This design comes from an exercise in tuning for small area, a short achievable clock period and few clock cycles per item on the open sky130 flow, not from production work.
Where RTL was checked, it was by simulation tests only, not by an equivalence proof against the original.
The series may have gaps, and a smaller design here may also do less where the tests do not look.
For runs 4 to 10, only the layout was checked, not whether the RTL still works.

==> flow/flow/run.sh <==
#!/bin/bash
set -euo pipefail
export SETUP_SLACK_MARGIN=11.3
export BUFFER_PORTS_ARGS="-buffer_cell sky130_fd_sc_hd__buf_1"
bash standard.sh > standard.log 2>&1
==> flow/standard.sh <==
#!/bin/bash
# synth_recipe.tcl (not shown) runs the flow's synth.tcl, then flattens the netlist and writes it again
# the make line also repeats each setting of config.mk as NAME=value (left out here)
make -C /OpenROAD-flow-scripts/flow DESIGN_CONFIG=/design/flow/config.mk WORK_HOME=/design/flow/orfs CLKGATE_MAP_FILE= SYNTH_SCRIPT=/design/flow/synth_recipe.tcl "${@:-finish}"
==> flow/config.mk <==
export PLATFORM = sky130hd
export DESIGN_NAME = block_solver
export DESIGN_NICKNAME = block_solver
export VERILOG_FILES = /design/flow/design.v
export SDC_FILE = /design/flow/constraint.sdc
export NUM_CORES = 8
export LEC_CHECK = 0
export ABC_AREA = 1
export CAP_MARGIN = 20
export CORE_MARGIN = 2
export CORE_UTILIZATION = 40
export SLEW_MARGIN = 20
==> flow/constraint.sdc <==
create_clock -name core_clock -period 16.0 [get_ports {clk}]
set_input_delay 3.2000 -clock core_clock [delete_from_list [all_inputs] [get_ports {clk}]]
set_output_delay 3.2000 -clock core_clock [all_outputs]
set_load 0.01 [all_outputs]
==> flow/design.v <==
`timescale 1ns / 1ps
module k_table(
    input [5:0] round,
    output reg [31:0] constant
    );
    always @*
    begin
    case (round)
        6'h00 : constant <= 32'h428a2f98;
        6'h01 : constant <= 32'h71374491;
        6'h02 : constant <= 32'hb5c0fbcf;
        6'h03 : constant <= 32'he9b5dba5;
        6'h04 : constant <= 32'h3956c25b;
        6'h05 : constant <= 32'h59f111f1;
        6'h06 : constant <= 32'h923f82a4;
        6'h07 : constant <= 32'hab1c5ed5;
        6'h08 : constant <= 32'hd807aa98;
        6'h09 : constant <= 32'h12835b01;
        6'h0a : constant <= 32'h243185be;
        6'h0b : constant <= 32'h550c7dc3;
        6'h0c : constant <= 32'h72be5d74;
        6'h0d : constant <= 32'h80deb1fe;
        6'h0e : constant <= 32'h9bdc06a7;
        6'h0f : constant <= 32'hc19bf174;
        6'h10 : constant <= 32'he49b69c1;
        6'h11 : constant <= 32'hefbe4786;
        6'h12 : constant <= 32'h0fc19dc6;
        6'h13 : constant <= 32'h240ca1cc;
        6'h14 : constant <= 32'h2de92c6f;
        6'h15 : constant <= 32'h4a7484aa;
        6'h16 : constant <= 32'h5cb0a9dc;
        6'h17 : constant <= 32'h76f988da;
        6'h18 : constant <= 32'h983e5152;
        6'h19 : constant <= 32'ha831c66d;
        6'h1a : constant <= 32'hb00327c8;
        6'h1b : constant <= 32'hbf597fc7;
        6'h1c : constant <= 32'hc6e00bf3;
        6'h1d : constant <= 32'hd5a79147;
        6'h1e : constant <= 32'h06ca6351;
        6'h1f : constant <= 32'h14292967;
        6'h20 : constant <= 32'h27b70a85;
        6'h21 : constant <= 32'h2e1b2138;
        6'h22 : constant <= 32'h4d2c6dfc;
        6'h23 : constant <= 32'h53380d13;
        6'h24 : constant <= 32'h650a7354;
        6'h25 : constant <= 32'h766a0abb;
        6'h26 : constant <= 32'h81c2c92e;
        6'h27 : constant <= 32'h92722c85;
        6'h28 : constant <= 32'ha2bfe8a1;
        6'h29 : constant <= 32'ha81a664b;
        6'h2a : constant <= 32'hc24b8b70;
        6'h2b : constant <= 32'hc76c51a3;
        6'h2c : constant <= 32'hd192e819;
        6'h2d : constant <= 32'hd6990624;
        6'h2e : constant <= 32'hf40e3585;
        6'h2f : constant <= 32'h106aa070;
        6'h30 : constant <= 32'h19a4c116;
        6'h31 : constant <= 32'h1e376c08;
        6'h32 : constant <= 32'h2748774c;
        6'h33 : constant <= 32'h34b0bcb5;
        6'h34 : constant <= 32'h391c0cb3;
        6'h35 : constant <= 32'h4ed8aa4a;
        6'h36 : constant <= 32'h5b9cca4f;
        6'h37 : constant <= 32'h682e6ff3;
        6'h38 : constant <= 32'h748f82ee;
        6'h39 : constant <= 32'h78a5636f;
        6'h3a : constant <= 32'h84c87814;
        6'h3b : constant <= 32'h8cc70208;
        6'h3c : constant <= 32'h90befffa;
        6'h3d : constant <= 32'ha4506ceb;
        6'h3e : constant <= 32'hbef9a3f7;
        default: constant <= 32'hc67178f2;
endcase
end
endmodule
`timescale 1ns / 1ps
module sha_round(start_state, p, result);
input [255:0] start_state;
input [31:0] p;
output [255:0] result;
function [63:0] csa;
    input [31:0] x;
    input [31:0] y;
    input [31:0] z;
    reg [31:0] cy;
    begin
        cy = (x & y) | (z & (x | y));
        csa = {cy[30:0], 1'b0, x ^ y ^ z};
    end
endfunction
wire [31:0] a = start_state[255:224];
wire [31:0] b = start_state[223:192];
wire [31:0] c = start_state[191:160];
wire [31:0] d = start_state[159:128];
wire [31:0] e = start_state[127:96];
wire [31:0] f = start_state[95:64];
wire [31:0] g = start_state[63:32];
wire [31:0] ch = (e & f) ^ (~e & g);
wire [31:0] ma = (a & b) | (c & (a | b));
wire [31:0] sum0 = {a[1:0], a[31:2]} ^ {a[12:0], a[31:13]} ^ {a[21:0], a[31:22]};
wire [31:0] sum1 = {e[5:0], e[31:6]} ^ {e[10:0], e[31:11]} ^ {e[24:0], e[31:25]};
wire [63:0] e1 = csa(p, d, ch);
wire [63:0] e2 = csa(e1[31:0], e1[63:32], sum1);
wire [31:0] e_out = e2[31:0] + e2[63:32];
wire [63:0] a1 = csa(p, ch, ma);
wire [63:0] a2 = csa(sum0, sum1, a1[31:0]);
wire [63:0] a3 = csa(a2[31:0], a2[63:32], a1[63:32]);
wire [31:0] a_out = a3[31:0] + a3[63:32];
assign result = {a_out, a, b, c, e_out, e, f, g};
endmodule
`timescale 1ns / 1ps
module message_schedule(w0, w1, w9, w14, message);
input [31:0] w0;
input [31:0] w1;
input [31:0] w9;
input [31:0] w14;
output [31:0] message;
wire [31:0] s0 = {w1[6:0], w1[31:7]} ^ {w1[17:0], w1[31:18]} ^ {3'b0, w1[31:3]};
wire [31:0] s1 = {w14[16:0], w14[31:17]} ^ {w14[18:0], w14[31:19]} ^ {10'b0, w14[31:10]};
wire [31:0] p = w0 ^ w9 ^ s0;
wire [31:0] pc = (w0 & w9) | (s0 & (w0 | w9));
wire [31:0] pcs = {pc[30:0], 1'b0};
wire [31:0] q = p ^ pcs ^ s1;
wire [31:0] qc = (p & pcs) | (s1 & (p | pcs));
wire [31:0] qcs = {qc[30:0], 1'b0};
assign message = q + qcs;
endmodule
`timescale 1ns / 1ps
module sha_core #(parameter LOADLO = 0) (
    input clk,
    input ld,
    input [31:0] kn,
    input [255:0] init,
    input [31:0] init_h,
    input head_comp,
    input [31:0] head_alt,
    input [31:0] wa,
    input [31:0] we,
    input q61,
    input q62,
    input q63,
    input q64,
    output [255:0] st
);
    reg [255:0] s;
    reg [511:0] w;
    reg [31:0] p;
    wire [255:0] s_next;
    wire [31:0] wnew;
    sha_round core_op (
        .start_state (s),
        .p (p),
        .result (s_next)
    );
    message_schedule messages (
        .w0 (w[31:0]),
        .w1 (w[63:32]),
        .w9 (w[9*32 +: 32]),
        .w14 (w[14*32 +: 32]),
        .message (wnew)
    );
    wire [31:0] head = head_comp ? wnew : head_alt;
    wire [511:0] shifted = {head, w[511:32]};
    wire [31:0] hn = ld ? init_h : s[63:32];
    wire [31:0] wn = w[63:32];
    wire [31:0] pc = (hn & kn) | (wn & (hn | kn));
    wire [31:0] p_next = (hn ^ kn ^ wn) + {pc[30:0], 1'b0};
    always @(posedge clk) begin
        s <= ld ? init : s_next;
        p <= p_next;
        if (LOADLO) begin
            w[511:384] <= shifted[511:384];
            w[383:352] <= q61 ? we : shifted[383:352];                  
            w[351:320] <= shifted[351:320];
            w[319:288] <= q62 ? we : shifted[319:288];                  
            w[287:256] <= shifted[287:256];
            w[255:224] <= q61 ? wa : (q63 ? we : shifted[255:224]);     
            w[223:192] <= shifted[223:192];
            w[191:160] <= q62 ? wa : (q64 ? we : shifted[191:160]);     
            w[159:128] <= shifted[159:128];
            w[127:96]  <= q63 ? wa : shifted[127:96];                   
            w[95:64]   <= shifted[95:64];
            w[63:32]   <= q64 ? wa : shifted[63:32];                    
            w[31:0]    <= shifted[31:0];
        end else begin
            w <= shifted;
        end
    end
    assign st = s;
endmodule
`timescale 1ns / 1ps
module block_solver (
	input clk,
	input rst_n,
	input [255:0] midstate,
	input [95:0] header_leftovers,
	input [255:0] target,
	input [31:0] nonce_start,
	output [2:0] state_out,
	output [31:0] current_nonce
);
localparam [255:0] IV = {
	32'h6a09e667, 32'hbb67ae85, 32'h3c6ef372, 32'ha54ff53a,
	32'h510e527f, 32'h9b05688c, 32'h1f83d9ab, 32'h5be0cd19};
reg [5:0] t;         
reg ld;              
reg q61, q62, q63;   
reg p0, p1;          
reg [1:0] fill;      
reg done;
reg nosol;
reg [31:0] cur;      
reg [31:0] mwa, mwe;  
reg [31:0] mid_h;    
reg hlt, hgt, llt, lgt;    
reg [31:0] k_in;     
reg [31:0] k_out;    
reg [31:0] twa, twe;  
wire [31:0] k_rom;
k_table constants (.round(ld ? 6'd1 : (t == 6'd63 ? 6'd0 : t + 6'd2)), .constant(k_rom));
wire [255:0] s_in;
wire [255:0] s_out;
wire [31:0] cur1 = cur + 32'd1;
wire [31:0] feed = fill[1] ? {cur[31:1] + 31'd1, cur[0]} : (fill[0] ? cur1 : cur);
reg [31:0] in_alt;
always @(*) begin
	in_alt = 32'h0;
	if (ld) in_alt = 32'h00000280;
	else case (t)
		6'd49: in_alt = header_leftovers[95:64];
		6'd50: in_alt = header_leftovers[63:32];
		6'd51: in_alt = header_leftovers[31:0];
		6'd52: in_alt = feed;    
		6'd53: in_alt = 32'h80000000;
		default: in_alt = 32'h0;
	endcase
end
wire in_comp = !ld && (t < 6'd48);
wire [31:0] out_alt = p0 ? 32'h00000100 : (!ld && t == 6'd58 ? 32'h80000000 : 32'h0);
wire out_comp = !ld && !p0 && (t <= 6'd48);
always @(posedge clk) begin
	mid_h <= midstate[31:0];
	if (!ld && t == 6'd60) begin
		mwa <= midstate[159:128]; mwe <= midstate[31:0];
	end else if (q61) begin
		mwa <= midstate[191:160]; mwe <= midstate[63:32];
	end else if (q62) begin
		mwa <= midstate[223:192]; mwe <= midstate[95:64];
	end else begin
		mwa <= midstate[255:224]; mwe <= midstate[127:96];
	end
end
wire [31:0] h1a = s_in[255:224] + mwa;
wire [31:0] h1e = s_in[127:96] + mwe;
sha_core #(.LOADLO(0)) inner_core (
	.clk(clk), .ld(ld), .kn(k_in), .init(midstate), .init_h(mid_h),
	.head_comp(in_comp), .head_alt(in_alt),
	.wa(32'b0), .we(32'b0), .q61(q61), .q62(q62), .q63(q63), .q64(ld), .st(s_in));
sha_core #(.LOADLO(1)) outer_core (
	.clk(clk), .ld(p0), .kn(k_out), .init(IV), .init_h(IV[31:0]),
	.head_comp(out_comp), .head_alt(out_alt),
	.wa(h1a), .we(h1e), .q61(q61), .q62(q62), .q63(q63), .q64(ld), .st(s_out));
reg [1:0] lp;         
always @(posedge clk) lp <= q61 ? 2'd0 : lp + 2'd1;
reg [31:0] ia_w, ie_w;
always @(*) begin
	case (lp)
	2'd0: begin ia_w = IV[159:128]; ie_w = IV[31:0];   end
	2'd1: begin ia_w = IV[191:160]; ie_w = IV[63:32];  end
	2'd2: begin ia_w = IV[223:192]; ie_w = IV[95:64];  end
	default: begin ia_w = IV[255:224]; ie_w = IV[127:96]; end
	endcase
end
always @(posedge clk) begin
	if (q61) begin
		twa <= target[127:96];    twe <= target[255:224];
	end else if (q62) begin
		twa <= target[95:64];     twe <= target[223:192];
	end else if (q63) begin
		twa <= target[63:32];     twe <= target[191:160];
	end else begin
		twa <= target[31:0];      twe <= target[159:128];
	end
end
wire [31:0] h2a = s_out[255:224] + ia_w;
wire [31:0] h2e = s_out[127:96] + ie_w;
wire [31:0] hva = {h2a[7:0], h2a[15:8], h2a[23:16], h2a[31:24]};
wire [31:0] hve = {h2e[7:0], h2e[15:8], h2e[23:16], h2e[31:24]};
function [1:0] cmp32;
	input [31:0] x;
	input [31:0] y;
	reg [31:0] lt, gt;
	integer l, i;
	begin
		lt = ~x & y;
		gt = x & ~y;
		for (l = 1; l < 32; l = l * 2)
			for (i = 0; i < 32; i = i + 2 * l) begin
				lt[i] = lt[i + l] | (~gt[i + l] & lt[i]);
				gt[i] = gt[i + l] | (~lt[i + l] & gt[i]);
			end
		cmp32 = {lt[0], gt[0]};
	end
endfunction
wire hi_lt, hi_gt, lo_lt, lo_gt;
assign {hi_lt, hi_gt} = cmp32(hve, twe);
assign {lo_lt, lo_gt} = cmp32(hva, twa);
wire hlt_n = (hlt | (!hgt & hi_lt)) & !q62 | q62 & hi_lt;
wire hgt_n = (hgt | (!hlt & hi_gt)) & !q62 | q62 & hi_gt;
wire llt_n = (llt | (!lgt & lo_lt)) & !q62 | q62 & lo_lt;
wire lgt_n = (lgt | (!llt & lo_gt)) & !q62 | q62 & lo_gt;
wire found = hlt | (!hgt & llt);
wire last = &cur;    
wire step = p1 && !done && fill == 2'd2 && !found && !last;
always @(posedge clk) begin
	hlt <= hlt_n;
	hgt <= hgt_n;
	llt <= llt_n;
	lgt <= lgt_n;
	k_in <= k_rom;
	k_out <= k_in;
	if (!rst_n) begin
		t <= 6'd49;
		ld <= 1'b0;
		q61 <= 1'b0;
		q62 <= 1'b0;
		q63 <= 1'b0;
		p0 <= 1'b0;
		p1 <= 1'b0;
		fill <= 2'd0;
		done <= 1'b0;
		nosol <= 1'b0;
		cur <= nonce_start;
	end else begin
		if (!ld) t <= t + 6'd1;
		q61 <= !ld && (t == 6'd60);
		q62 <= q61;
		q63 <= q62;
		ld <= q63;
		p0 <= ld;
		p1 <= p0;
		cur <= cur + {31'b0, step};
		if (p1 && !done) begin
			if (fill != 2'd2) begin
				fill <= fill + 2'd1;
			end else if (found) begin
				done <= 1'b1;
			end else if (last) begin
				done <= 1'b1;
				nosol <= 1'b1;
			end
		end
	end
end
assign state_out = {1'b0, done, nosol};
assign current_nonce = cur;
endmodule
==> results.sh, run 1 <==
export IMPL_grt_pass1_wl_microns=496500
export IMPL_netlist_area_sq_um=93170
export IMPL_multi_input_area_sq_um=48990
export IMPL_core_area_sq_um=232100
export IMPL_avgSynthCellArea_sq_um=8.084
export IMPL_crit_required_ns=16.73
export IMPL_synth_edf_count=0
export IMPL_grt_usage_pct=28.59
export IMPL_worstSetupPathType="flip-flop to flip-flop"
export IMPL_fin_ws_ns=11.33
export IMPL_slew_viol_final=0
export IMPL_final_common_cell="nand2_1"
export IMPL_h_tree_depth=4
export IMPL_reg2reg_setup_slack_ns=11.33
export IMPL_dp_hpwl_microns=279200
export IMPL_cp_end_kind="flip-flop"
export IMPL_tns_ns=0
export IMPL_synthAdderAreaFrac_pct=16.15
export IMPL_hold_start="inner_core.w[161]"
export IMPL_numCtsBuffers=193
export IMPL_die_area_sq_um=236800
export IMPL_synth_compound_area_share_pct=12.12
export IMPL_root_buffer="clkbuf_16"
export IMPL_worstMarginPinSlew_ns=1.145
export IMPL_start_kind="flip-flop"
export IMPL_synth_top_cell_by_area="dfxtp_1"
export IMPL_grt_overflow_total=0
export IMPL_clock_sinks=1814
export IMPL_cts_buffer_depth=3
export IMPL_rsz0062_at_grt="true"
export IMPL_grt_pass1_vias=74170
export IMPL_hold_end="inner_core.w[129]"
export IMPL_hold_slack_ns=0.2826
export IMPL_status="timing/DRC/antenna clean"
Testbench counts for the RTL of run 1, summed over its fixed seeds: cycles 861,407, nonces 13,087.
-- run 1: flip-flops by register name, indices dropped and copies added (netlist names), 32 cells and up --
signal,count
inner_core.w,512
outer_core.w,512
inner_core.s,224
outer_core.s,224
cur,32
inner_core.p,32
k_in,32
k_out,32
mid_h,32
mwa,32
mwe,32
outer_core.p,32
twa,32
twe,32
-- run 1: worst max-delay path by stage --
stage | startpoint | end | slack [ns]
after global routing | inner_core.s[226] | inner_core.s[250] | 11.11
after floorplan | inner_core.s[226] | inner_core.s[250] | 11.32
after CTS | outer_core.s[226] | outer_core.s[250] | 11.25
final | inner_core.s[226] | inner_core.s[254] | 11.33
after detailed placement | outer_core.s[99] | outer_core.s[250] | 10.79
after global placement | outer_core.s[99] | outer_core.s[250] | 10.82
-- run 1: final cells by class --
type                    instances  share of cell area [%]
multi-input cells            7539                   46.00
flip-flops and latches       1814                   34.33
inverters                    1780                   6.309
clock buffers                 250                   5.086
well taps                    3043                   3.575
repair buffers                775                   3.219
clock inverters               108                   1.447
diodes                         16                 0.03759
-- run 1: metal layers --
metal / vias to the layer above / global-route usage (%) / part of all wire (%)
met5: - / 0 / 0.020
met4: 10 / 16.08 / 6.5
met3: 741 / 4.578 / 7.2
met2: 3209 / 46.33 / 45
met1: 36630 / 36.22 / 41
li1: 37470 / - / -
-- run 1: logic make-up after synthesis --
kind of cell / after synthesis
and+or+nand+nor: 3839
buffers and inverters: 2173
AOI/OAI and AO/OA: 2062
DFF: 1814
adders and majority gates: 907
xor gates and xnor gates: 726
muxes: 4
other: 1
-- run 1: Yosys cell counts, types with 24 or more instances --
master and n:
o21a_1 35, a21oi_1 544, a31oi_1 74, o211ai_1 43, o21ai_1 42, nor3_1 61
buf_2 28, xor2_1 371, or2_2 93, ha_1 377, nand3_1 398, o21bai_1 29
a21o_1 26, nand2_1 2509, a21boi_0 24, nand4_1 64, nor2_1 583, xnor2_1 352
fa_1 502, clkbuf_1 332, o21ai_0 1091, maj3_1 28, dfxtp_1 1814, inv_1 1760
nand2_2 31
-- run 1: worst max-delay path: stages (launching register included) --
cell	delay, ns
dfxtp_4	0.34
maj3_2	0.30
fa_1	0.54
inv_1	0.05
fa_1	0.52
inv_2	0.05
fa_1	0.56
ha_4	0.17
inv_2	0.04
fa_2	0.34
nor2_2	0.14
nand2_1	0.08
nand3_2	0.09
inv_2	0.04
nor2_2	0.10
nor2_2	0.07
nor2_1	0.13
nor2_2	0.08
buf_4	0.14
o31ai_4	0.23
nand4_1	0.15
nand2_1	0.10
o21ai_0	0.07
a21oi_1	0.16
a21oi_1	0.05
-- run 1: metrics by stage --
stage,util [%],instances,cell area (sq um)
6_report,45.89,15330,106500
5_1_grt,45.88,15320,106500
4_1_cts,45.62,15290,105900
3_5_place_dp,42.48,14920,98590
3_3_place_gp,42.48,14920,98590
2_1_floorplan,-,11530,93170
-- run 1: what timing repair did --
action                                  4_1_cts  5_1_grt
endpoints found under the setup margin      104       84
gates resized for setup                     169      188
hold buffers                                  0        0
pin swaps                                     6       40
setup buffers                                 7       20
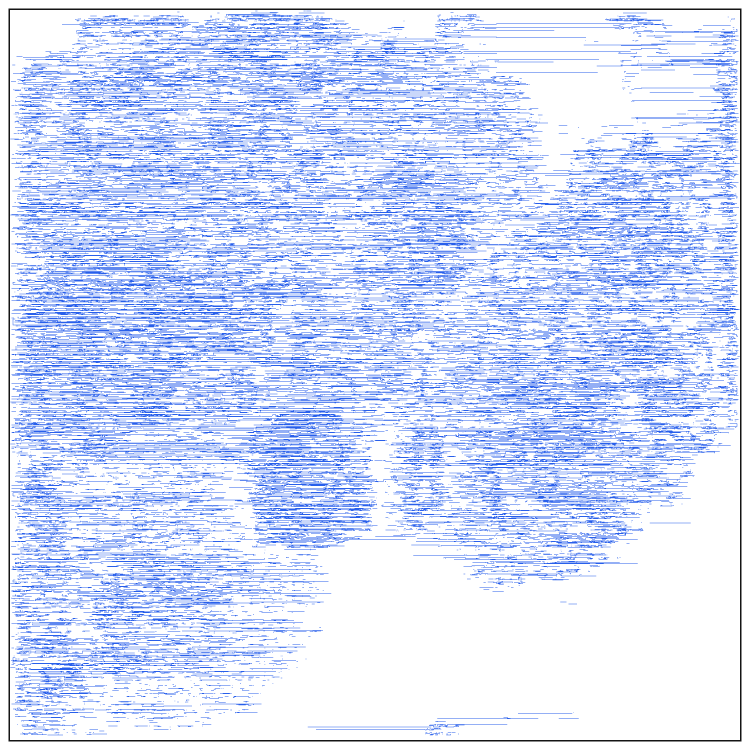
*Met1 routing, run 1*
(1.5 px per micron)
wire length on this layer = 142 mm
nets with wire on the layer = 12889
grt met1 use: 36.22%
final WL: 347000 microns
Vias: 78.06k

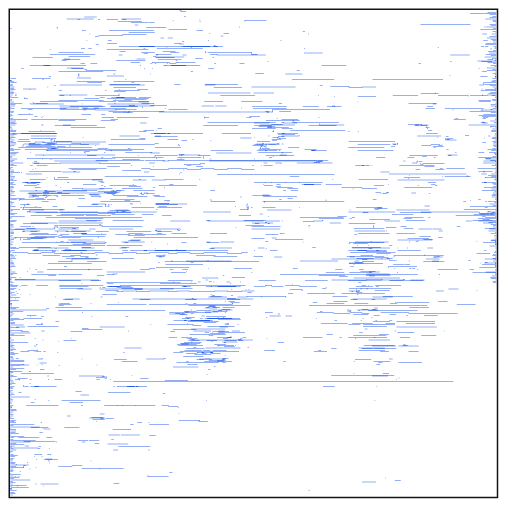
*Metal 3, run 1*
(1 px per micron)
share of all routed wire = 7.2%
wire length on this layer = 25.1 mm
nets with wire on the layer = 1442
main direction = horizontal

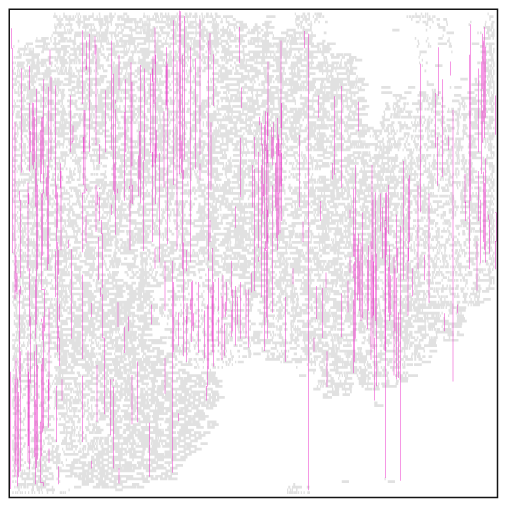
*Metal 4, run 1*
(1 px per micron)
longest straight run = 271 microns
share of all routed wire = 6.5%
nets with wire on the layer = 255
wire length on this layer = 22.5 mm
main direction = vertical

### Wires after detailed routing, run 1

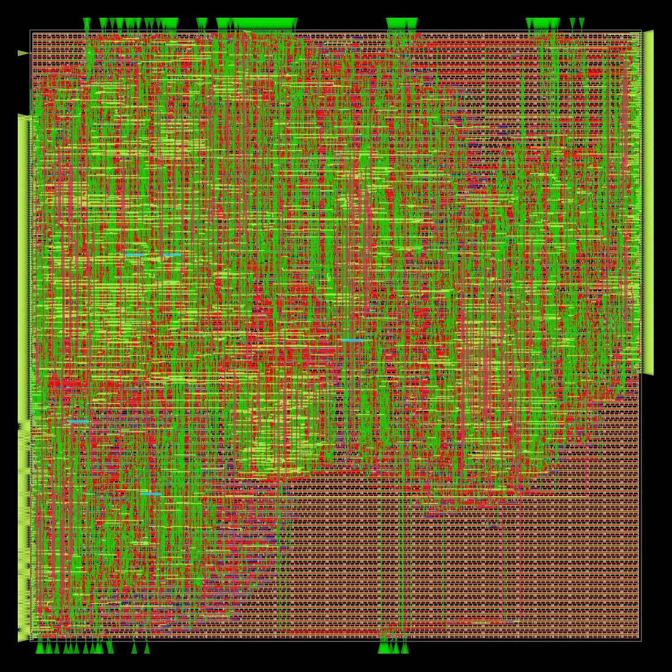

## Run 2: what changed since run 1
--- a/flow/config.mk
+++ b/flow/config.mk
@@ -5,7 +5,6 @@
 export SDC_FILE = /design/flow/constraint.sdc
 export NUM_CORES = 8
 export LEC_CHECK = 0
-export ABC_AREA = 1
 export CAP_MARGIN = 20
 export CORE_MARGIN = 2
 export CORE_UTILIZATION = 40
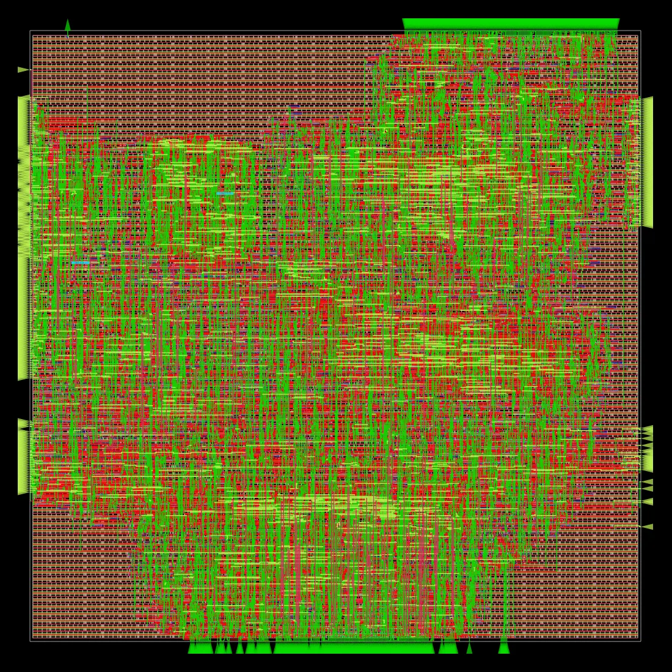
*Wires after detailed routing, run 2*
Vias: 69.07k
Met1 Routed Length: 139300 microns
Total Routing Usage GR: 26.30%
top layer in use: met5
final WL: 313200 microns

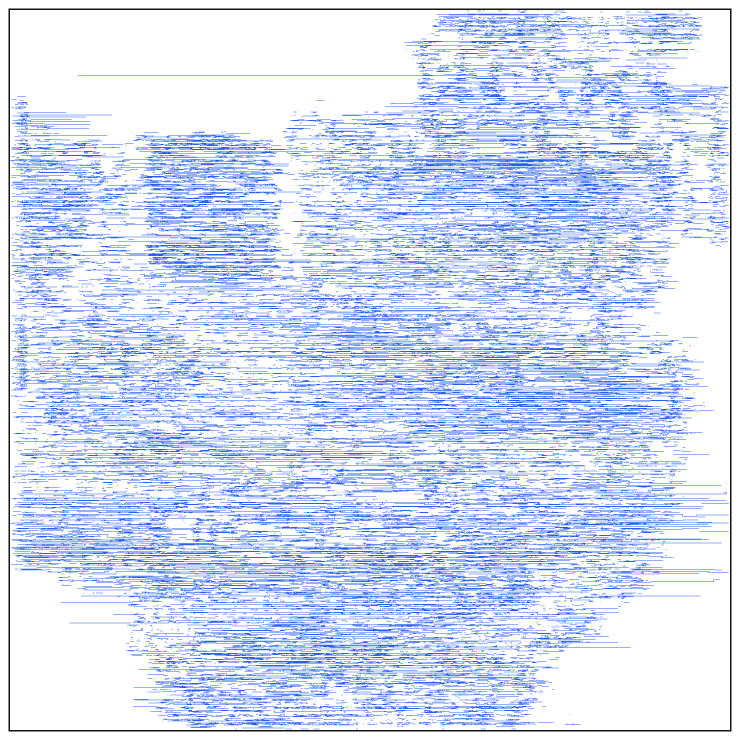
*Met1 routing, run 2*
(1.5 px per micron)
longest straight run = 246 microns
nets with wire on the layer = 10935
grt met1 use: 36.49%

==> results.sh, run 2 <==
export IMPL_status="timing/DRC/antenna clean"
export IMPL_port_buffers=675
export IMPL_grt_pass1_wl_microns=449600
export IMPL_final_common_cell="dfxtp_1"
export IMPL_clk_pin_slew_worst_paths_ns=0.06
export IMPL_start_kind="flip-flop"
export IMPL_dp_hpwl_microns=238300
export IMPL_cp_end_kind="flip-flop"
export IMPL_slew_limit_headroom_pct=15.94
export IMPL_netlist_instances=9167
export IMPL_synth_edf_count=0
export IMPL_place_congestion=0.9692
export IMPL_synth_top_area_share_pct=40.08
export IMPL_die_width_microns=479.9
export IMPL_die_area_sq_um=230300
export IMPL_worstMarginPinSlew_ns=1.248
export IMPL_largest_registers="inner_core.w x512, outer_core.w x512"
export IMPL_crit_required_ns=16.74
export IMPL_ys_ff_latch=1814
export IMPL_clock_sinks=1814
export IMPL_yosysSeqAreaShare_pct=40.08
export IMPL_tns_ns=0
export IMPL_hold_slack_ns=0.3003
export IMPL_rsz0062_at_grt="true"
export IMPL_synth_top_cell_by_area="dfxtp_1"
export IMPL_grt_overflow_total=0
export IMPL_die_y_microns=479.9
export IMPL_cts_tree="yes"
export IMPL_slew_viol_final=0
export IMPL_h_tree_depth=4
export IMPL_grt_pass1_vias=67690
export IMPL_avgSynthCellArea_sq_um=9.883
export IMPL_yosysMostFrequentCell="dfxtp_1"
export IMPL_core_area_sq_um=224900
export IMPL_worstSetupPathType="flip-flop to flip-flop"
export IMPL_synth_warnings=5
export IMPL_cts_buffer_depth=3
export IMPL_syn_to_final_growth_pct=19.65
export IMPL_netlist_area_sq_um=90600
export IMPL_ys_top_cells_by_count="dfxtp_1, inv_1, nand2_1"
export IMPL_numCtsBuffers=191
export IMPL_critPathArrivalTime_ns=5.97
export IMPL_final_cell_mix="dfxtp_1, inv_1, buf_1"
export IMPL_num_rows=174
export IMPL_root_buffer="clkbuf_16"
export IMPL_finalHoldViolCount=0
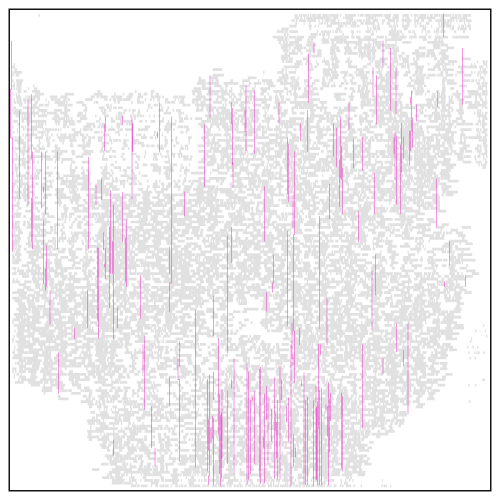
*Metal 4, run 2*
(1 px per micron)
main direction = vertical
nets with wire on the layer = 133

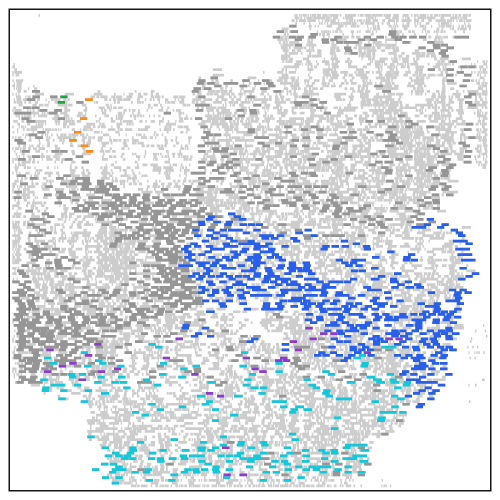
*Sequential cells grouped by signal name, run 2*
(1 px per micron) Other sequential cells in the stronger grey, the rest of the logic in the fainter grey.
inner_core.s -> cyan  # placed flops 224
fill -> green  # placed flops 2
outer_core.w -> blue  # placed flops 512
t -> orange  # placed flops 6, where top left
mid_h -> purple  # placed flops 32
not coloured = 1038
register area: 36630 sq um
fraction of area in registers: 33.79%

[run 2: worst paths after layout]
| kind | startpoint | end | depth (start not counted) | slack [ns] |
|---|---|---|---|---|
| worst max register to register | inner_core.s[228] | inner_core.s[248] | 22 | 10.77 |
| worst min-delay path | inner_core.w[489] | inner_core.w[457] | 0 | 0.30 |
| worst min register to register | inner_core.w[489] | inner_core.w[457] | 0 | 0.30 |
| worst max-delay path | inner_core.s[228] | inner_core.s[248] | 22 | 10.77 |
[run 2: what timing repair did]
action	4_1_cts	5_1_grt
gates cloned	5	1
setup buffers	167	85
hold buffers	0	0
gates resized for setup	424	366
pin swaps	178	259
endpoints found under the setup margin	219	144
[run 2: cell type report]
class,count,area (sq um)
flip-flops and latches,1814,36630
multi-input cells,6044,51930
diodes,7,17.52
inverters,903,3423
clock buffers,257,5399
well taps,2992,3744
repair buffers,1010,5644
fillers,20830,116500
clock inverters,101,1614
[run 2: through the flow]
| stage | instances | utilization (%) | instance area [sq um] | setup slack [ns] |
|---|---|---|---|---|
| floorplan | 9167 | - | 91050 | 10.95 |
| global placement | 12510 | 42.82 | 96300 | 9.281 |
| detailed placement | 12510 | 42.82 | 96300 | 9.287 |
| CTS | 13040 | 47.27 | 106300 | 10.74 |
| global route | 13130 | 48.20 | 108400 | 10.54 |
| finish | 13130 | 48.20 | 108400 | 10.77 |
[run 2: cell families after synthesis]
logic type	after synthesis	synth area share (%)
compound gates	1701	11.73
xor+xnor	886	8.565
fa+ha+maj	988	17.51
buf+inv	1309	5.472
flops	1814	40.08
mux	581	6.966
other cells	1	0.004139
simple gates	1887	9.669
[run 2: critical path, cell delays in order, from the launching register on]
cell	delay (ns)
dfxtp_4	0.39
maj3_2	0.35
fa_1	0.51
inv_1	0.05
fa_1	0.53
inv_1	0.05
fa_1	0.52
ha_4	0.22
nor2b_2	0.16
o21ai_2	0.16
a21boi_2	0.09
o21ai_2	0.20
a21boi_2	0.10
o21ai_2	0.21
a21oi_4	0.10
o31ai_4	0.19
buf_6	0.17
o211ai_1	0.14
a41o_1	0.27
a211o_1	0.33
a21oi_2	0.13
xor2_1	0.17
o21ai_1	0.07
[run 2: layer usage]
layer | share of wire (%) | routed length [microns] | global-route usage, % | vias up
met5 | 0.0073 | 23 | 0 | -
met4 | 3.1 | 9722 | 7.525 | 4
met3 | 6.6 | 20640 | 3.962 | 421
met2 | 46 | 143400 | 42.35 | 2420
met1 | 44 | 139300 | 36.49 | 34100
li1 | - | - | - | 32130
### Metal 3, run 2

(1 px per micron)
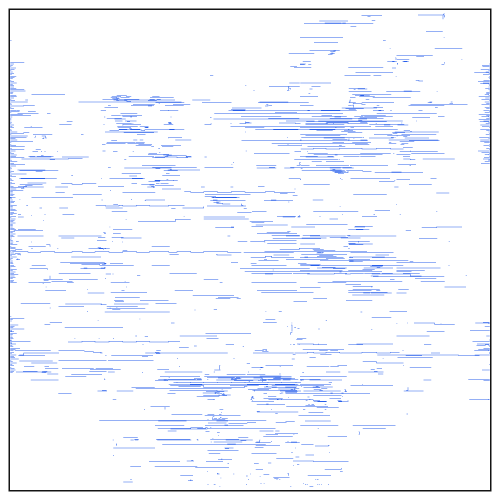

## Run 3: what changed since run 2
==> flow/flow/run.sh (replaced) <==
#!/bin/bash
set -euo pipefail
export SETUP_SLACK_MARGIN=11.6
export BUFFER_PORTS_ARGS="-buffer_cell sky130_fd_sc_hd__buf_1"
bash standard.sh > standard.log 2>&1
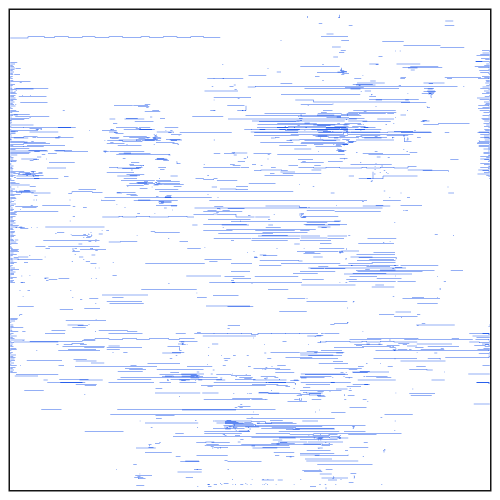
*Metal 3, run 3*
(1 px per micron)
met3 Resource Use GR: 4.484%
Vias: 70.16k
final WL: 316700 microns

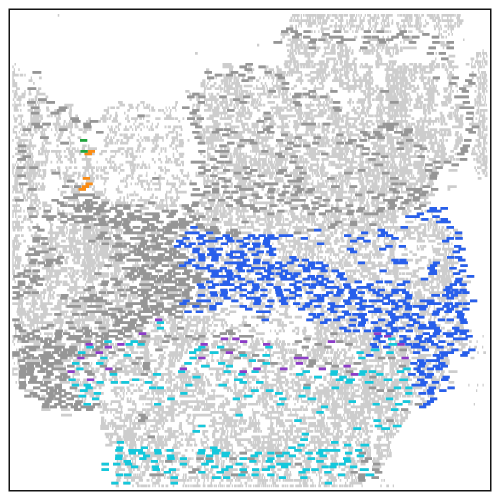
*Sequential cells grouped by signal name, run 3*
(1 px per micron) Other sequential cells in the stronger grey, the rest of the logic in the fainter grey.
inner_core.s -> cyan  # placed flops 224
mid_h -> purple  # placed flops 32
outer_core.w -> blue  # placed flops 512
t -> orange  # placed flops 6
fill -> green  # placed flops 2
not coloured = 1038
fraction of area in registers: 33.25%
final core occ: 49.13%

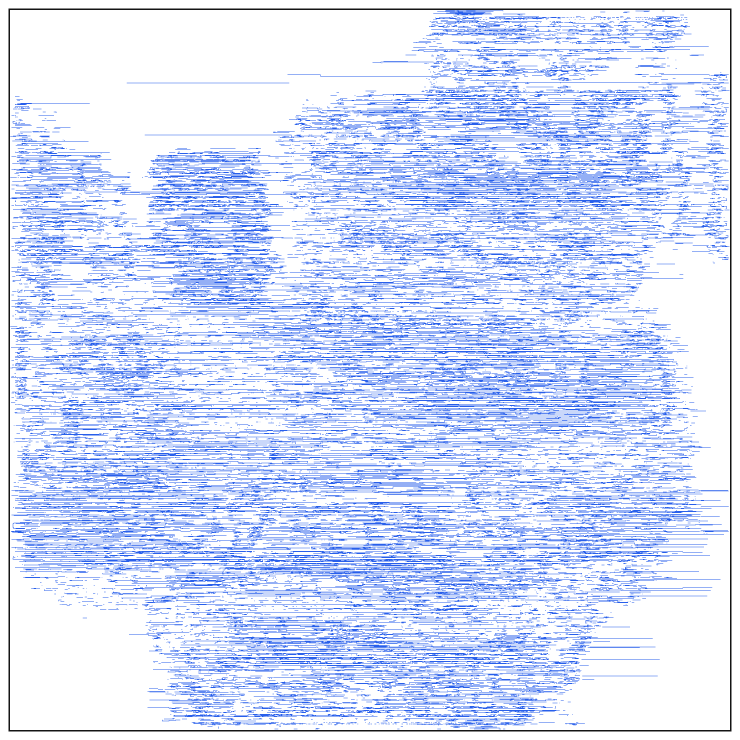
*Met1 routing, run 3*
(1.5 px per micron)
grt met1 use: 35.78%

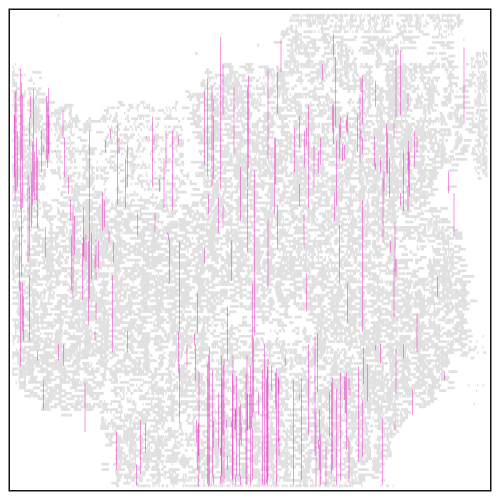
*Metal 4, run 3*
(1 px per micron)

==> results.sh, run 3 <==
export IMPL_worstSetupPathType="flip-flop to flip-flop"
export IMPL_synth_top_cell_by_area="dfxtp_1"
export IMPL_max_stage_delay_ns=0.53
export IMPL_clk_pin_slew_worst_paths_ns=0.06
export IMPL_num_rows=174
export IMPL_rsz0062_at_grt="true"
export IMPL_start_kind="flip-flop"
export IMPL_synth_warnings=5
export IMPL_synth_edf_count=0
export IMPL_grt_pass1_wl_microns=453100
export IMPL_grt_pass1_vias=68490
export IMPL_worstMarginPinSlew_ns=1.168
export IMPL_ys_top_cells_by_count="dfxtp_1, inv_1, nand2_1"
export IMPL_grt_usage_pct=26.49
export IMPL_rr_startpoint="inner_core.s[228]"
export IMPL_place_ws_ns=9.882
export IMPL_final_cell_mix="dfxtp_1, inv_1, buf_1"
export IMPL_crit_path_cell_trace="maj3_2, fa_1, inv_1, fa_1, inv_1, fa_1, ha_4, nor2b_2, o21ai_2, a21boi_2, o21ai_2, a21boi_2, o21ai_2, a21oi_4, o31ai_4, o211ai_1, a41o_1, a211o_1, a21oi_2, xor2_1, o21ai_1"
export IMPL_status="timing/DRC/antenna clean"
export IMPL_avgSynthCellArea_sq_um=9.883
export IMPL_finalHoldViolCount=0
export IMPL_critPathSlowestCell="fa_1"
export IMPL_slew_viol_final=0
export IMPL_cts_buffer_depth=3
export IMPL_root_buffer="clkbuf_16"
export IMPL_dp_hpwl_microns=237200
==> run 3: cell counts after synthesis <==
Identical to the previous run, type by type.
==> run 3: area by class of cell <==
type                    count  area (sq um)  area share, %
diodes                     12         30.03        0.02718
repair buffers           1140          6975          6.314
clock inverters            99          1439          1.302
clock buffers             254          5436          4.921
well taps                2992          3744          3.388
multi-input cells        6044         52670          47.68
flip-flops and latches   1814         36740          33.25
inverters                 903          3443          3.117
==> run 3: cells by family after synthesis <==
family	count (synthesis)	synth area share, %
other	1	0.004139
AOI/OAI and AO/OA	1701	11.73
DFF	1814	40.08
xor gates and xnor gates	886	8.565
adders and majority gates	988	17.51
buffers and inverters	1309	5.472
and+or+nand+nor	1887	9.669
muxes	581	6.966
==> run 3: timing repair <==
action | in CTS | in global routing
pin swaps | 283 | 306
hold buffers | 0 | 0
gates cloned | 4 | 7
endpoints found under the setup margin | 246 | 217
resized for setup | 620 | 384
setup buffers | 248 | 122
==> run 3: worst max-delay path, delay by kind of cell, from the launching register on <==
family	cells	cell delay [ns]
AOI/OAI and AO/OA	12	2.19
buffers and inverters	2	0.11
and+or+nand+nor	1	0.16
xor gates and xnor gates	1	0.15
adders and majority gates	5	2.12
DFF	1	0.38
==> run 3: worst min-delay path by stage <==
stage / end / start
after floorplan: inner_core.w[51] / inner_core.w[83]
after global placement: inner_core.w[327] / inner_core.w[359]
after detailed placement: outer_core.w[463] / outer_core.w[495]
after CTS: inner_core.w[207] / inner_core.w[239]
after global routing: inner_core.w[77] / inner_core.w[109]
final: inner_core.w[228] / inner_core.w[260]
==> run 3: layer usage <==
metal  track usage (%)  up-vias  part of all wire (%)
met2             42.58     2543                    46
met5                 0        -                 0.014
met3             4.484      574                   7.0
met1             35.78    34630                    43
met4             9.487        6                   4.2
li1                  -    32400                     -
==> run 3: through the flow <==
stage	util [%]	area (sq um)
finish	49.13	110500
global placement	42.94	96570
CTS	47.92	107800
detailed placement	42.94	96570
global route	49.11	110500
floorplan	-	91360
### Wires after detailed routing, run 3

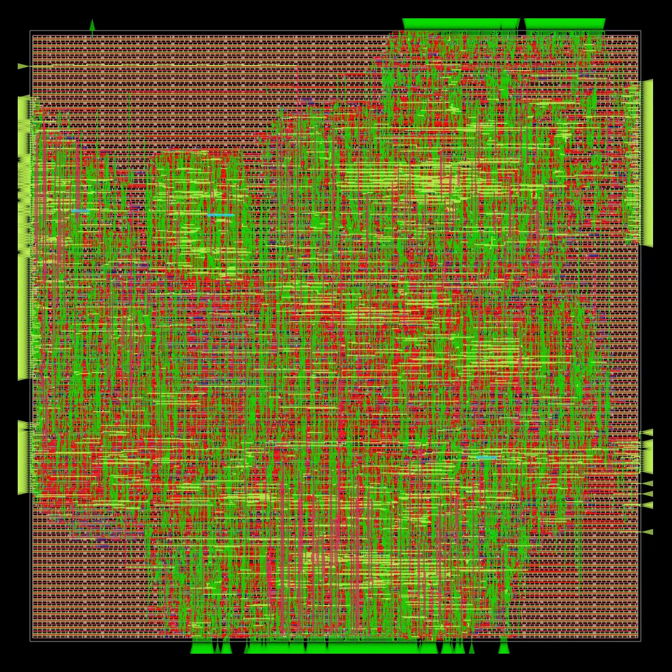

## Run 4: what changed since run 3
--- a/flow/design.v
+++ b/flow/design.v
@@ -132,6 +132,7 @@
     input [31:0] kn,
     input [255:0] init,
     input [31:0] init_h,
+    input l63,
     input head_comp,
     input [31:0] head_alt,
     input [31:0] wa,
@@ -161,12 +162,13 @@
     );
     wire [31:0] head = head_comp ? wnew : head_alt;
     wire [511:0] shifted = {head, w[511:32]};
-    wire [31:0] hn = ld ? init_h : s[63:32];
+    wire [31:0] hn = s[63:32];
     wire [31:0] wn = w[63:32];
     wire [31:0] pc = (hn & kn) | (wn & (hn | kn));
     wire [31:0] p_next = (hn ^ kn ^ wn) + {pc[30:0], 1'b0};
     always @(posedge clk) begin
-        s <= ld ? init : s_next;
+        s[255:64] <= ld ? init[255:64] : s_next[255:64];
+        s[63:32] <= ld ? init[63:32] : (l63 ? init_h : s_next[63:32]);
         p <= p_next;
         if (LOADLO) begin
             w[511:384] <= shifted[511:384];
@@ -211,7 +213,6 @@
 reg nosol;
 reg [31:0] cur;      
 reg [31:0] mwa, mwe;  
-reg [31:0] mid_h;    
 reg hlt, hgt, llt, lgt;    
 reg [31:0] k_in;     
 reg [31:0] k_out;    
@@ -220,8 +221,7 @@
 k_table constants (.round(ld ? 6'd1 : (t == 6'd63 ? 6'd0 : t + 6'd2)), .constant(k_rom));
 wire [255:0] s_in;
 wire [255:0] s_out;
-wire [31:0] cur1 = cur + 32'd1;
-wire [31:0] feed = fill[1] ? {cur[31:1] + 31'd1, cur[0]} : (fill[0] ? cur1 : cur);
+wire [31:0] feed = cur + {30'b0, fill == 2'd2, fill == 2'd1};
 reg [31:0] in_alt;
 always @(*) begin
 	in_alt = 32'h0;
@@ -239,7 +239,6 @@
 wire [31:0] out_alt = p0 ? 32'h00000100 : (!ld && t == 6'd58 ? 32'h80000000 : 32'h0);
 wire out_comp = !ld && !p0 && (t <= 6'd48);
 always @(posedge clk) begin
-	mid_h <= midstate[31:0];
 	if (!ld && t == 6'd60) begin
 		mwa <= midstate[159:128]; mwe <= midstate[31:0];
 	end else if (q61) begin
@@ -253,11 +252,11 @@
 wire [31:0] h1a = s_in[255:224] + mwa;
 wire [31:0] h1e = s_in[127:96] + mwe;
 sha_core #(.LOADLO(0)) inner_core (
-	.clk(clk), .ld(ld), .kn(k_in), .init(midstate), .init_h(mid_h),
+	.clk(clk), .ld(ld), .kn(k_in), .init(midstate), .init_h(midstate[31:0]), .l63(q63),
 	.head_comp(in_comp), .head_alt(in_alt),
 	.wa(32'b0), .we(32'b0), .q61(q61), .q62(q62), .q63(q63), .q64(ld), .st(s_in));
 sha_core #(.LOADLO(1)) outer_core (
-	.clk(clk), .ld(p0), .kn(k_out), .init(IV), .init_h(IV[31:0]),
+	.clk(clk), .ld(p0), .kn(k_out), .init(IV), .init_h(IV[31:0]), .l63(ld),
 	.head_comp(out_comp), .head_alt(out_alt),
 	.wa(h1a), .we(h1e), .q61(q61), .q62(q62), .q63(q63), .q64(ld), .st(s_out));
 reg [1:0] lp;         
--- a/flow/config.mk
+++ b/flow/config.mk
@@ -5,6 +5,7 @@
 export SDC_FILE = /design/flow/constraint.sdc
 export NUM_CORES = 8
 export LEC_CHECK = 0
+export ABC_AREA = 1
 export CAP_MARGIN = 20
 export CORE_MARGIN = 2
 export CORE_UTILIZATION = 40
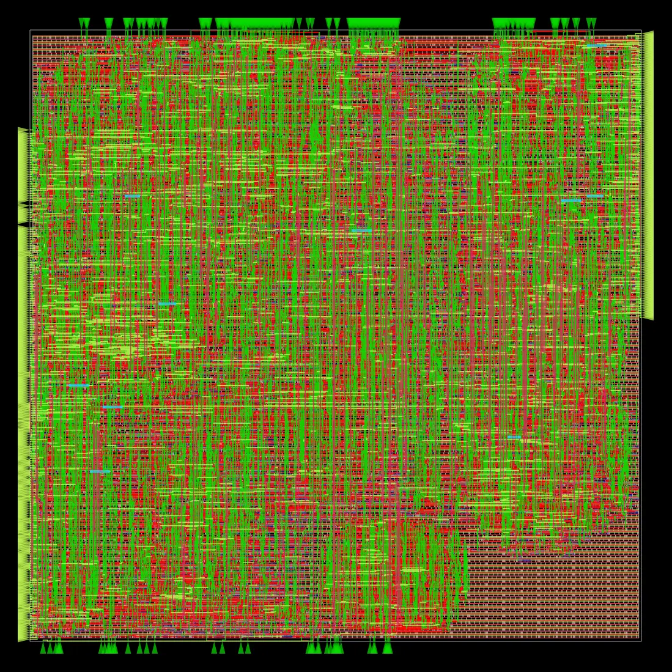
*Wires after detailed routing, run 4*
final WL: 398100 microns
DR WL met3: 22630 microns
Met1 Routed Length: 158700 microns

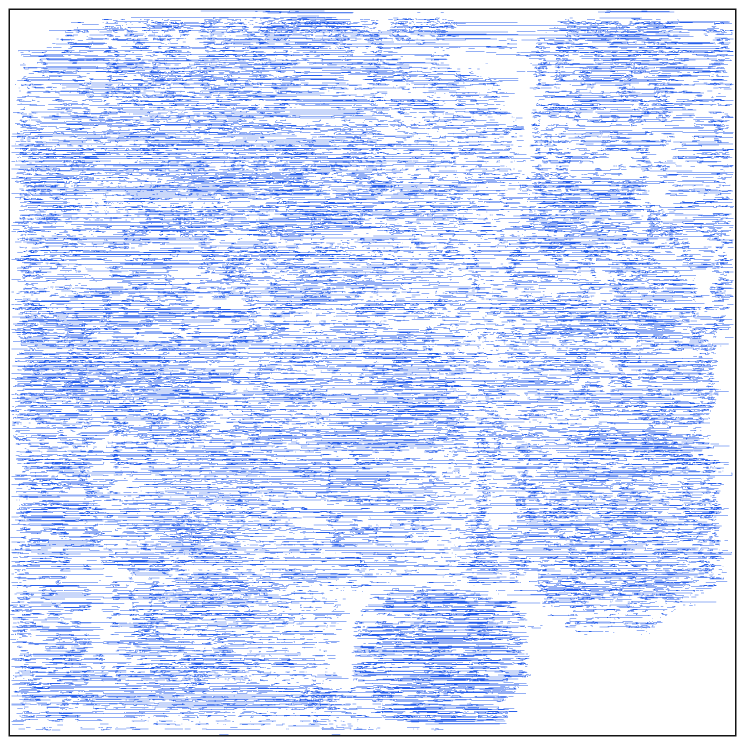
*Met1 routing, run 4*
(1.5 px per micron)
grt met1 use: 39.79%
Vias: 79.68k

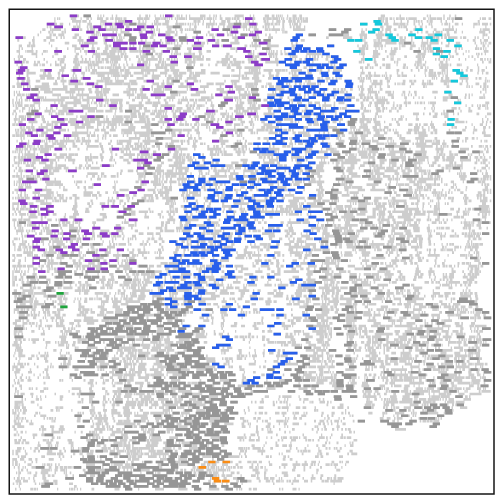
*Sequential cells grouped by signal name, run 4*
(1 px per micron) Other sequential cells in the stronger grey, the rest of the logic in the fainter grey.
inner_core.s -> purple  # placed flops 224
fill -> green  # placed flops 2
outer_core.w -> blue  # placed flops 512
twa -> cyan  # placed flops 32, where top right
t -> orange  # placed flops 6, where bottom middle
not coloured = 1006

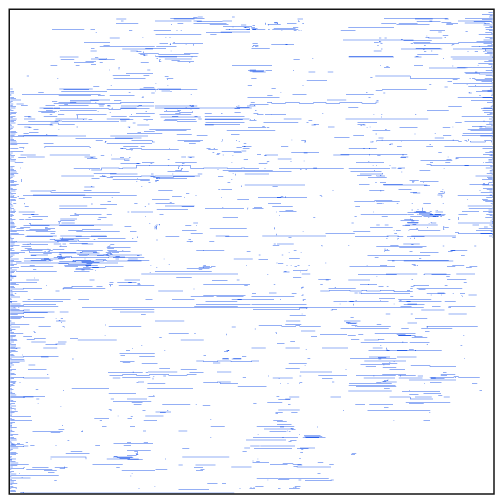
*Metal 3, run 4*
(1 px per micron)
nets with wire on the layer = 1350
wire length on this layer = 22.6 mm

==> results.sh, run 4 <==
export IMPL_yosysMostFrequentCell="nand2_1"
export IMPL_root_buffer="clkbuf_16"
export IMPL_die_area_sq_um=233600
export IMPL_final_common_cell="nand2_1"
export IMPL_rr_startpoint="inner_core.s[226]"
export IMPL_yosysSeqAreaShare_pct=38.83
export IMPL_status="timing/DRC/antenna clean"
export IMPL_cp_end_kind="flip-flop"
export IMPL_ys_top_cells_by_count="nand2_1, dfxtp_1, inv_1"
export IMPL_tns_ns=0
export IMPL_place_ws_ns=10.73
export IMPL_grt_pass1_vias=78610
export IMPL_die_width_microns=483.3
export IMPL_max_stage_delay_ns=0.53
export IMPL_grt_pass1_wl_microns=560600
export IMPL_dp_cells=14760
export IMPL_finalHoldViolCount=0
export IMPL_cts_buffer_depth=3
export IMPL_slew_limit_headroom_pct=24.25
export IMPL_cp_startpoint="inner_core.s[226]"
export IMPL_grt_overflow_total=0
export IMPL_start_kind="flip-flop"
export IMPL_ff_latch_area_sq_um=36150
export IMPL_netlist_area_sq_um=91880
export IMPL_clk_pin_slew_worst_paths_ns=0.07
export IMPL_worstMarginPinSlew_ns=1.129
export IMPL_stdcell_count=15290
export IMPL_holdBufCountCts=0
==> run 4: cell count changes in the layout (fill, tap and decap cells not counted), moves of 203 or more <==
cell     before   now
inv_1       870  1673
mux2_2      365     0
nand3_1     106   401
xnor2_1     541   338
nand2_1     571  2360
o21ai_0     398   932
==> run 4: cells by family after synthesis <==
group                      Yosys count  share of synthesized area, %
other                                1                      0.004081
adders and majority gates          909                         16.41
DFF                               1782                         38.83
xor gates and xnor gates           702                         6.708
buffers and inverters             2080                         8.575
and+or+nand+nor                   3732                         16.72
AOI/OAI and AO/OA                 2131                         12.76
==> run 4: routing by layer <==
layer / routed length (microns) / vias up / GRT usage (%) / part of all wire [%]
met2: 189300 / 2978 / 56.43 / 48
li1: - / 37500 / - / -
met5: 124 / - / 0 / 0.031
met4: 27280 / 20 / 19.47 / 6.9
met3: 22630 / 772 / 4.992 / 5.7
met1: 158700 / 38410 / 39.79 / 40
==> run 4: path summary, 6_finish.rpt <==
kind                                          end  slack [ns]
worst max-delay path            inner_core.s[250]       11.30
worst max register to register  inner_core.s[250]       11.30
worst min register to register  outer_core.w[458]        0.29
worst min-delay path            outer_core.w[458]        0.29
==> run 4: cell type report <==
class | instances | share of cell area (%)
flip-flops and latches | 1782 | 33.50
clock inverters | 101 | 1.408
clock buffers | 250 | 4.957
repair buffers | 920 | 4.367
inverters | 1725 | 6.076
well taps | 3009 | 3.489
diodes | 25 | 0.05798
multi-input cells | 7476 | 46.14
==> run 4: metrics by stage <==
step,instance area (sq um),util [%]
CTS,106400,46.69
finish,107900,47.34
floorplan,91910,-
global placement,97600,42.82
global route,107900,47.32
detailed placement,97610,42.83
==> run 4: worst register-to-register path: cells and delay by family, from the launching register on <==
family / cells / cell delay (ns)
adders and majority gates: 6 / 2.40
and+or+nand+nor: 13 / 1.11
AOI/OAI and AO/OA: 4 / 0.50
DFF: 1 / 0.34
buffers and inverters: 5 / 0.26
==> run 4: what timing repair did <==
| action | 4_1_cts | 5_1_grt |
|---|---|---|
| endpoints found under the setup margin | 150 | 124 |
| gates cloned | 0 | 1 |
| buffers inserted | 86 | 61 |
| resized for setup | 516 | 304 |
| hold endpoints to repair | 0 | 0 |
| pin swaps | 48 | 85 |
### Metal 4, run 4

(1 px per micron)
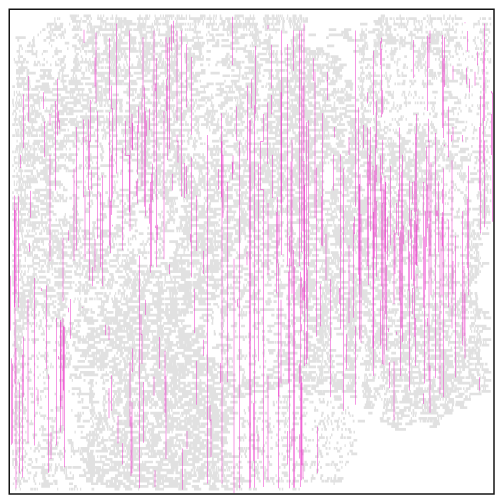

## Run 5: what changed since run 4
==> flow/flow/run.sh (replaced) <==
#!/bin/bash
set -euo pipefail
export SETUP_SLACK_MARGIN=11.3
export BUFFER_PORTS_ARGS="-buffer_cell sky130_fd_sc_hd__buf_1"
bash standard.sh > standard.log 2>&1
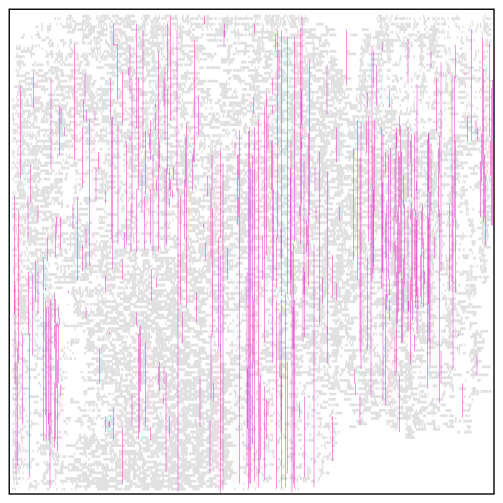
*Metal 4, run 5*
(1 px per micron)
wire length on this layer = 27.7 mm
main direction = vertical
share of all routed wire = 7.1%
nets with wire on the layer = 266
Vias: 79.15k
final WL: 391600 microns

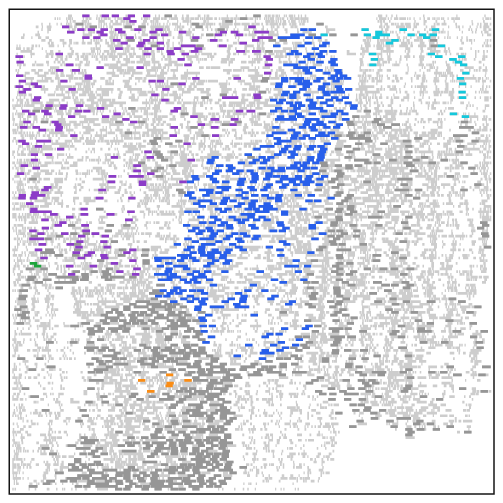
*Sequential cells grouped by signal name, run 5*
(1 px per micron) Other sequential cells in the stronger grey, the rest of the logic in the fainter grey.
fill -> green  # placed flops 2
t -> orange  # placed flops 6
outer_core.w -> blue  # placed flops 512
inner_core.s -> purple  # placed flops 224
twa -> cyan  # placed flops 32, where top right
not coloured = 1006
fraction of area in registers: 33.98%
final core occ: 46.43%
register area: 35960 sq um

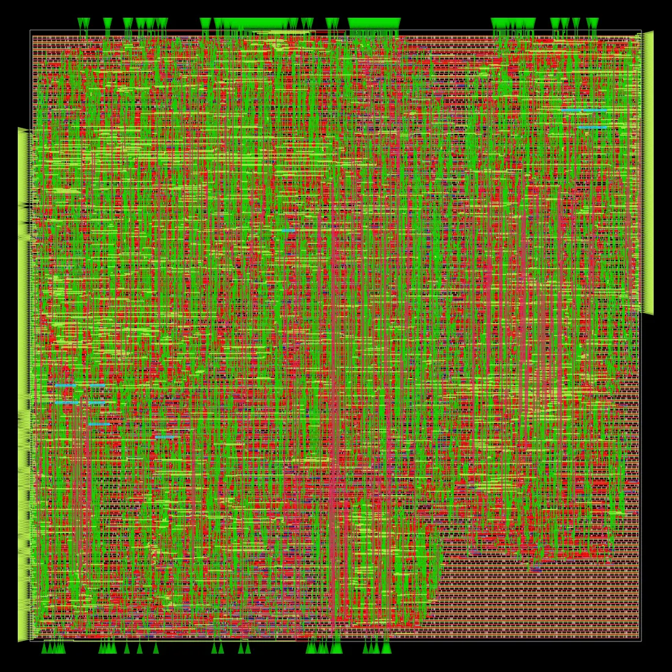
*Wires after detailed routing, run 5*
DR WL met3: 23940 microns
Met1 Routed Length: 156000 microns
Total Routing Usage GR: 32.74%
per-cell routed wire length: 25.81 microns

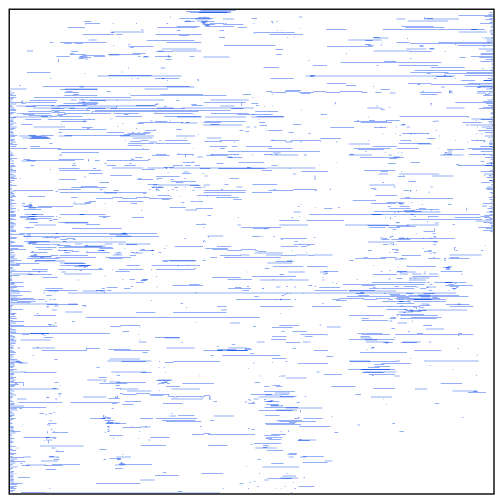
*Metal 3, run 5*
(1 px per micron)
share of all routed wire = 6.1%
wire length on this layer = 23.9 mm

==> results.sh, run 5 <==
export IMPL_root_buffer="clkbuf_16"
export IMPL_hold_end="outer_core.w[343]"
export IMPL_ys_ff_latch=1782
export IMPL_rsz0062_at_grt="true"
export IMPL_die_y_microns=483.3
export IMPL_synth_warnings=5
export IMPL_grt_pass1_wl_microns=554800
export IMPL_post_dp_cell_area_sq_um=97550
export IMPL_synth_top_area_share_pct=38.83
export IMPL_regToRegEndpoint="inner_core.s[252]"
export IMPL_slew_limit_headroom_pct=25.97
export IMPL_start_kind="flip-flop"
export IMPL_cts_buffer_depth=3
export IMPL_stdcell_count=15170
export IMPL_final_area_sq_um=105800
export IMPL_r2r_cells=25
export IMPL_syn_to_final_growth_pct=15.19
export IMPL_yosysMostFrequentCell="nand2_1"
export IMPL_largest_registers="inner_core.w x512, outer_core.w x512"
export IMPL_whs_path_depth=0
export IMPL_tns_ns=0
export IMPL_dp_hpwl_microns=319300
export IMPL_grt_overflow_total=0
export IMPL_yosysSeqAreaShare_pct=38.83
export IMPL_core_area_sq_um=227900
export IMPL_ys_top_cells_by_count="nand2_1, dfxtp_1, inv_1"
export IMPL_critPathArrivalTime_ns=5.48
export IMPL_status="timing/DRC/antenna clean"
export IMPL_h_tree_depth=4
export IMPL_final_common_cell="nand2_1"
export IMPL_reg2reg_setup_slack_ns=11.25
export IMPL_netlist_area_sq_um=91880
export IMPL_hold_start="outer_core.w[375]"
export IMPL_clk_pin_slew_worst_paths_ns=0.06
[run 5: cell count changes in the layout (fill, tap and decap cells not counted), moves of 20 or more]
cell	delta
dfxtp_4	-53
buf_2	+21
o21ai_0	+34
buf_6	-42
buf_4	-109
o21ai_2	-25
dfxtp_1	+45
nand2_1	+20
[run 5: per-layer routing]
layer / GRT usage, % / routed length [microns]
met4: 19.93 / 27660
met2: 54.81 / 183800
met1: 39.69 / 156000
met5: 0 / 138
met3: 4.921 / 23940
[run 5: cell type report]
| type | instances | area [sq um] | area share, % |
|---|---|---|---|
| clock buffer | 247 | 5333 | 5.038 |
| multi-input combinational | 7475 | 49040 | 46.33 |
| clock inverter | 109 | 1595 | 1.507 |
| antenna | 23 | 57.56 | 0.05438 |
| inverter | 1725 | 6525 | 6.165 |
| timing repair buffer | 802 | 3565 | 3.368 |
| sequential | 1782 | 35960 | 33.98 |
| tap | 3009 | 3765 | 3.557 |
[run 5: cells by family (layout without fill, tap and decap cells)]
logic type      after synthesis  count (layout)  share of synthesized area [%]
simple gates               3732            3732                          16.72
buf+inv                    2080            2883                          8.575
flops                      1782            1782                          38.83
compound gates             2131            2131                          12.76
xor+xnor                    702             702                          6.708
other cells                   1              24                       0.004081
fa+ha+maj                   909             909                          16.41
[run 5: worst max path at each step]
| stage | from | end | cells past startpoint |
|---|---|---|---|
| finish | inner_core.s[226] | inner_core.s[252] | 25 |
| global route | inner_core.s[226] | inner_core.s[250] | 28 |
| CTS | inner_core.s[226] | inner_core.s[250] | 28 |
| detailed placement | outer_core.s[98] | outer_core.s[250] | 20 |
| global placement | outer_core.s[98] | outer_core.s[250] | 21 |
| floorplan | inner_core.s[226] | inner_core.s[250] | 29 |
[run 5: critical path, delay by kind of cell, from the launching register on]
kind	cells	cell delay [ns]
adder cells (fa/ha/maj)	6	2.42
AO/OA/AOI/OAI	6	0.77
AND/OR/NAND/NOR	6	0.62
buffers and inverters	7	0.49
flip-flops	1	0.34
[run 5: metrics by stage]
stage,worst slack (ns),utilization (%)
6_report,11.25,46.43
5_1_grt,11.06,46.42
4_1_cts,11.27,46.08
3_5_place_dp,10.44,42.80
3_3_place_gp,10.49,42.79
2_1_floorplan,11.31,-
[run 5: what timing repair did]
| action | 4_1_cts | 5_1_grt |
|---|---|---|
| buffers inserted | 15 | 24 |
| hold buffers | 0 | 0 |
| pin swaps | 20 | 35 |
| setup endpoints to repair | 109 | 77 |
| resized for setup | 237 | 218 |
| hold endpoints to repair | 0 | 0 |
### Met1 routing, run 5

(1.5 px per micron)
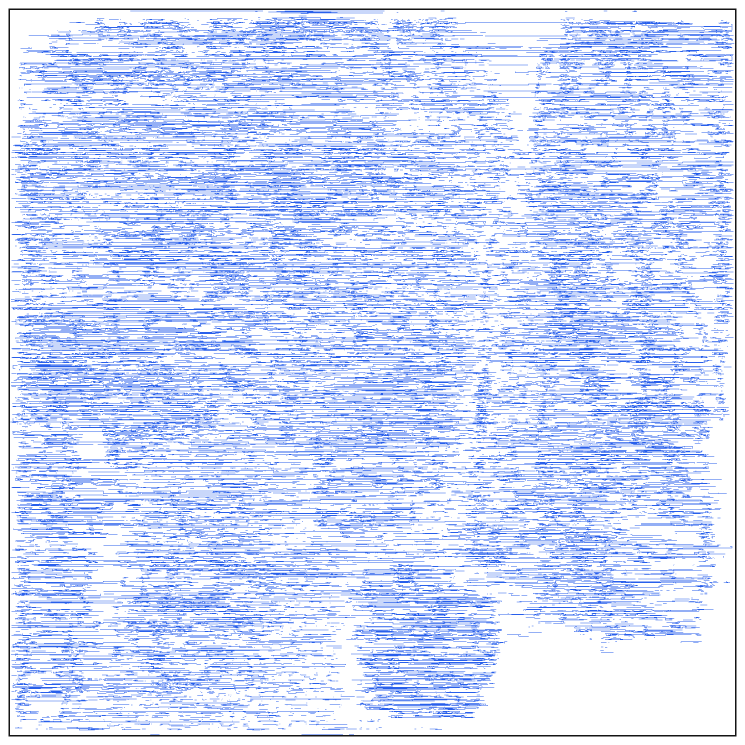

## Run 6: what changed since run 5
--- a/flow/config.mk
+++ b/flow/config.mk
@@ -8,5 +8,5 @@
 export ABC_AREA = 1
 export CAP_MARGIN = 20
 export CORE_MARGIN = 2
-export CORE_UTILIZATION = 40
+export CORE_UTILIZATION = 55
 export SLEW_MARGIN = 20
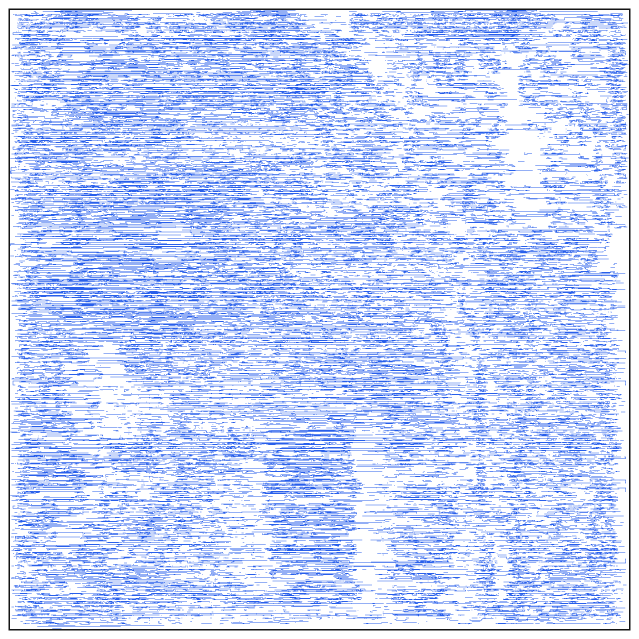
*Met1 routing, run 6*
(1.5 px per micron)
grt met1 use: 48.10%
Vias: 81.42k
final WL: 370100 microns

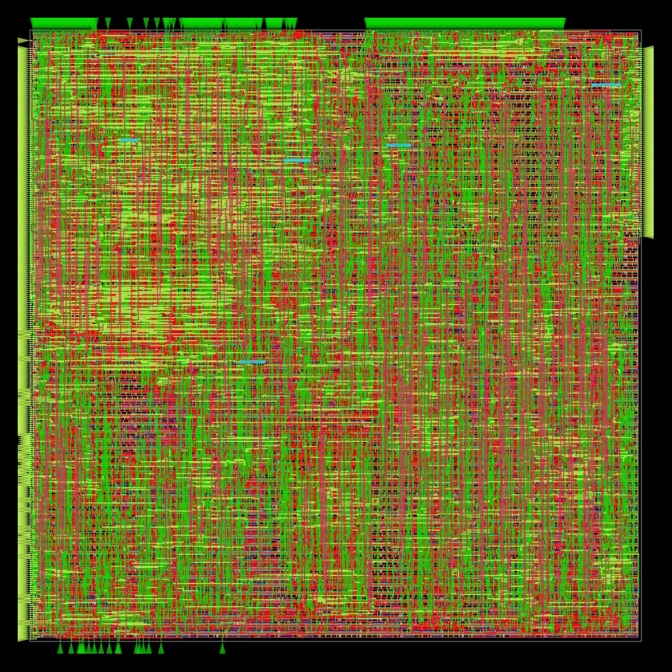
*Wires after detailed routing, run 6*
Total Routing Usage GR: 42.33%
DR WL met3: 33440 microns
per-cell routed wire length: 25.86 microns
Met1 Routed Length: 133100 microns

==> results.sh, run 6 <==
export IMPL_die_area_sq_um=170300
export IMPL_grt_overflow_total=0
export IMPL_wl_met2_microns=166300
export IMPL_synth_edf_count=0
export IMPL_ys_ff_latch=1782
export IMPL_root_buffer="clkbuf_16"
export IMPL_cts_buffer_depth=3
export IMPL_synth_xor_area_share_pct=6.708
export IMPL_top_layer="met5"
export IMPL_tns_ns=0
export IMPL_start_kind="flip-flop"
export IMPL_synth_compound_area_share_pct=12.76
export IMPL_h_tree_depth=4
export IMPL_cp_end_kind="flip-flop"
export IMPL_synthAdderAreaFrac_pct=16.41
export IMPL_clock_sinks=1782
export IMPL_hold_slack_ns=0.2902
export IMPL_cts_tree="yes"
export IMPL_port_buffers=675
export IMPL_rsz0062_at_grt="true"
export IMPL_synth_top_cell_by_area="dfxtp_1"
export IMPL_synthSimpleGateAreaFrac_pct=16.72
export IMPL_die_width_microns=412.7
export IMPL_finalHoldViolCount=0
export IMPL_worstSetupPathType="flip-flop to flip-flop"
export IMPL_place_congestion=1.057
export IMPL_grt_pass1_wl_microns=520000
export IMPL_netlist_area_sq_um=91880
export IMPL_slew_limit_headroom_pct=20.89
export IMPL_yosysSeqAreaShare_pct=38.83
export IMPL_syn_to_final_growth_pct=13.16
export IMPL_synth_area_mux_share_pct=0
export IMPL_die_y_microns=412.7
export IMPL_first_pass_iters=12
export IMPL_ys_top_cells_by_count="nand2_1, dfxtp_1, inv_1"
export IMPL_worstMarginPinSlew_ns=1.183
export IMPL_num_rows=150
export IMPL_crit_required_ns=16.80
export IMPL_final_common_cell="nand2_1"
export IMPL_synth_top_family_by_area="simple AND/OR/NAND/NOR gates"
export IMPL_synth_top_area_share_pct=38.83
export IMPL_synth_warnings=5
export IMPL_critPathArrivalTime_ns=5.47
export IMPL_core_area_sq_um=166500
export IMPL_largest_registers="inner_core.w x512, outer_core.w x512"
export IMPL_yosysMostFrequentCell="nand2_1"
export IMPL_final_cell_mix="nand2_1, inv_1, dfxtp_1"
export IMPL_netlist_instances=11340
export IMPL_dp_hpwl_microns=296700
export IMPL_status="timing/DRC/antenna clean"
export IMPL_avgSynthCellArea_sq_um=8.105
export IMPL_holdBufCountCts=0
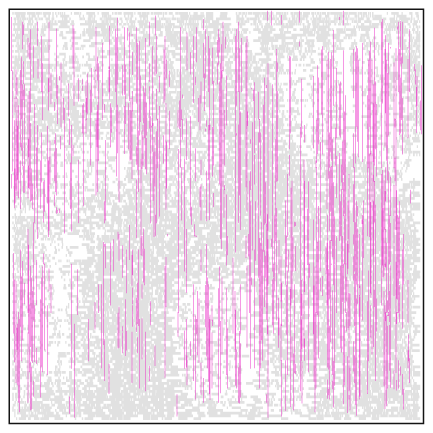
*Metal 4, run 6*
(1 px per micron)

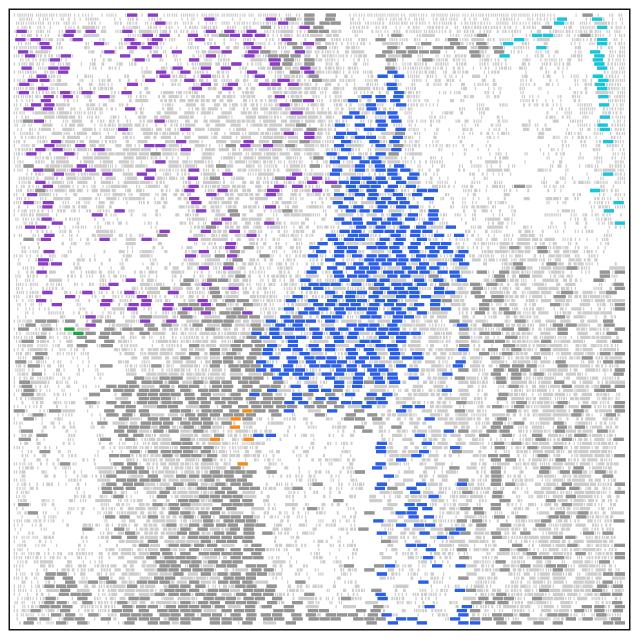
*Sequential cells grouped by signal name, run 6*
(1.5 px per micron) Other sequential cells in the stronger grey, the rest of the logic in the fainter grey.
twa -> cyan  # placed flops 32, where top right
t -> orange  # placed flops 6
outer_core.w -> blue  # placed flops 512
inner_core.s -> purple  # placed flops 224
fill -> green  # placed flops 2
register area: 35920 sq um

-- run 6: final timing paths --
path / startpoint / end / slack [ns] / cells past startpoint
max: outer_core.s[119] / outer_core.s[254] / 11.32 / 18
min: inner_core.w[265] / inner_core.w[233] / 0.29 / 0
max reg2reg: outer_core.s[119] / outer_core.s[254] / 11.32 / 18
min reg2reg: inner_core.w[265] / inner_core.w[233] / 0.29 / 0
-- run 6: through the flow --
step	instance area, sq um	std cells	util, %	setup WS, ns
finish	104000	14310	62.46	11.32
global route	103900	14300	62.44	11.06
CTS	103200	14270	62.02	11.30
detailed placement	96340	13930	57.87	10.71
global placement	96340	13930	57.87	10.66
floorplan	91890	11340	-	11.31
-- run 6: cell families after synthesis --
family / after synthesis
other: 1
AO/OA/AOI/OAI: 2131
flip-flops: 1782
adder cells (fa/ha/maj): 909
buffers and inverters: 2080
XOR/XNOR: 702
AND/OR/NAND/NOR: 3732
-- run 6: area by class of cell --
type	count	area [sq um]	area share (%)
Multi-Input combinational cell	7475	48810	46.95
Sequential cell	1782	35920	34.55
Inverter	1725	6528	6.278
Clock buffer	232	4961	4.771
Timing Repair Buffer	775	3324	3.197
Tap cell	2204	2758	2.652
Clock inverter	101	1622	1.560
Antenna cell	19	47.55	0.04573
-- run 6: layer usage --
layer  vias to the layer above  global-route usage (%)
met5                         -                       0
met4                        10                   35.89
met3                      1341                   9.698
met2                      4465                   67.58
met1                     38430                   48.10
li1                      37170                       -
-- run 6: timing repair --
item,4_1_cts,5_1_grt
endpoints found under the setup margin,94,74
pin swaps,15,36
gates resized for setup,159,217
buffers inserted,10,26
-- run 6: worst max-delay path: stages (launching register included) --
cell and delay [ns]:
dfxtp_1 0.71, inv_1 0.15, o21ai_1 0.40, fa_1 0.49
inv_1 0.10, fa_1 0.40, inv_1 0.08, fa_1 0.43
ha_1 0.37, nand2_1 0.11, nor2_1 0.05, a211oi_1 0.31
o211ai_1 0.15, a41oi_1 0.18, inv_1 0.09, a21oi_1 0.15
o21bai_1 0.09, or2_2 0.28, nand2_1 0.06
### Metal 3, run 6

(1.5 px per micron)
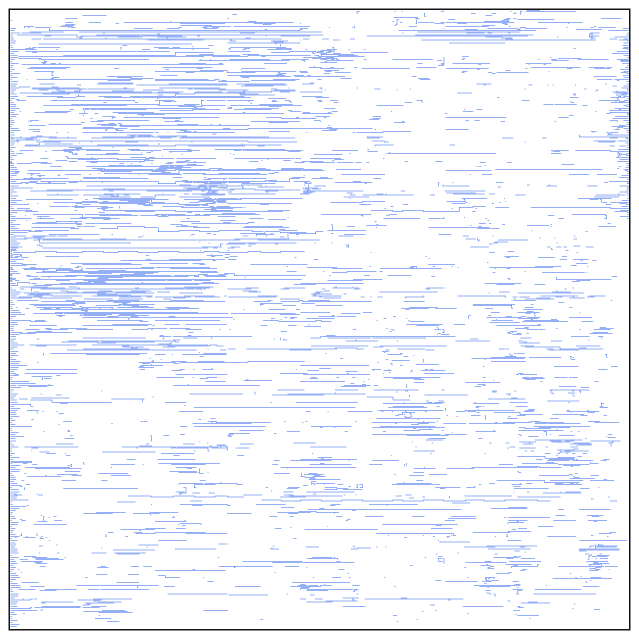

## Run 7: what changed since run 6
--- a/flow/design.v
+++ b/flow/design.v
@@ -88,6 +88,20 @@
         csa = {cy[30:0], 1'b0, x ^ y ^ z};
     end
 endfunction
+function [63:0] c42;
+    input [31:0] x;
+    input [31:0] y;
+    input [31:0] z;
+    input [31:0] w;
+    reg [31:0] t, co, ci, cy;
+    begin
+        co = (x & y) | (z & (x | y));
+        ci = {co[30:0], 1'b0};
+        t = x ^ y ^ z;
+        cy = ((t ^ w) & ci) | (~(t ^ w) & w);
+        c42 = {cy[30:0], 1'b0, t ^ w ^ ci};
+    end
+endfunction
 wire [31:0] a = start_state[255:224];
 wire [31:0] b = start_state[223:192];
 wire [31:0] c = start_state[191:160];
@@ -99,12 +113,10 @@
 wire [31:0] ma = (a & b) | (c & (a | b));
 wire [31:0] sum0 = {a[1:0], a[31:2]} ^ {a[12:0], a[31:13]} ^ {a[21:0], a[31:22]};
 wire [31:0] sum1 = {e[5:0], e[31:6]} ^ {e[10:0], e[31:11]} ^ {e[24:0], e[31:25]};
-wire [63:0] e1 = csa(p, d, ch);
-wire [63:0] e2 = csa(e1[31:0], e1[63:32], sum1);
+wire [63:0] e2 = c42(p, d, ch, sum1);
 wire [31:0] e_out = e2[31:0] + e2[63:32];
-wire [63:0] a1 = csa(p, ch, ma);
-wire [63:0] a2 = csa(sum0, sum1, a1[31:0]);
-wire [63:0] a3 = csa(a2[31:0], a2[63:32], a1[63:32]);
+wire [63:0] a2 = c42(ch, ma, sum0, sum1);
+wire [63:0] a3 = csa(p, a2[31:0], a2[63:32]);
 wire [31:0] a_out = a3[31:0] + a3[63:32];
 assign result = {a_out, a, b, c, e_out, e, f, g};
 endmodule
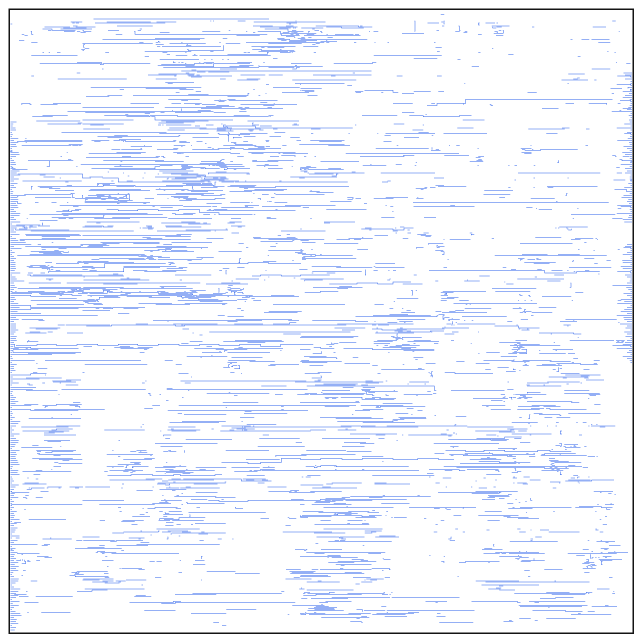
*Metal 3, run 7*
(1.5 px per micron)
met3 Resource Use GR: 8.269%
Vias: 84.20k
final WL: 363600 microns

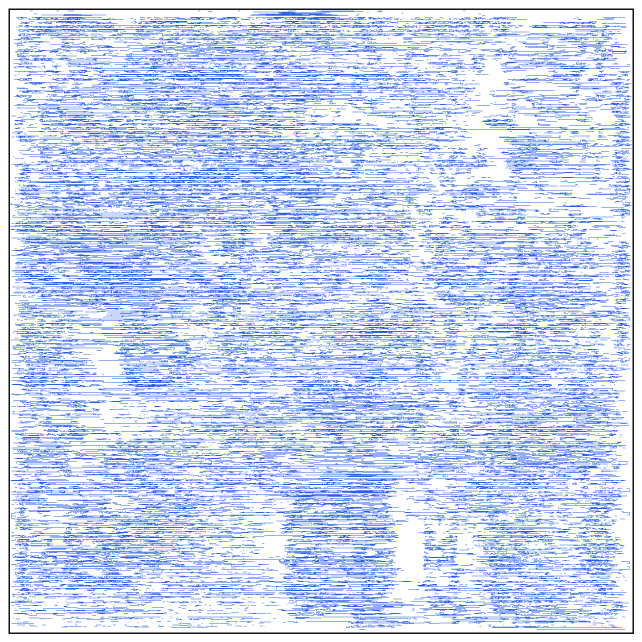
*Met1 routing, run 7*
(1.5 px per micron)
grt met1 use: 46.69%

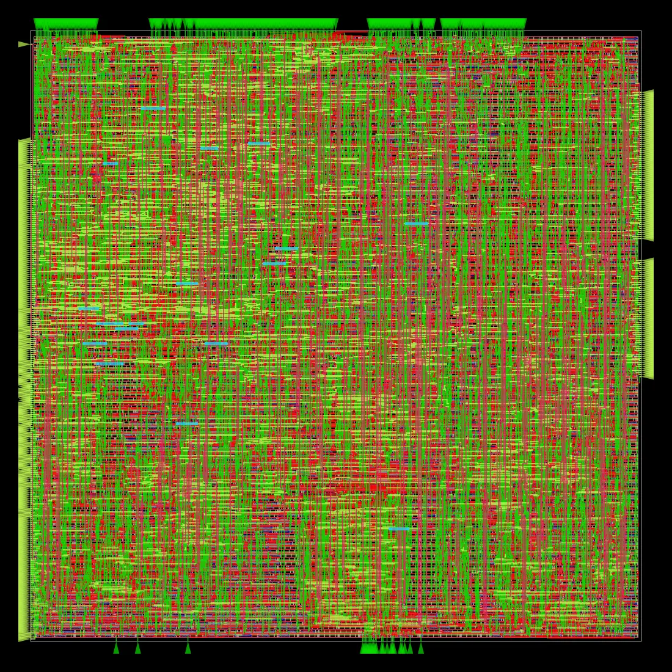
*Wires after detailed routing, run 7*
per-cell routed wire length: 24.62 microns
DR WL met3: 31290 microns
Total Routing Usage GR: 40.93%
Met1 Routed Length: 131500 microns

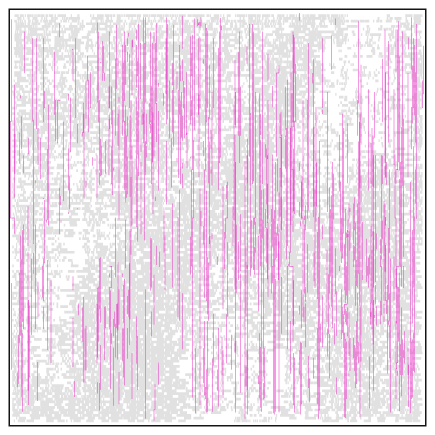
*Metal 4, run 7*
(1 px per micron)
share of all routed wire = 9.8%
wire length on this layer = 35.7 mm
longest straight run = 275 microns
main direction = vertical

==> results.sh, run 7 <==
export IMPL_status="timing/DRC/antenna clean"
export IMPL_clock_sinks=1782
export IMPL_synth_warnings=5
export IMPL_core_area_sq_um=167400
export IMPL_avgSynthCellArea_sq_um=7.881
export IMPL_h_tree_depth=4
export IMPL_port_buffers=675
export IMPL_slew_viol_final=0
export IMPL_synth_top_cell_by_area="dfxtp_1"
export IMPL_grt_pass1_vias=82120
export IMPL_cp_end_kind="flip-flop"
export IMPL_final_common_cell="nand2_1"
export IMPL_final_cell_mix="nand2_1, inv_1, dfxtp_1"
export IMPL_yosysMostFrequentCell="nand2_1"
export IMPL_start_kind="flip-flop"
export IMPL_holdBufCountCts=0
export IMPL_place_ws_ns=10.37
export IMPL_cts_buffer_depth=3
export IMPL_max_stage_delay_ns=0.49
export IMPL_rsz0062_at_grt="true"
export IMPL_dp_hpwl_microns=287800
export IMPL_slew_limit_headroom_pct=20.87
export IMPL_numCtsBuffers=182
export IMPL_ys_top_cells_by_count="nand2_1, dfxtp_1, inv_1"
export IMPL_ys_ff_latch=1782
export IMPL_synth_edf_count=0
export IMPL_first_pass_iters=8
export IMPL_ff_latch_area_sq_um=35950
export IMPL_fin_ws_ns=11.30
export IMPL_worstSetupPathType="flip-flop to flip-flop"
export IMPL_dp_cells=14370
export IMPL_finalHoldViolCount=0
export IMPL_grt_overflow_total=0
export IMPL_cp_common_cell="inv_2"
export IMPL_critPathSlowestCell="fa_1"
export IMPL_die_width_microns=415.0
export IMPL_cts_tree="yes"
export IMPL_worstMarginPinSlew_ns=1.175
export IMPL_place_congestion=1.077
export IMPL_multi_input_area_sq_um=50200
export IMPL_yosysSeqAreaShare_pct=38.41
export IMPL_netlist_instances=11790
export IMPL_num_rows=150
export IMPL_netlist_area_sq_um=92890
export IMPL_fmax_mhz=212.7
export IMPL_synth_top_area_share_pct=38.41
## run 7: changes by cell type after synthesis, sizes merged, moves of 54 or more
cell,before,now
nor2,597,746
a21oi,628,682
xor2,354,473
o21ai,1093,1154
fa,503,381
xnor2,348,402
## run 7: per-stage QoR
| stage | hold slack [ns] |
|---|---|
| 5_1_grt | 0.2803 |
| 3_5_place_dp | 0.3121 |
| 6_report | 0.2696 |
| 3_3_place_gp | 0.3095 |
| 2_1_floorplan | 0.3096 |
| 4_1_cts | 0.2693 |
## run 7: final cells by class
| cell class | count | share of cell area [%] |
|---|---|---|
| clock buffer | 239 | 4.809 |
| tap | 2204 | 2.616 |
| inverter | 1742 | 6.230 |
| sequential | 1782 | 34.11 |
| timing repair buffer | 763 | 3.073 |
| clock inverter | 102 | 1.499 |
| antenna | 16 | 0.03799 |
| multi-input combinational | 7921 | 47.63 |
## run 7: final timing paths
| check | depth (start not counted) | slack (ns) | end | start |
|---|---|---|---|---|
| max | 30 | 11.30 | inner_core.s[255] | inner_core.s[247] |
| max reg2reg | 30 | 11.30 | inner_core.s[255] | inner_core.s[247] |
| min reg2reg | 0 | 0.27 | outer_core.w[334] | outer_core.w[366] |
| min | 0 | 0.27 | outer_core.w[334] | outer_core.w[366] |
## run 7: logic make-up after synthesis
family | after synthesis | synth area share (%)
xor+xnor | 875 | 8.250
buf+inv | 2083 | 8.482
fa+ha+maj | 798 | 13.74
simple gates | 3916 | 17.28
other cells | 1 | 0.004037
compound gates | 2331 | 13.83
flops | 1782 | 38.41
## run 7: repair_timing
item	4_1_cts	5_1_grt
gates cloned	0	0
pin swaps	17	59
gates resized for setup	173	244
setup buffers	7	31
setup endpoints to repair	94	83
## run 7: critical path, delay by kind of cell (launching register included)
family | cells | cell delay (ns)
buffers and inverters | 6 | 0.38
AO/OA/AOI/OAI | 5 | 0.81
flip-flops | 1 | 0.39
AND/OR/NAND/NOR | 11 | 0.76
XOR/XNOR | 4 | 0.74
adder cells (fa/ha/maj) | 4 | 1.46
## run 7: per-layer routing
layer | GRT usage (%) | vias to the layer above | wire (microns) | part of all wire, %
met1 | 46.69 | 39610 | 131500 | 36
met2 | 66.51 | 4441 | 164900 | 45
met4 | 33.62 | 34 | 35720 | 9.8
met5 | 0 | - | 220 | 0.060
li1 | - | 38840 | - | -
met3 | 8.269 | 1277 | 31290 | 8.6
### Sequential cells grouped by signal name, run 7

(1.5 px per micron) Other sequential cells in the stronger grey, the rest of the logic in the fainter grey.
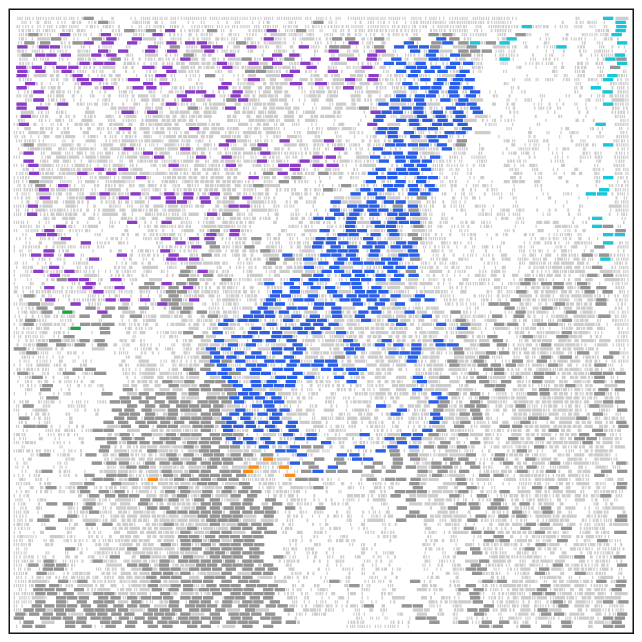

## Run 8: what changed since run 7
--- a/flow/config.mk
+++ b/flow/config.mk
@@ -9,4 +9,5 @@
 export CAP_MARGIN = 20
 export CORE_MARGIN = 2
 export CORE_UTILIZATION = 55
+export PLACE_DENSITY = 0.85
 export SLEW_MARGIN = 20
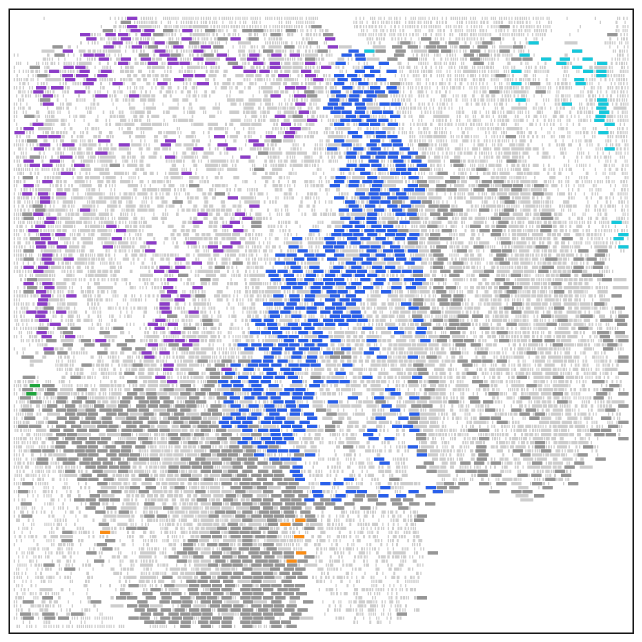
*Sequential cells grouped by signal name, run 8*
(1.5 px per micron) Other sequential cells in the stronger grey, the rest of the logic in the fainter grey.
fill -> green  # placed flops 2
twa -> cyan  # placed flops 32, where top right
inner_core.s -> purple  # placed flops 224
t -> orange  # placed flops 6, where bottom middle
outer_core.w -> blue  # placed flops 512
not coloured = 1006

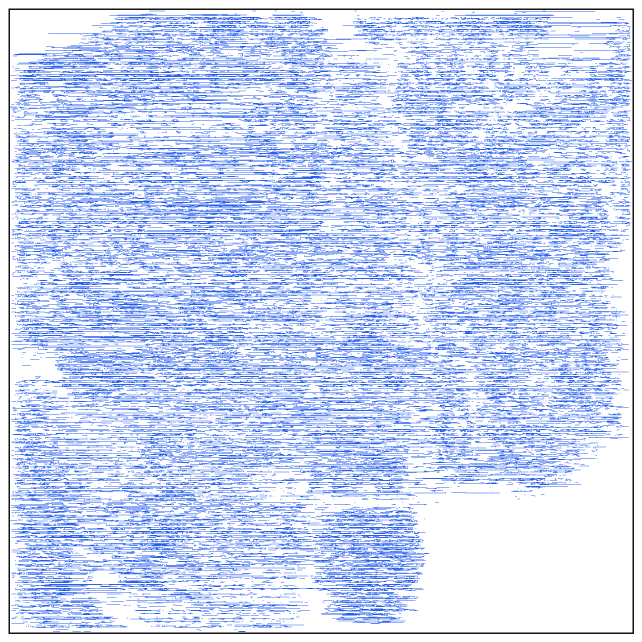
*Met1 routing, run 8*
(1.5 px per micron)
nets with wire on the layer = 13108
wire length on this layer = 126 mm
share of all routed wire = 36%
longest straight run = 95.7 microns
main direction = horizontal

==> results.sh, run 8 <==
export IMPL_status="timing/DRC/antenna clean"
export IMPL_netlist_instances=11790
export IMPL_detail_route_wl_per_cell_microns=24.01
export IMPL_whs_path_depth=0
export IMPL_cts_tree="yes"
export IMPL_slew_viol_final=0
export IMPL_fillCellCount=14340
export IMPL_final_area_sq_um=104900
export IMPL_netlist_area_sq_um=92890
export IMPL_tns_ns=0
export IMPL_h_tree_depth=4
export IMPL_fin_ws_ns=11.31
export IMPL_die_y_microns=415.0
export IMPL_synth_top_area_share_pct=38.41
export IMPL_ys_top_cells_by_count="nand2_1, dfxtp_1, inv_1"
export IMPL_num_rows=150
export IMPL_first_pass_iters=7
export IMPL_final_common_cell="nand2_1"
export IMPL_start_util_pct=55.49
export IMPL_grt_pass1_wl_microns=511500
export IMPL_synth_warnings=5
export IMPL_crit_path_cell_trace="buf_1"
export IMPL_worstSetupPathType="flip-flop to output pin"
export IMPL_place_ws_ns=10.60
export IMPL_cp_end_kind="output pin"
export IMPL_place_congestion=1.063
export IMPL_numCtsBuffers=179
export IMPL_critPathArrivalTime_ns=1.49
export IMPL_async_flop_share_pct=0
export IMPL_clock_sinks=1782
export IMPL_critPathTopFamily="flip-flops"
export IMPL_ys_ff_latch=1782
export IMPL_cts_buffer_depth=3
export IMPL_r2r_cells=19
export IMPL_port_buffers=675
export IMPL_slew_limit_headroom_pct=23.15
export IMPL_post_dp_cell_area_sq_um=97230
export IMPL_avgSynthCellArea_sq_um=7.881
export IMPL_max_stage_delay_ns=0.43
export IMPL_clk_pin_slew_worst_paths_ns=0.07
export IMPL_core_area_sq_um=167400
export IMPL_dp_hpwl_microns=277800
export IMPL_die_width_microns=415.0
export IMPL_fmax_mhz=213.0
export IMPL_synth_top_cell_by_area="dfxtp_1"
export IMPL_finalHoldViolCount=0
export IMPL_crit_required_ns=12.80
export IMPL_yosysSeqAreaShare_pct=38.41
export IMPL_critPathSlowestCell="dfxtp_1"
export IMPL_yosysMostFrequentCell="nand2_1"
export IMPL_hold_path_class="flip-flop to flip-flop"
export IMPL_grt_usage_pct=39.97
export IMPL_worstMarginPinSlew_ns=1.153
export IMPL_syn_to_final_growth_pct=12.97
export IMPL_worst_path_stages=1
export IMPL_grt_pass1_vias=80630
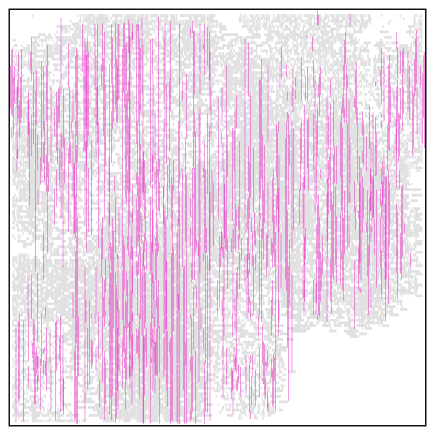
*Metal 4, run 8*
(1 px per micron)
Vias: 84.21k
final WL: 355000 microns

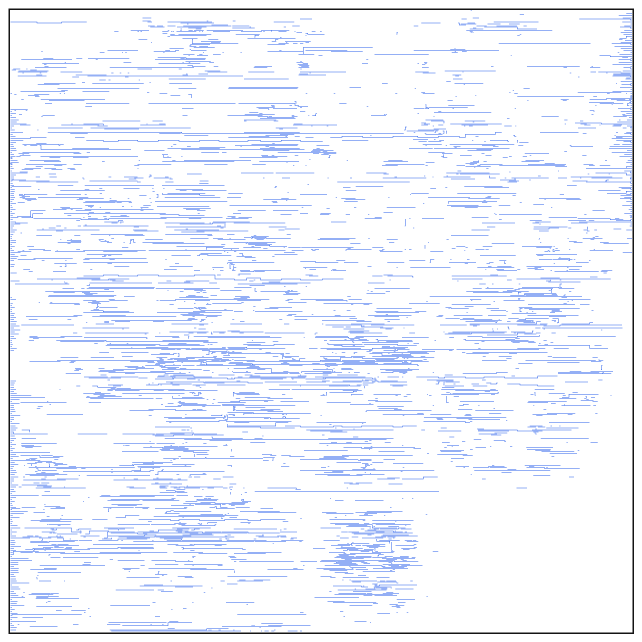
*Metal 3, run 8*
(1.5 px per micron)
main direction = horizontal
longest straight run = 148 microns
met3 Resource Use GR: 8.165%

run 8: cell counts after synthesis:
Identical to the previous run, type by type.
run 8: area by class of cell:
type	instances	area, sq um	share of cell area (%)
Clock inverter	100	1484	1.414
Clock buffer	232	4950	4.717
Multi-Input combinational cell	7921	49970	47.62
Inverter	1742	6566	6.258
Sequential cell	1782	35920	34.24
Timing Repair Buffer	758	3173	3.024
Tap cell	2204	2758	2.628
Antenna cell	45	112.6	0.1073
run 8: timing repair:
item,in CTS,in global routing
hold buffers,0,0
resized for setup,125,232
endpoints found under the setup margin,92,91
pin swaps,12,52
buffers inserted,6,36
cloned,0,0
run 8: per-stage QoR:
step,hold WS (ns),std cells,utilization (%)
after floorplan,0.3096,11790,-
after global placement,0.3095,14370,58.08
after detailed placement,0.3121,14370,58.08
after CTS,0.2453,14700,62.08
after global routing,0.2410,14770,62.66
final,0.2519,14780,62.68
run 8: worst paths after layout:
| kind | end | start |
|---|---|---|
| worst min register to register | outer_core.w[468] | outer_core.w[500] |
| worst max-delay path | current_nonce[29] | cur[29] |
| worst max register to register | inner_core.s[251] | inner_core.s[246] |
| worst min-delay path | outer_core.w[468] | outer_core.w[500] |
run 8: logic make-up (layout without fill, tap and decap cells):
group / count (synthesis) / count (layout) / synth area share, %
simple gates: 3916 / 3916 / 17.28
compound gates: 2331 / 2331 / 13.83
buf+inv: 2083 / 2832 / 8.482
flops: 1782 / 1782 / 38.41
xor+xnor: 875 / 875 / 8.250
fa+ha+maj: 798 / 798 / 13.74
other cells: 1 / 46 / 0.004037
run 8: metal layers:
layer  global-route usage (%)  vias up  wire, microns
li1                         -    38880              -
met4                    36.46       16          39560
met3                    8.165     1471          32530
met2                    63.21     4856         156700
met5                        0        -             92
met1                    45.59    38990         126100
### Wires after detailed routing, run 8

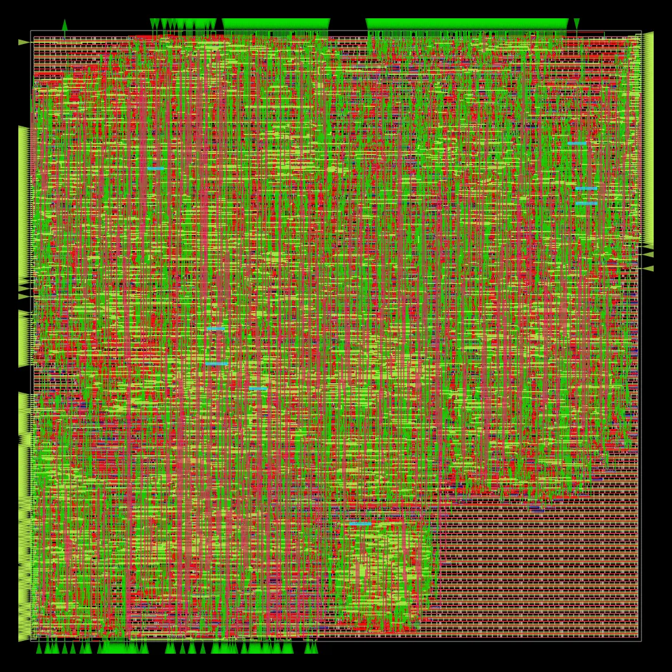

## Run 9: what changed since run 8
==> flow/flow/run.sh (replaced) <==
#!/bin/bash
set -euo pipefail
export SETUP_SLACK_MARGIN=11.5
export BUFFER_PORTS_ARGS="-buffer_cell sky130_fd_sc_hd__buf_1"
bash standard.sh > standard.log 2>&1
--- a/flow/config.mk
+++ b/flow/config.mk
@@ -9,5 +9,4 @@
 export CAP_MARGIN = 20
 export CORE_MARGIN = 2
 export CORE_UTILIZATION = 55
-export PLACE_DENSITY = 0.85
 export SLEW_MARGIN = 20
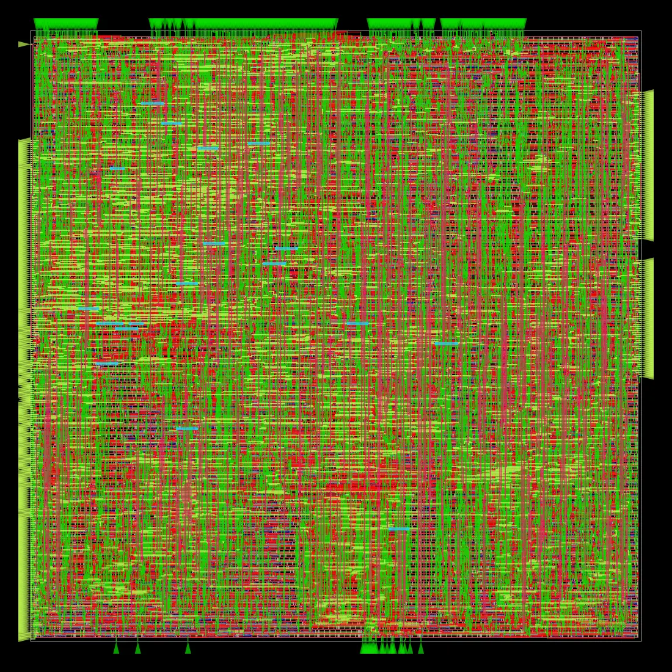
*Wires after detailed routing, run 9*
final WL: 367400 microns
DR WL met3: 31760 microns
Vias: 84.96k
met2 WL: 167700 microns

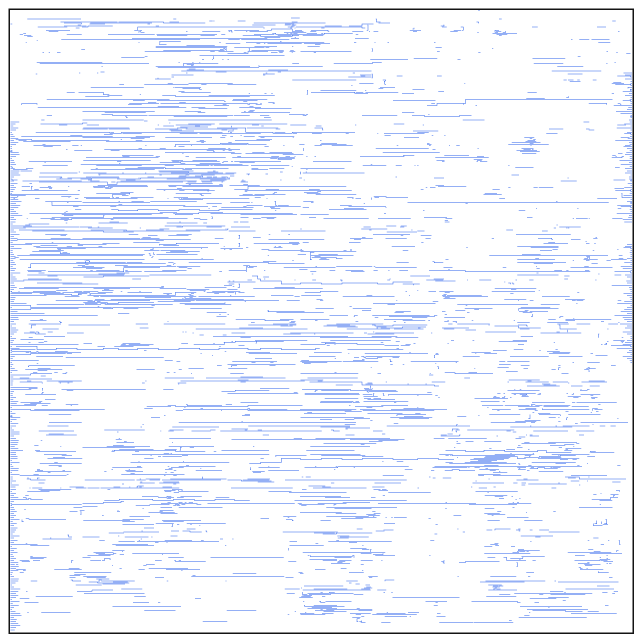
*Metal 3, run 9*
(1.5 px per micron)
met3 Resource Use GR: 8.385%

==> results.sh, run 9 <==
export IMPL_status="timing/DRC/antenna clean"
export IMPL_critPathArrivalTime_ns=5.41
export IMPL_holdBufCountCts=0
export IMPL_yosysMostFrequentCell="nand2_1"
export IMPL_start_kind="flip-flop"
export IMPL_dp_hpwl_microns=287800
export IMPL_hold_path_class="flip-flop to flip-flop"
export IMPL_start_util_pct=55.49
export IMPL_grt_pass1_wl_microns=526100
export IMPL_synth_warnings=5
export IMPL_final_cell_mix="nand2_1, inv_1, dfxtp_1"
export IMPL_netlist_instances=11790
export IMPL_grt_overflow_total=0
export IMPL_largest_registers="inner_core.w x512, outer_core.w x512"
export IMPL_fillCellCount=14300
export IMPL_first_pass_iters=7
export IMPL_max_stage_delay_ns=0.49
export IMPL_rr_startpoint="inner_core.s[247]"
export IMPL_cts_tree="yes"
export IMPL_synth_top_area_share_pct=38.41
export IMPL_fmax_mhz=212.6
export IMPL_grt_pass1_vias=82690
export IMPL_multi_input_area_sq_um=50700
export IMPL_clk_pin_slew_worst_paths_ns=0.07
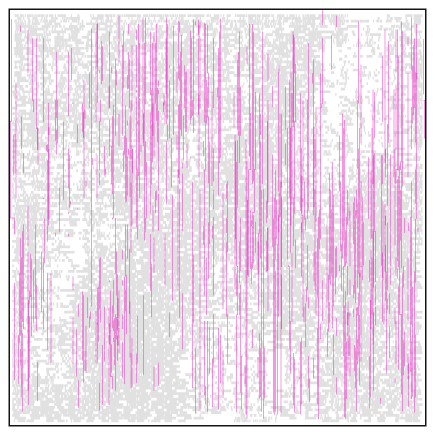
*Metal 4, run 9*
(1 px per micron)
nets with wire on the layer = 461
share of all routed wire = 9.7%

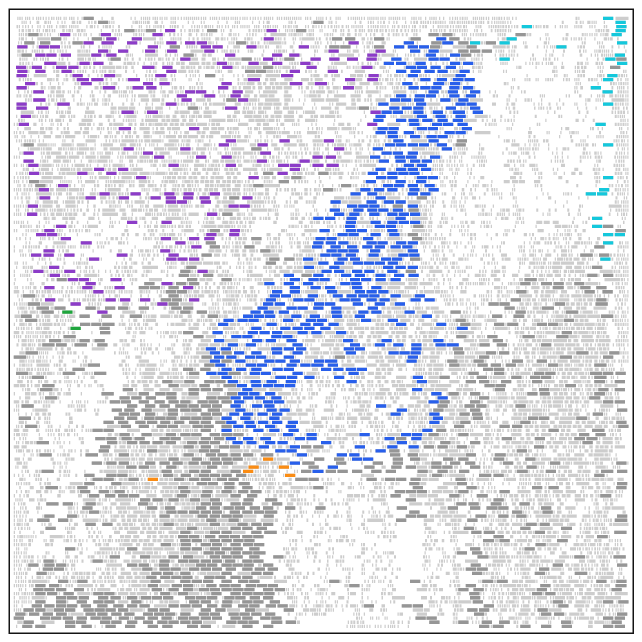
*Sequential cells grouped by signal name, run 9*
(1.5 px per micron) Other sequential cells in the stronger grey, the rest of the logic in the fainter grey.
t -> orange  # placed flops 6, where bottom middle
inner_core.s -> purple  # placed flops 224
twa -> cyan  # placed flops 32, where top right
outer_core.w -> blue  # placed flops 512
fill -> green  # placed flops 2
register area: 36100 sq um

-- run 9: cell families after synthesis --
logic type      after synthesis  share of synthesized area, %
compound gates             2331                         13.83
buf+inv                    2083                         8.482
simple gates               3916                         17.28
fa+ha+maj                   798                         13.74
other cells                   1                      0.004037
flops                      1782                         38.41
xor+xnor                    875                         8.250
-- run 9: worst min-delay path by stage --
| stage | depth (start not counted) | to | slack (ns) | start |
|---|---|---|---|---|
| 6_report | 0 | outer_core.w[334] | 0.27 | outer_core.w[366] |
| 5_1_grt | 0 | outer_core.w[334] | 0.28 | outer_core.w[366] |
| 4_1_cts | 0 | outer_core.w[334] | 0.27 | outer_core.w[366] |
| 3_5_place_dp | 0 | inner_core.w[115] | 0.31 | inner_core.w[147] |
| 3_3_place_gp | 0 | inner_core.w[110] | 0.31 | inner_core.w[142] |
| 2_1_floorplan | 0 | inner_core.w[100] | 0.31 | inner_core.w[132] |
-- run 9: stage by stage --
step / hold slack [ns] / std cells
CTS: 0.2693 / 14790
detailed placement: 0.3121 / 14370
global route: 0.2793 / 14850
finish: 0.2682 / 14860
floorplan: 0.3096 / 11790
global placement: 0.3095 / 14370
-- run 9: what timing repair did --
| action | CTS | global route |
|---|---|---|
| setup endpoints to repair | 125 | 130 |
| setup buffers | 70 | 61 |
| gates resized for setup | 372 | 315 |
| pin swaps | 54 | 89 |
-- run 9: critical path: cells and delay by family, from the launching register on --
kind,cells,cell delay [ns]
adder cells (fa/ha/maj),4,1.47
XOR/XNOR,5,0.84
AO/OA/AOI/OAI,5,0.77
buffers and inverters,9,0.70
flip-flops,1,0.39
AND/OR/NAND/NOR,5,0.35
-- run 9: area by class of cell --
| type | instances | share of cell area (%) |
|---|---|---|
| Multi-Input combinational cell | 7921 | 47.37 |
| Clock inverter | 102 | 1.477 |
| Timing Repair Buffer | 856 | 3.939 |
| Tap cell | 2204 | 2.577 |
| Clock buffer | 239 | 4.736 |
| Inverter | 1742 | 6.146 |
| Antenna cell | 11 | 0.02572 |
| Sequential cell | 1782 | 33.73 |
-- run 9: metal layers --
metal	vias up	part of all wire, %
met5	-	0.062
met4	36	9.7
met3	1258	8.6
met2	4471	46
met1	40160	36
li1	39040	-
### Met1 routing, run 9

(1.5 px per micron)
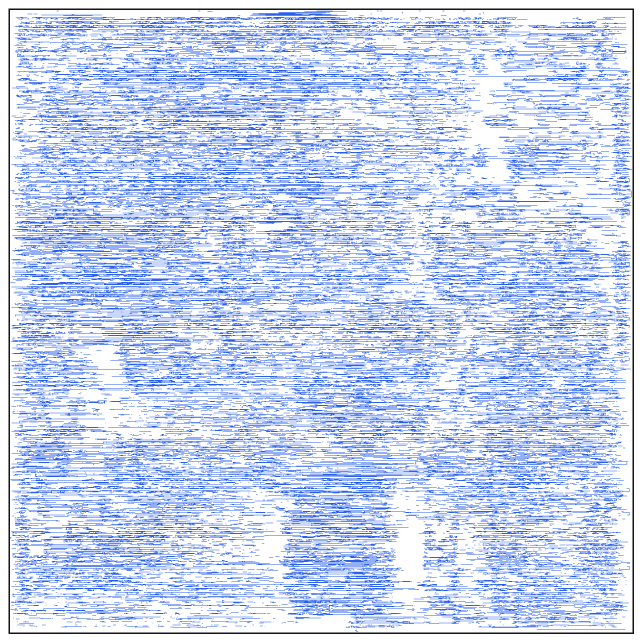

## Run 10: what changed since run 9
==> flow/flow/run.sh (replaced) <==
#!/bin/bash
set -euo pipefail
export SETUP_SLACK_MARGIN=11.3
export BUFFER_PORTS_ARGS="-buffer_cell sky130_fd_sc_hd__buf_1"
bash standard.sh > standard.log 2>&1
--- a/flow/config.mk
+++ b/flow/config.mk
@@ -9,4 +9,5 @@
 export CAP_MARGIN = 20
 export CORE_MARGIN = 2
 export CORE_UTILIZATION = 55
+export CTS_BUF_LIST = sky130_fd_sc_hd__clkbuf_4 sky130_fd_sc_hd__clkbuf_8 sky130_fd_sc_hd__clkbuf_16
 export SLEW_MARGIN = 20
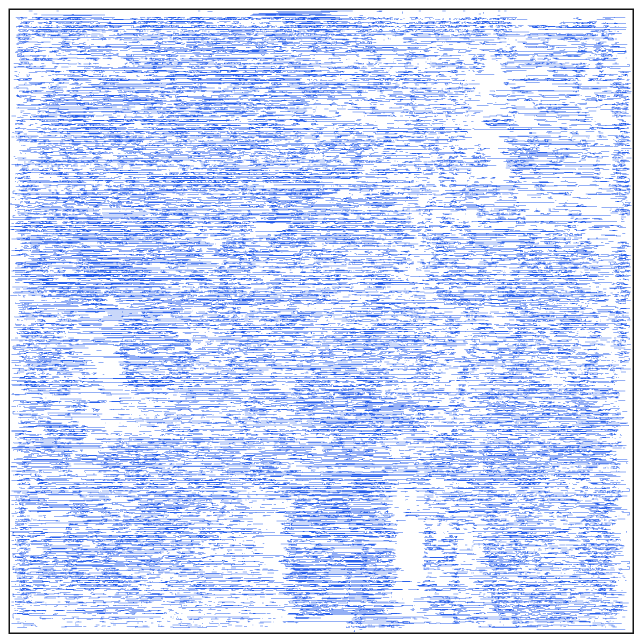
*Met1 routing, run 10*
(1.5 px per micron)
share of all routed wire = 36%
longest straight run = 98.4 microns
wire length on this layer = 132 mm
main direction = horizontal
nets with wire on the layer = 13087
Vias: 84.35k
final WL: 362900 microns
grt met1 use: 46.92%

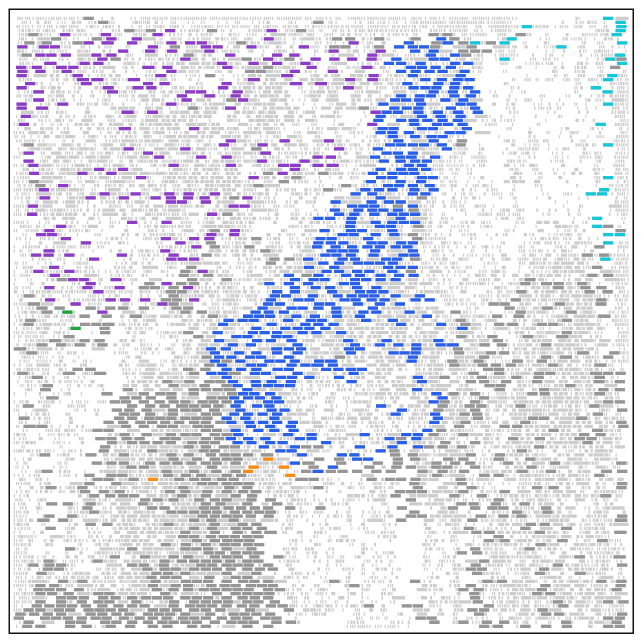
*Sequential cells grouped by signal name, run 10*
(1.5 px per micron) Other sequential cells in the stronger grey, the rest of the logic in the fainter grey.
register area: 35950 sq um
final core occ: 63.03%
fraction of area in registers: 34.07%

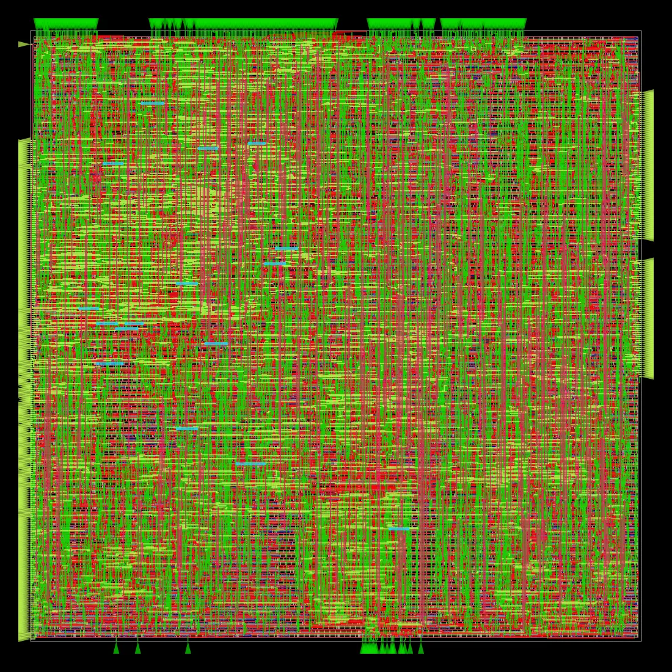
*Wires after detailed routing, run 10*
DR WL met3: 30860 microns
per-cell routed wire length: 24.57 microns
Total Routing Usage GR: 40.92%
Met1 Routed Length: 131500 microns

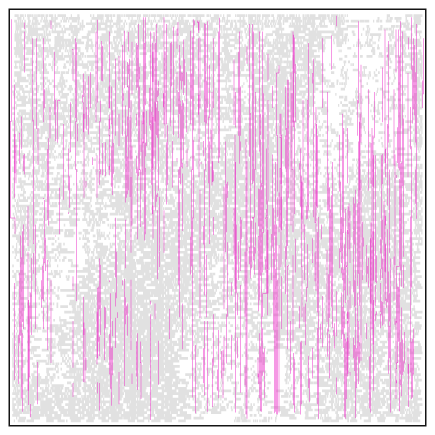
*Metal 4, run 10*
(1 px per micron)
nets with wire on the layer = 455
main direction = vertical
longest straight run = 275 microns

==> results.sh, run 10 <==
export IMPL_h_tree_depth=4
export IMPL_crit_required_ns=16.70
export IMPL_ys_ff_latch=1782
export IMPL_numCtsBuffers=182
export IMPL_cp_end_kind="flip-flop"
export IMPL_status="timing/DRC/antenna clean"
export IMPL_place_congestion=1.077
export IMPL_worstMarginPinSlew_ns=1.159
export IMPL_holdBufCountCts=0
export IMPL_post_dp_cell_area_sq_um=97310
export IMPL_first_pass_iters=6
export IMPL_dp_hpwl_microns=287800
export IMPL_slew_limit_headroom_pct=21.92
export IMPL_final_cell_mix="nand2_1, inv_1, dfxtp_1"
export IMPL_yosysMostFrequentCell="nand2_1"
export IMPL_root_buffer="clkbuf_16"
export IMPL_netlist_area_sq_um=92890
export IMPL_grt_busiest_layer="met2"
export IMPL_ys_top_cells_by_count="nand2_1, dfxtp_1, inv_1"
export IMPL_synth_top_area_share_pct=38.41
export IMPL_tns_ns=0
export IMPL_fmax_mhz=213.5
export IMPL_avgSynthCellArea_sq_um=7.881
export IMPL_largest_registers="inner_core.w x512, outer_core.w x512"
## run 10: area by class of cell
class	instances	area (sq um)	area share [%]
inverters	1742	6566	6.223
repair buffers	766	3262	3.091
clock inverters	102	1580	1.498
diodes	12	30.03	0.02846
well taps	2204	2758	2.614
multi-input cells	7921	50200	47.57
clock buffers	239	5170	4.900
flip-flops and latches	1782	35950	34.07
## run 10: worst paths after layout
check                                       start                 to  slack, ns  depth (start not counted)
worst max-delay path            inner_core.s[120]  inner_core.s[251]      11.32                         19
worst min-delay path            outer_core.w[366]  outer_core.w[334]       0.27                          0
worst max register to register  inner_core.s[120]  inner_core.s[251]      11.32                         19
worst min register to register  outer_core.w[366]  outer_core.w[334]       0.27                          0
## run 10: cell families (layout without fill, tap and decap cells)
family / Yosys count / after routing / share of synthesized area (%)
buffers and inverters: 2083 / 2849 / 8.482
DFF: 1782 / 1782 / 38.41
other: 1 / 13 / 0.004037
and+or+nand+nor: 3916 / 3916 / 17.28
adders and majority gates: 798 / 798 / 13.74
xor gates and xnor gates: 875 / 875 / 8.250
AOI/OAI and AO/OA: 2331 / 2331 / 13.83
## run 10: timing repair
action,CTS,global route
endpoints found under the setup margin,93,81
pin swaps,16,63
gates resized for setup,173,241
cloned,0,0
setup buffers,7,34
## run 10: worst max-delay path: stages, from the launching register on
cell	delay [ns]
dfxtp_1	0.71
inv_1	0.21
o21ai_1	0.46
fa_1	0.50
inv_1	0.10
xor2_1	0.27
xnor2_1	0.14
fa_1	0.50
inv_1	0.05
ha_1	0.38
nand2_1	0.13
nor2_1	0.05
inv_1	0.11
o221a_2	0.24
o21ai_4	0.08
nand2_2	0.08
nand2_4	0.06
or2_2	0.29
nand3_1	0.07
o21ai_0	0.11
## run 10: metal layers
| metal | vias to the layer above | share of wire, % |
|---|---|---|
| li1 | 38840 | - |
| met1 | 39770 | 36 |
| met2 | 4448 | 45 |
| met3 | 1263 | 8.5 |
| met4 | 32 | 9.7 |
| met5 | - | 0.058 |
## run 10: per-stage QoR
stage	std cells	worst slack, ns	hold WS [ns]	util (%)
finish	14770	11.32	0.2706	63.03
global route	14760	11.13	0.2793	63.01
floorplan	11790	11.58	0.3096	-
CTS	14720	11.26	0.2693	62.37
detailed placement	14370	10.37	0.3121	58.13
global placement	14370	10.27	0.3095	58.13

==> re-timing with driven ports <==
No port has a modelled driver above. Below, the same layouts with a new extraction and two added sets of constraints. Step 1 sets driving cells, clkbuf_16 on the clock port and buf_2 on the other inputs (assumed; they add their load-dependent delay and slew). Step 2 also shifts input and output timing later by t, the mid clock arrival at the registers, as if the neighbouring blocks saw the same clock. Three values: no drivers, after step 1, after step 2; two values: the first two.
run	shift t [ns]	setup WS [ns]	worst hold slack (ns)	worst data-port slew with drivers (ns)	pins driven straight from the clock port
run 1	0.964	11.334 / 11.238 / 10.940	0.283 / 0.283 / 0.283	0.25	1
run 2	0.945	10.770 / 10.770 / 10.770	0.300 / 0.300 / 0.300	0.10	1
run 3	0.933	10.787 / 10.787 / 10.787	0.297 / 0.297 / 0.297	0.16	1
run 4	0.923	11.299 / 11.299 / 11.163	0.288 / 0.288 / 0.288	0.28	1
run 5	0.907	11.253 / 11.253 / 10.755	0.277 / 0.277 / 0.277	0.29	1
run 6	0.943	11.324 / 11.239 / 11.246	0.290 / 0.290 / 0.290	0.21	1
run 7	0.950	11.299 / 11.228 / 11.075	0.270 / 0.270 / 0.270	0.12	1
run 8	0.949	11.306 / 11.209 / 11.304	0.252 / 0.252 / 0.252	0.36	1
run 9	0.939	11.297 / 11.297 / 11.066	0.268 / 0.268 / 0.268	0.13	1
run 10	0.950	11.316 / 11.236 / 11.073	0.271 / 0.271 / 0.271	0.12	1
After both steps setup and hold are still met in every run listed. For run 5, which loses most, drivers alone change the setup slack by 0.000 ns; drivers and shift together by -0.498 ns.
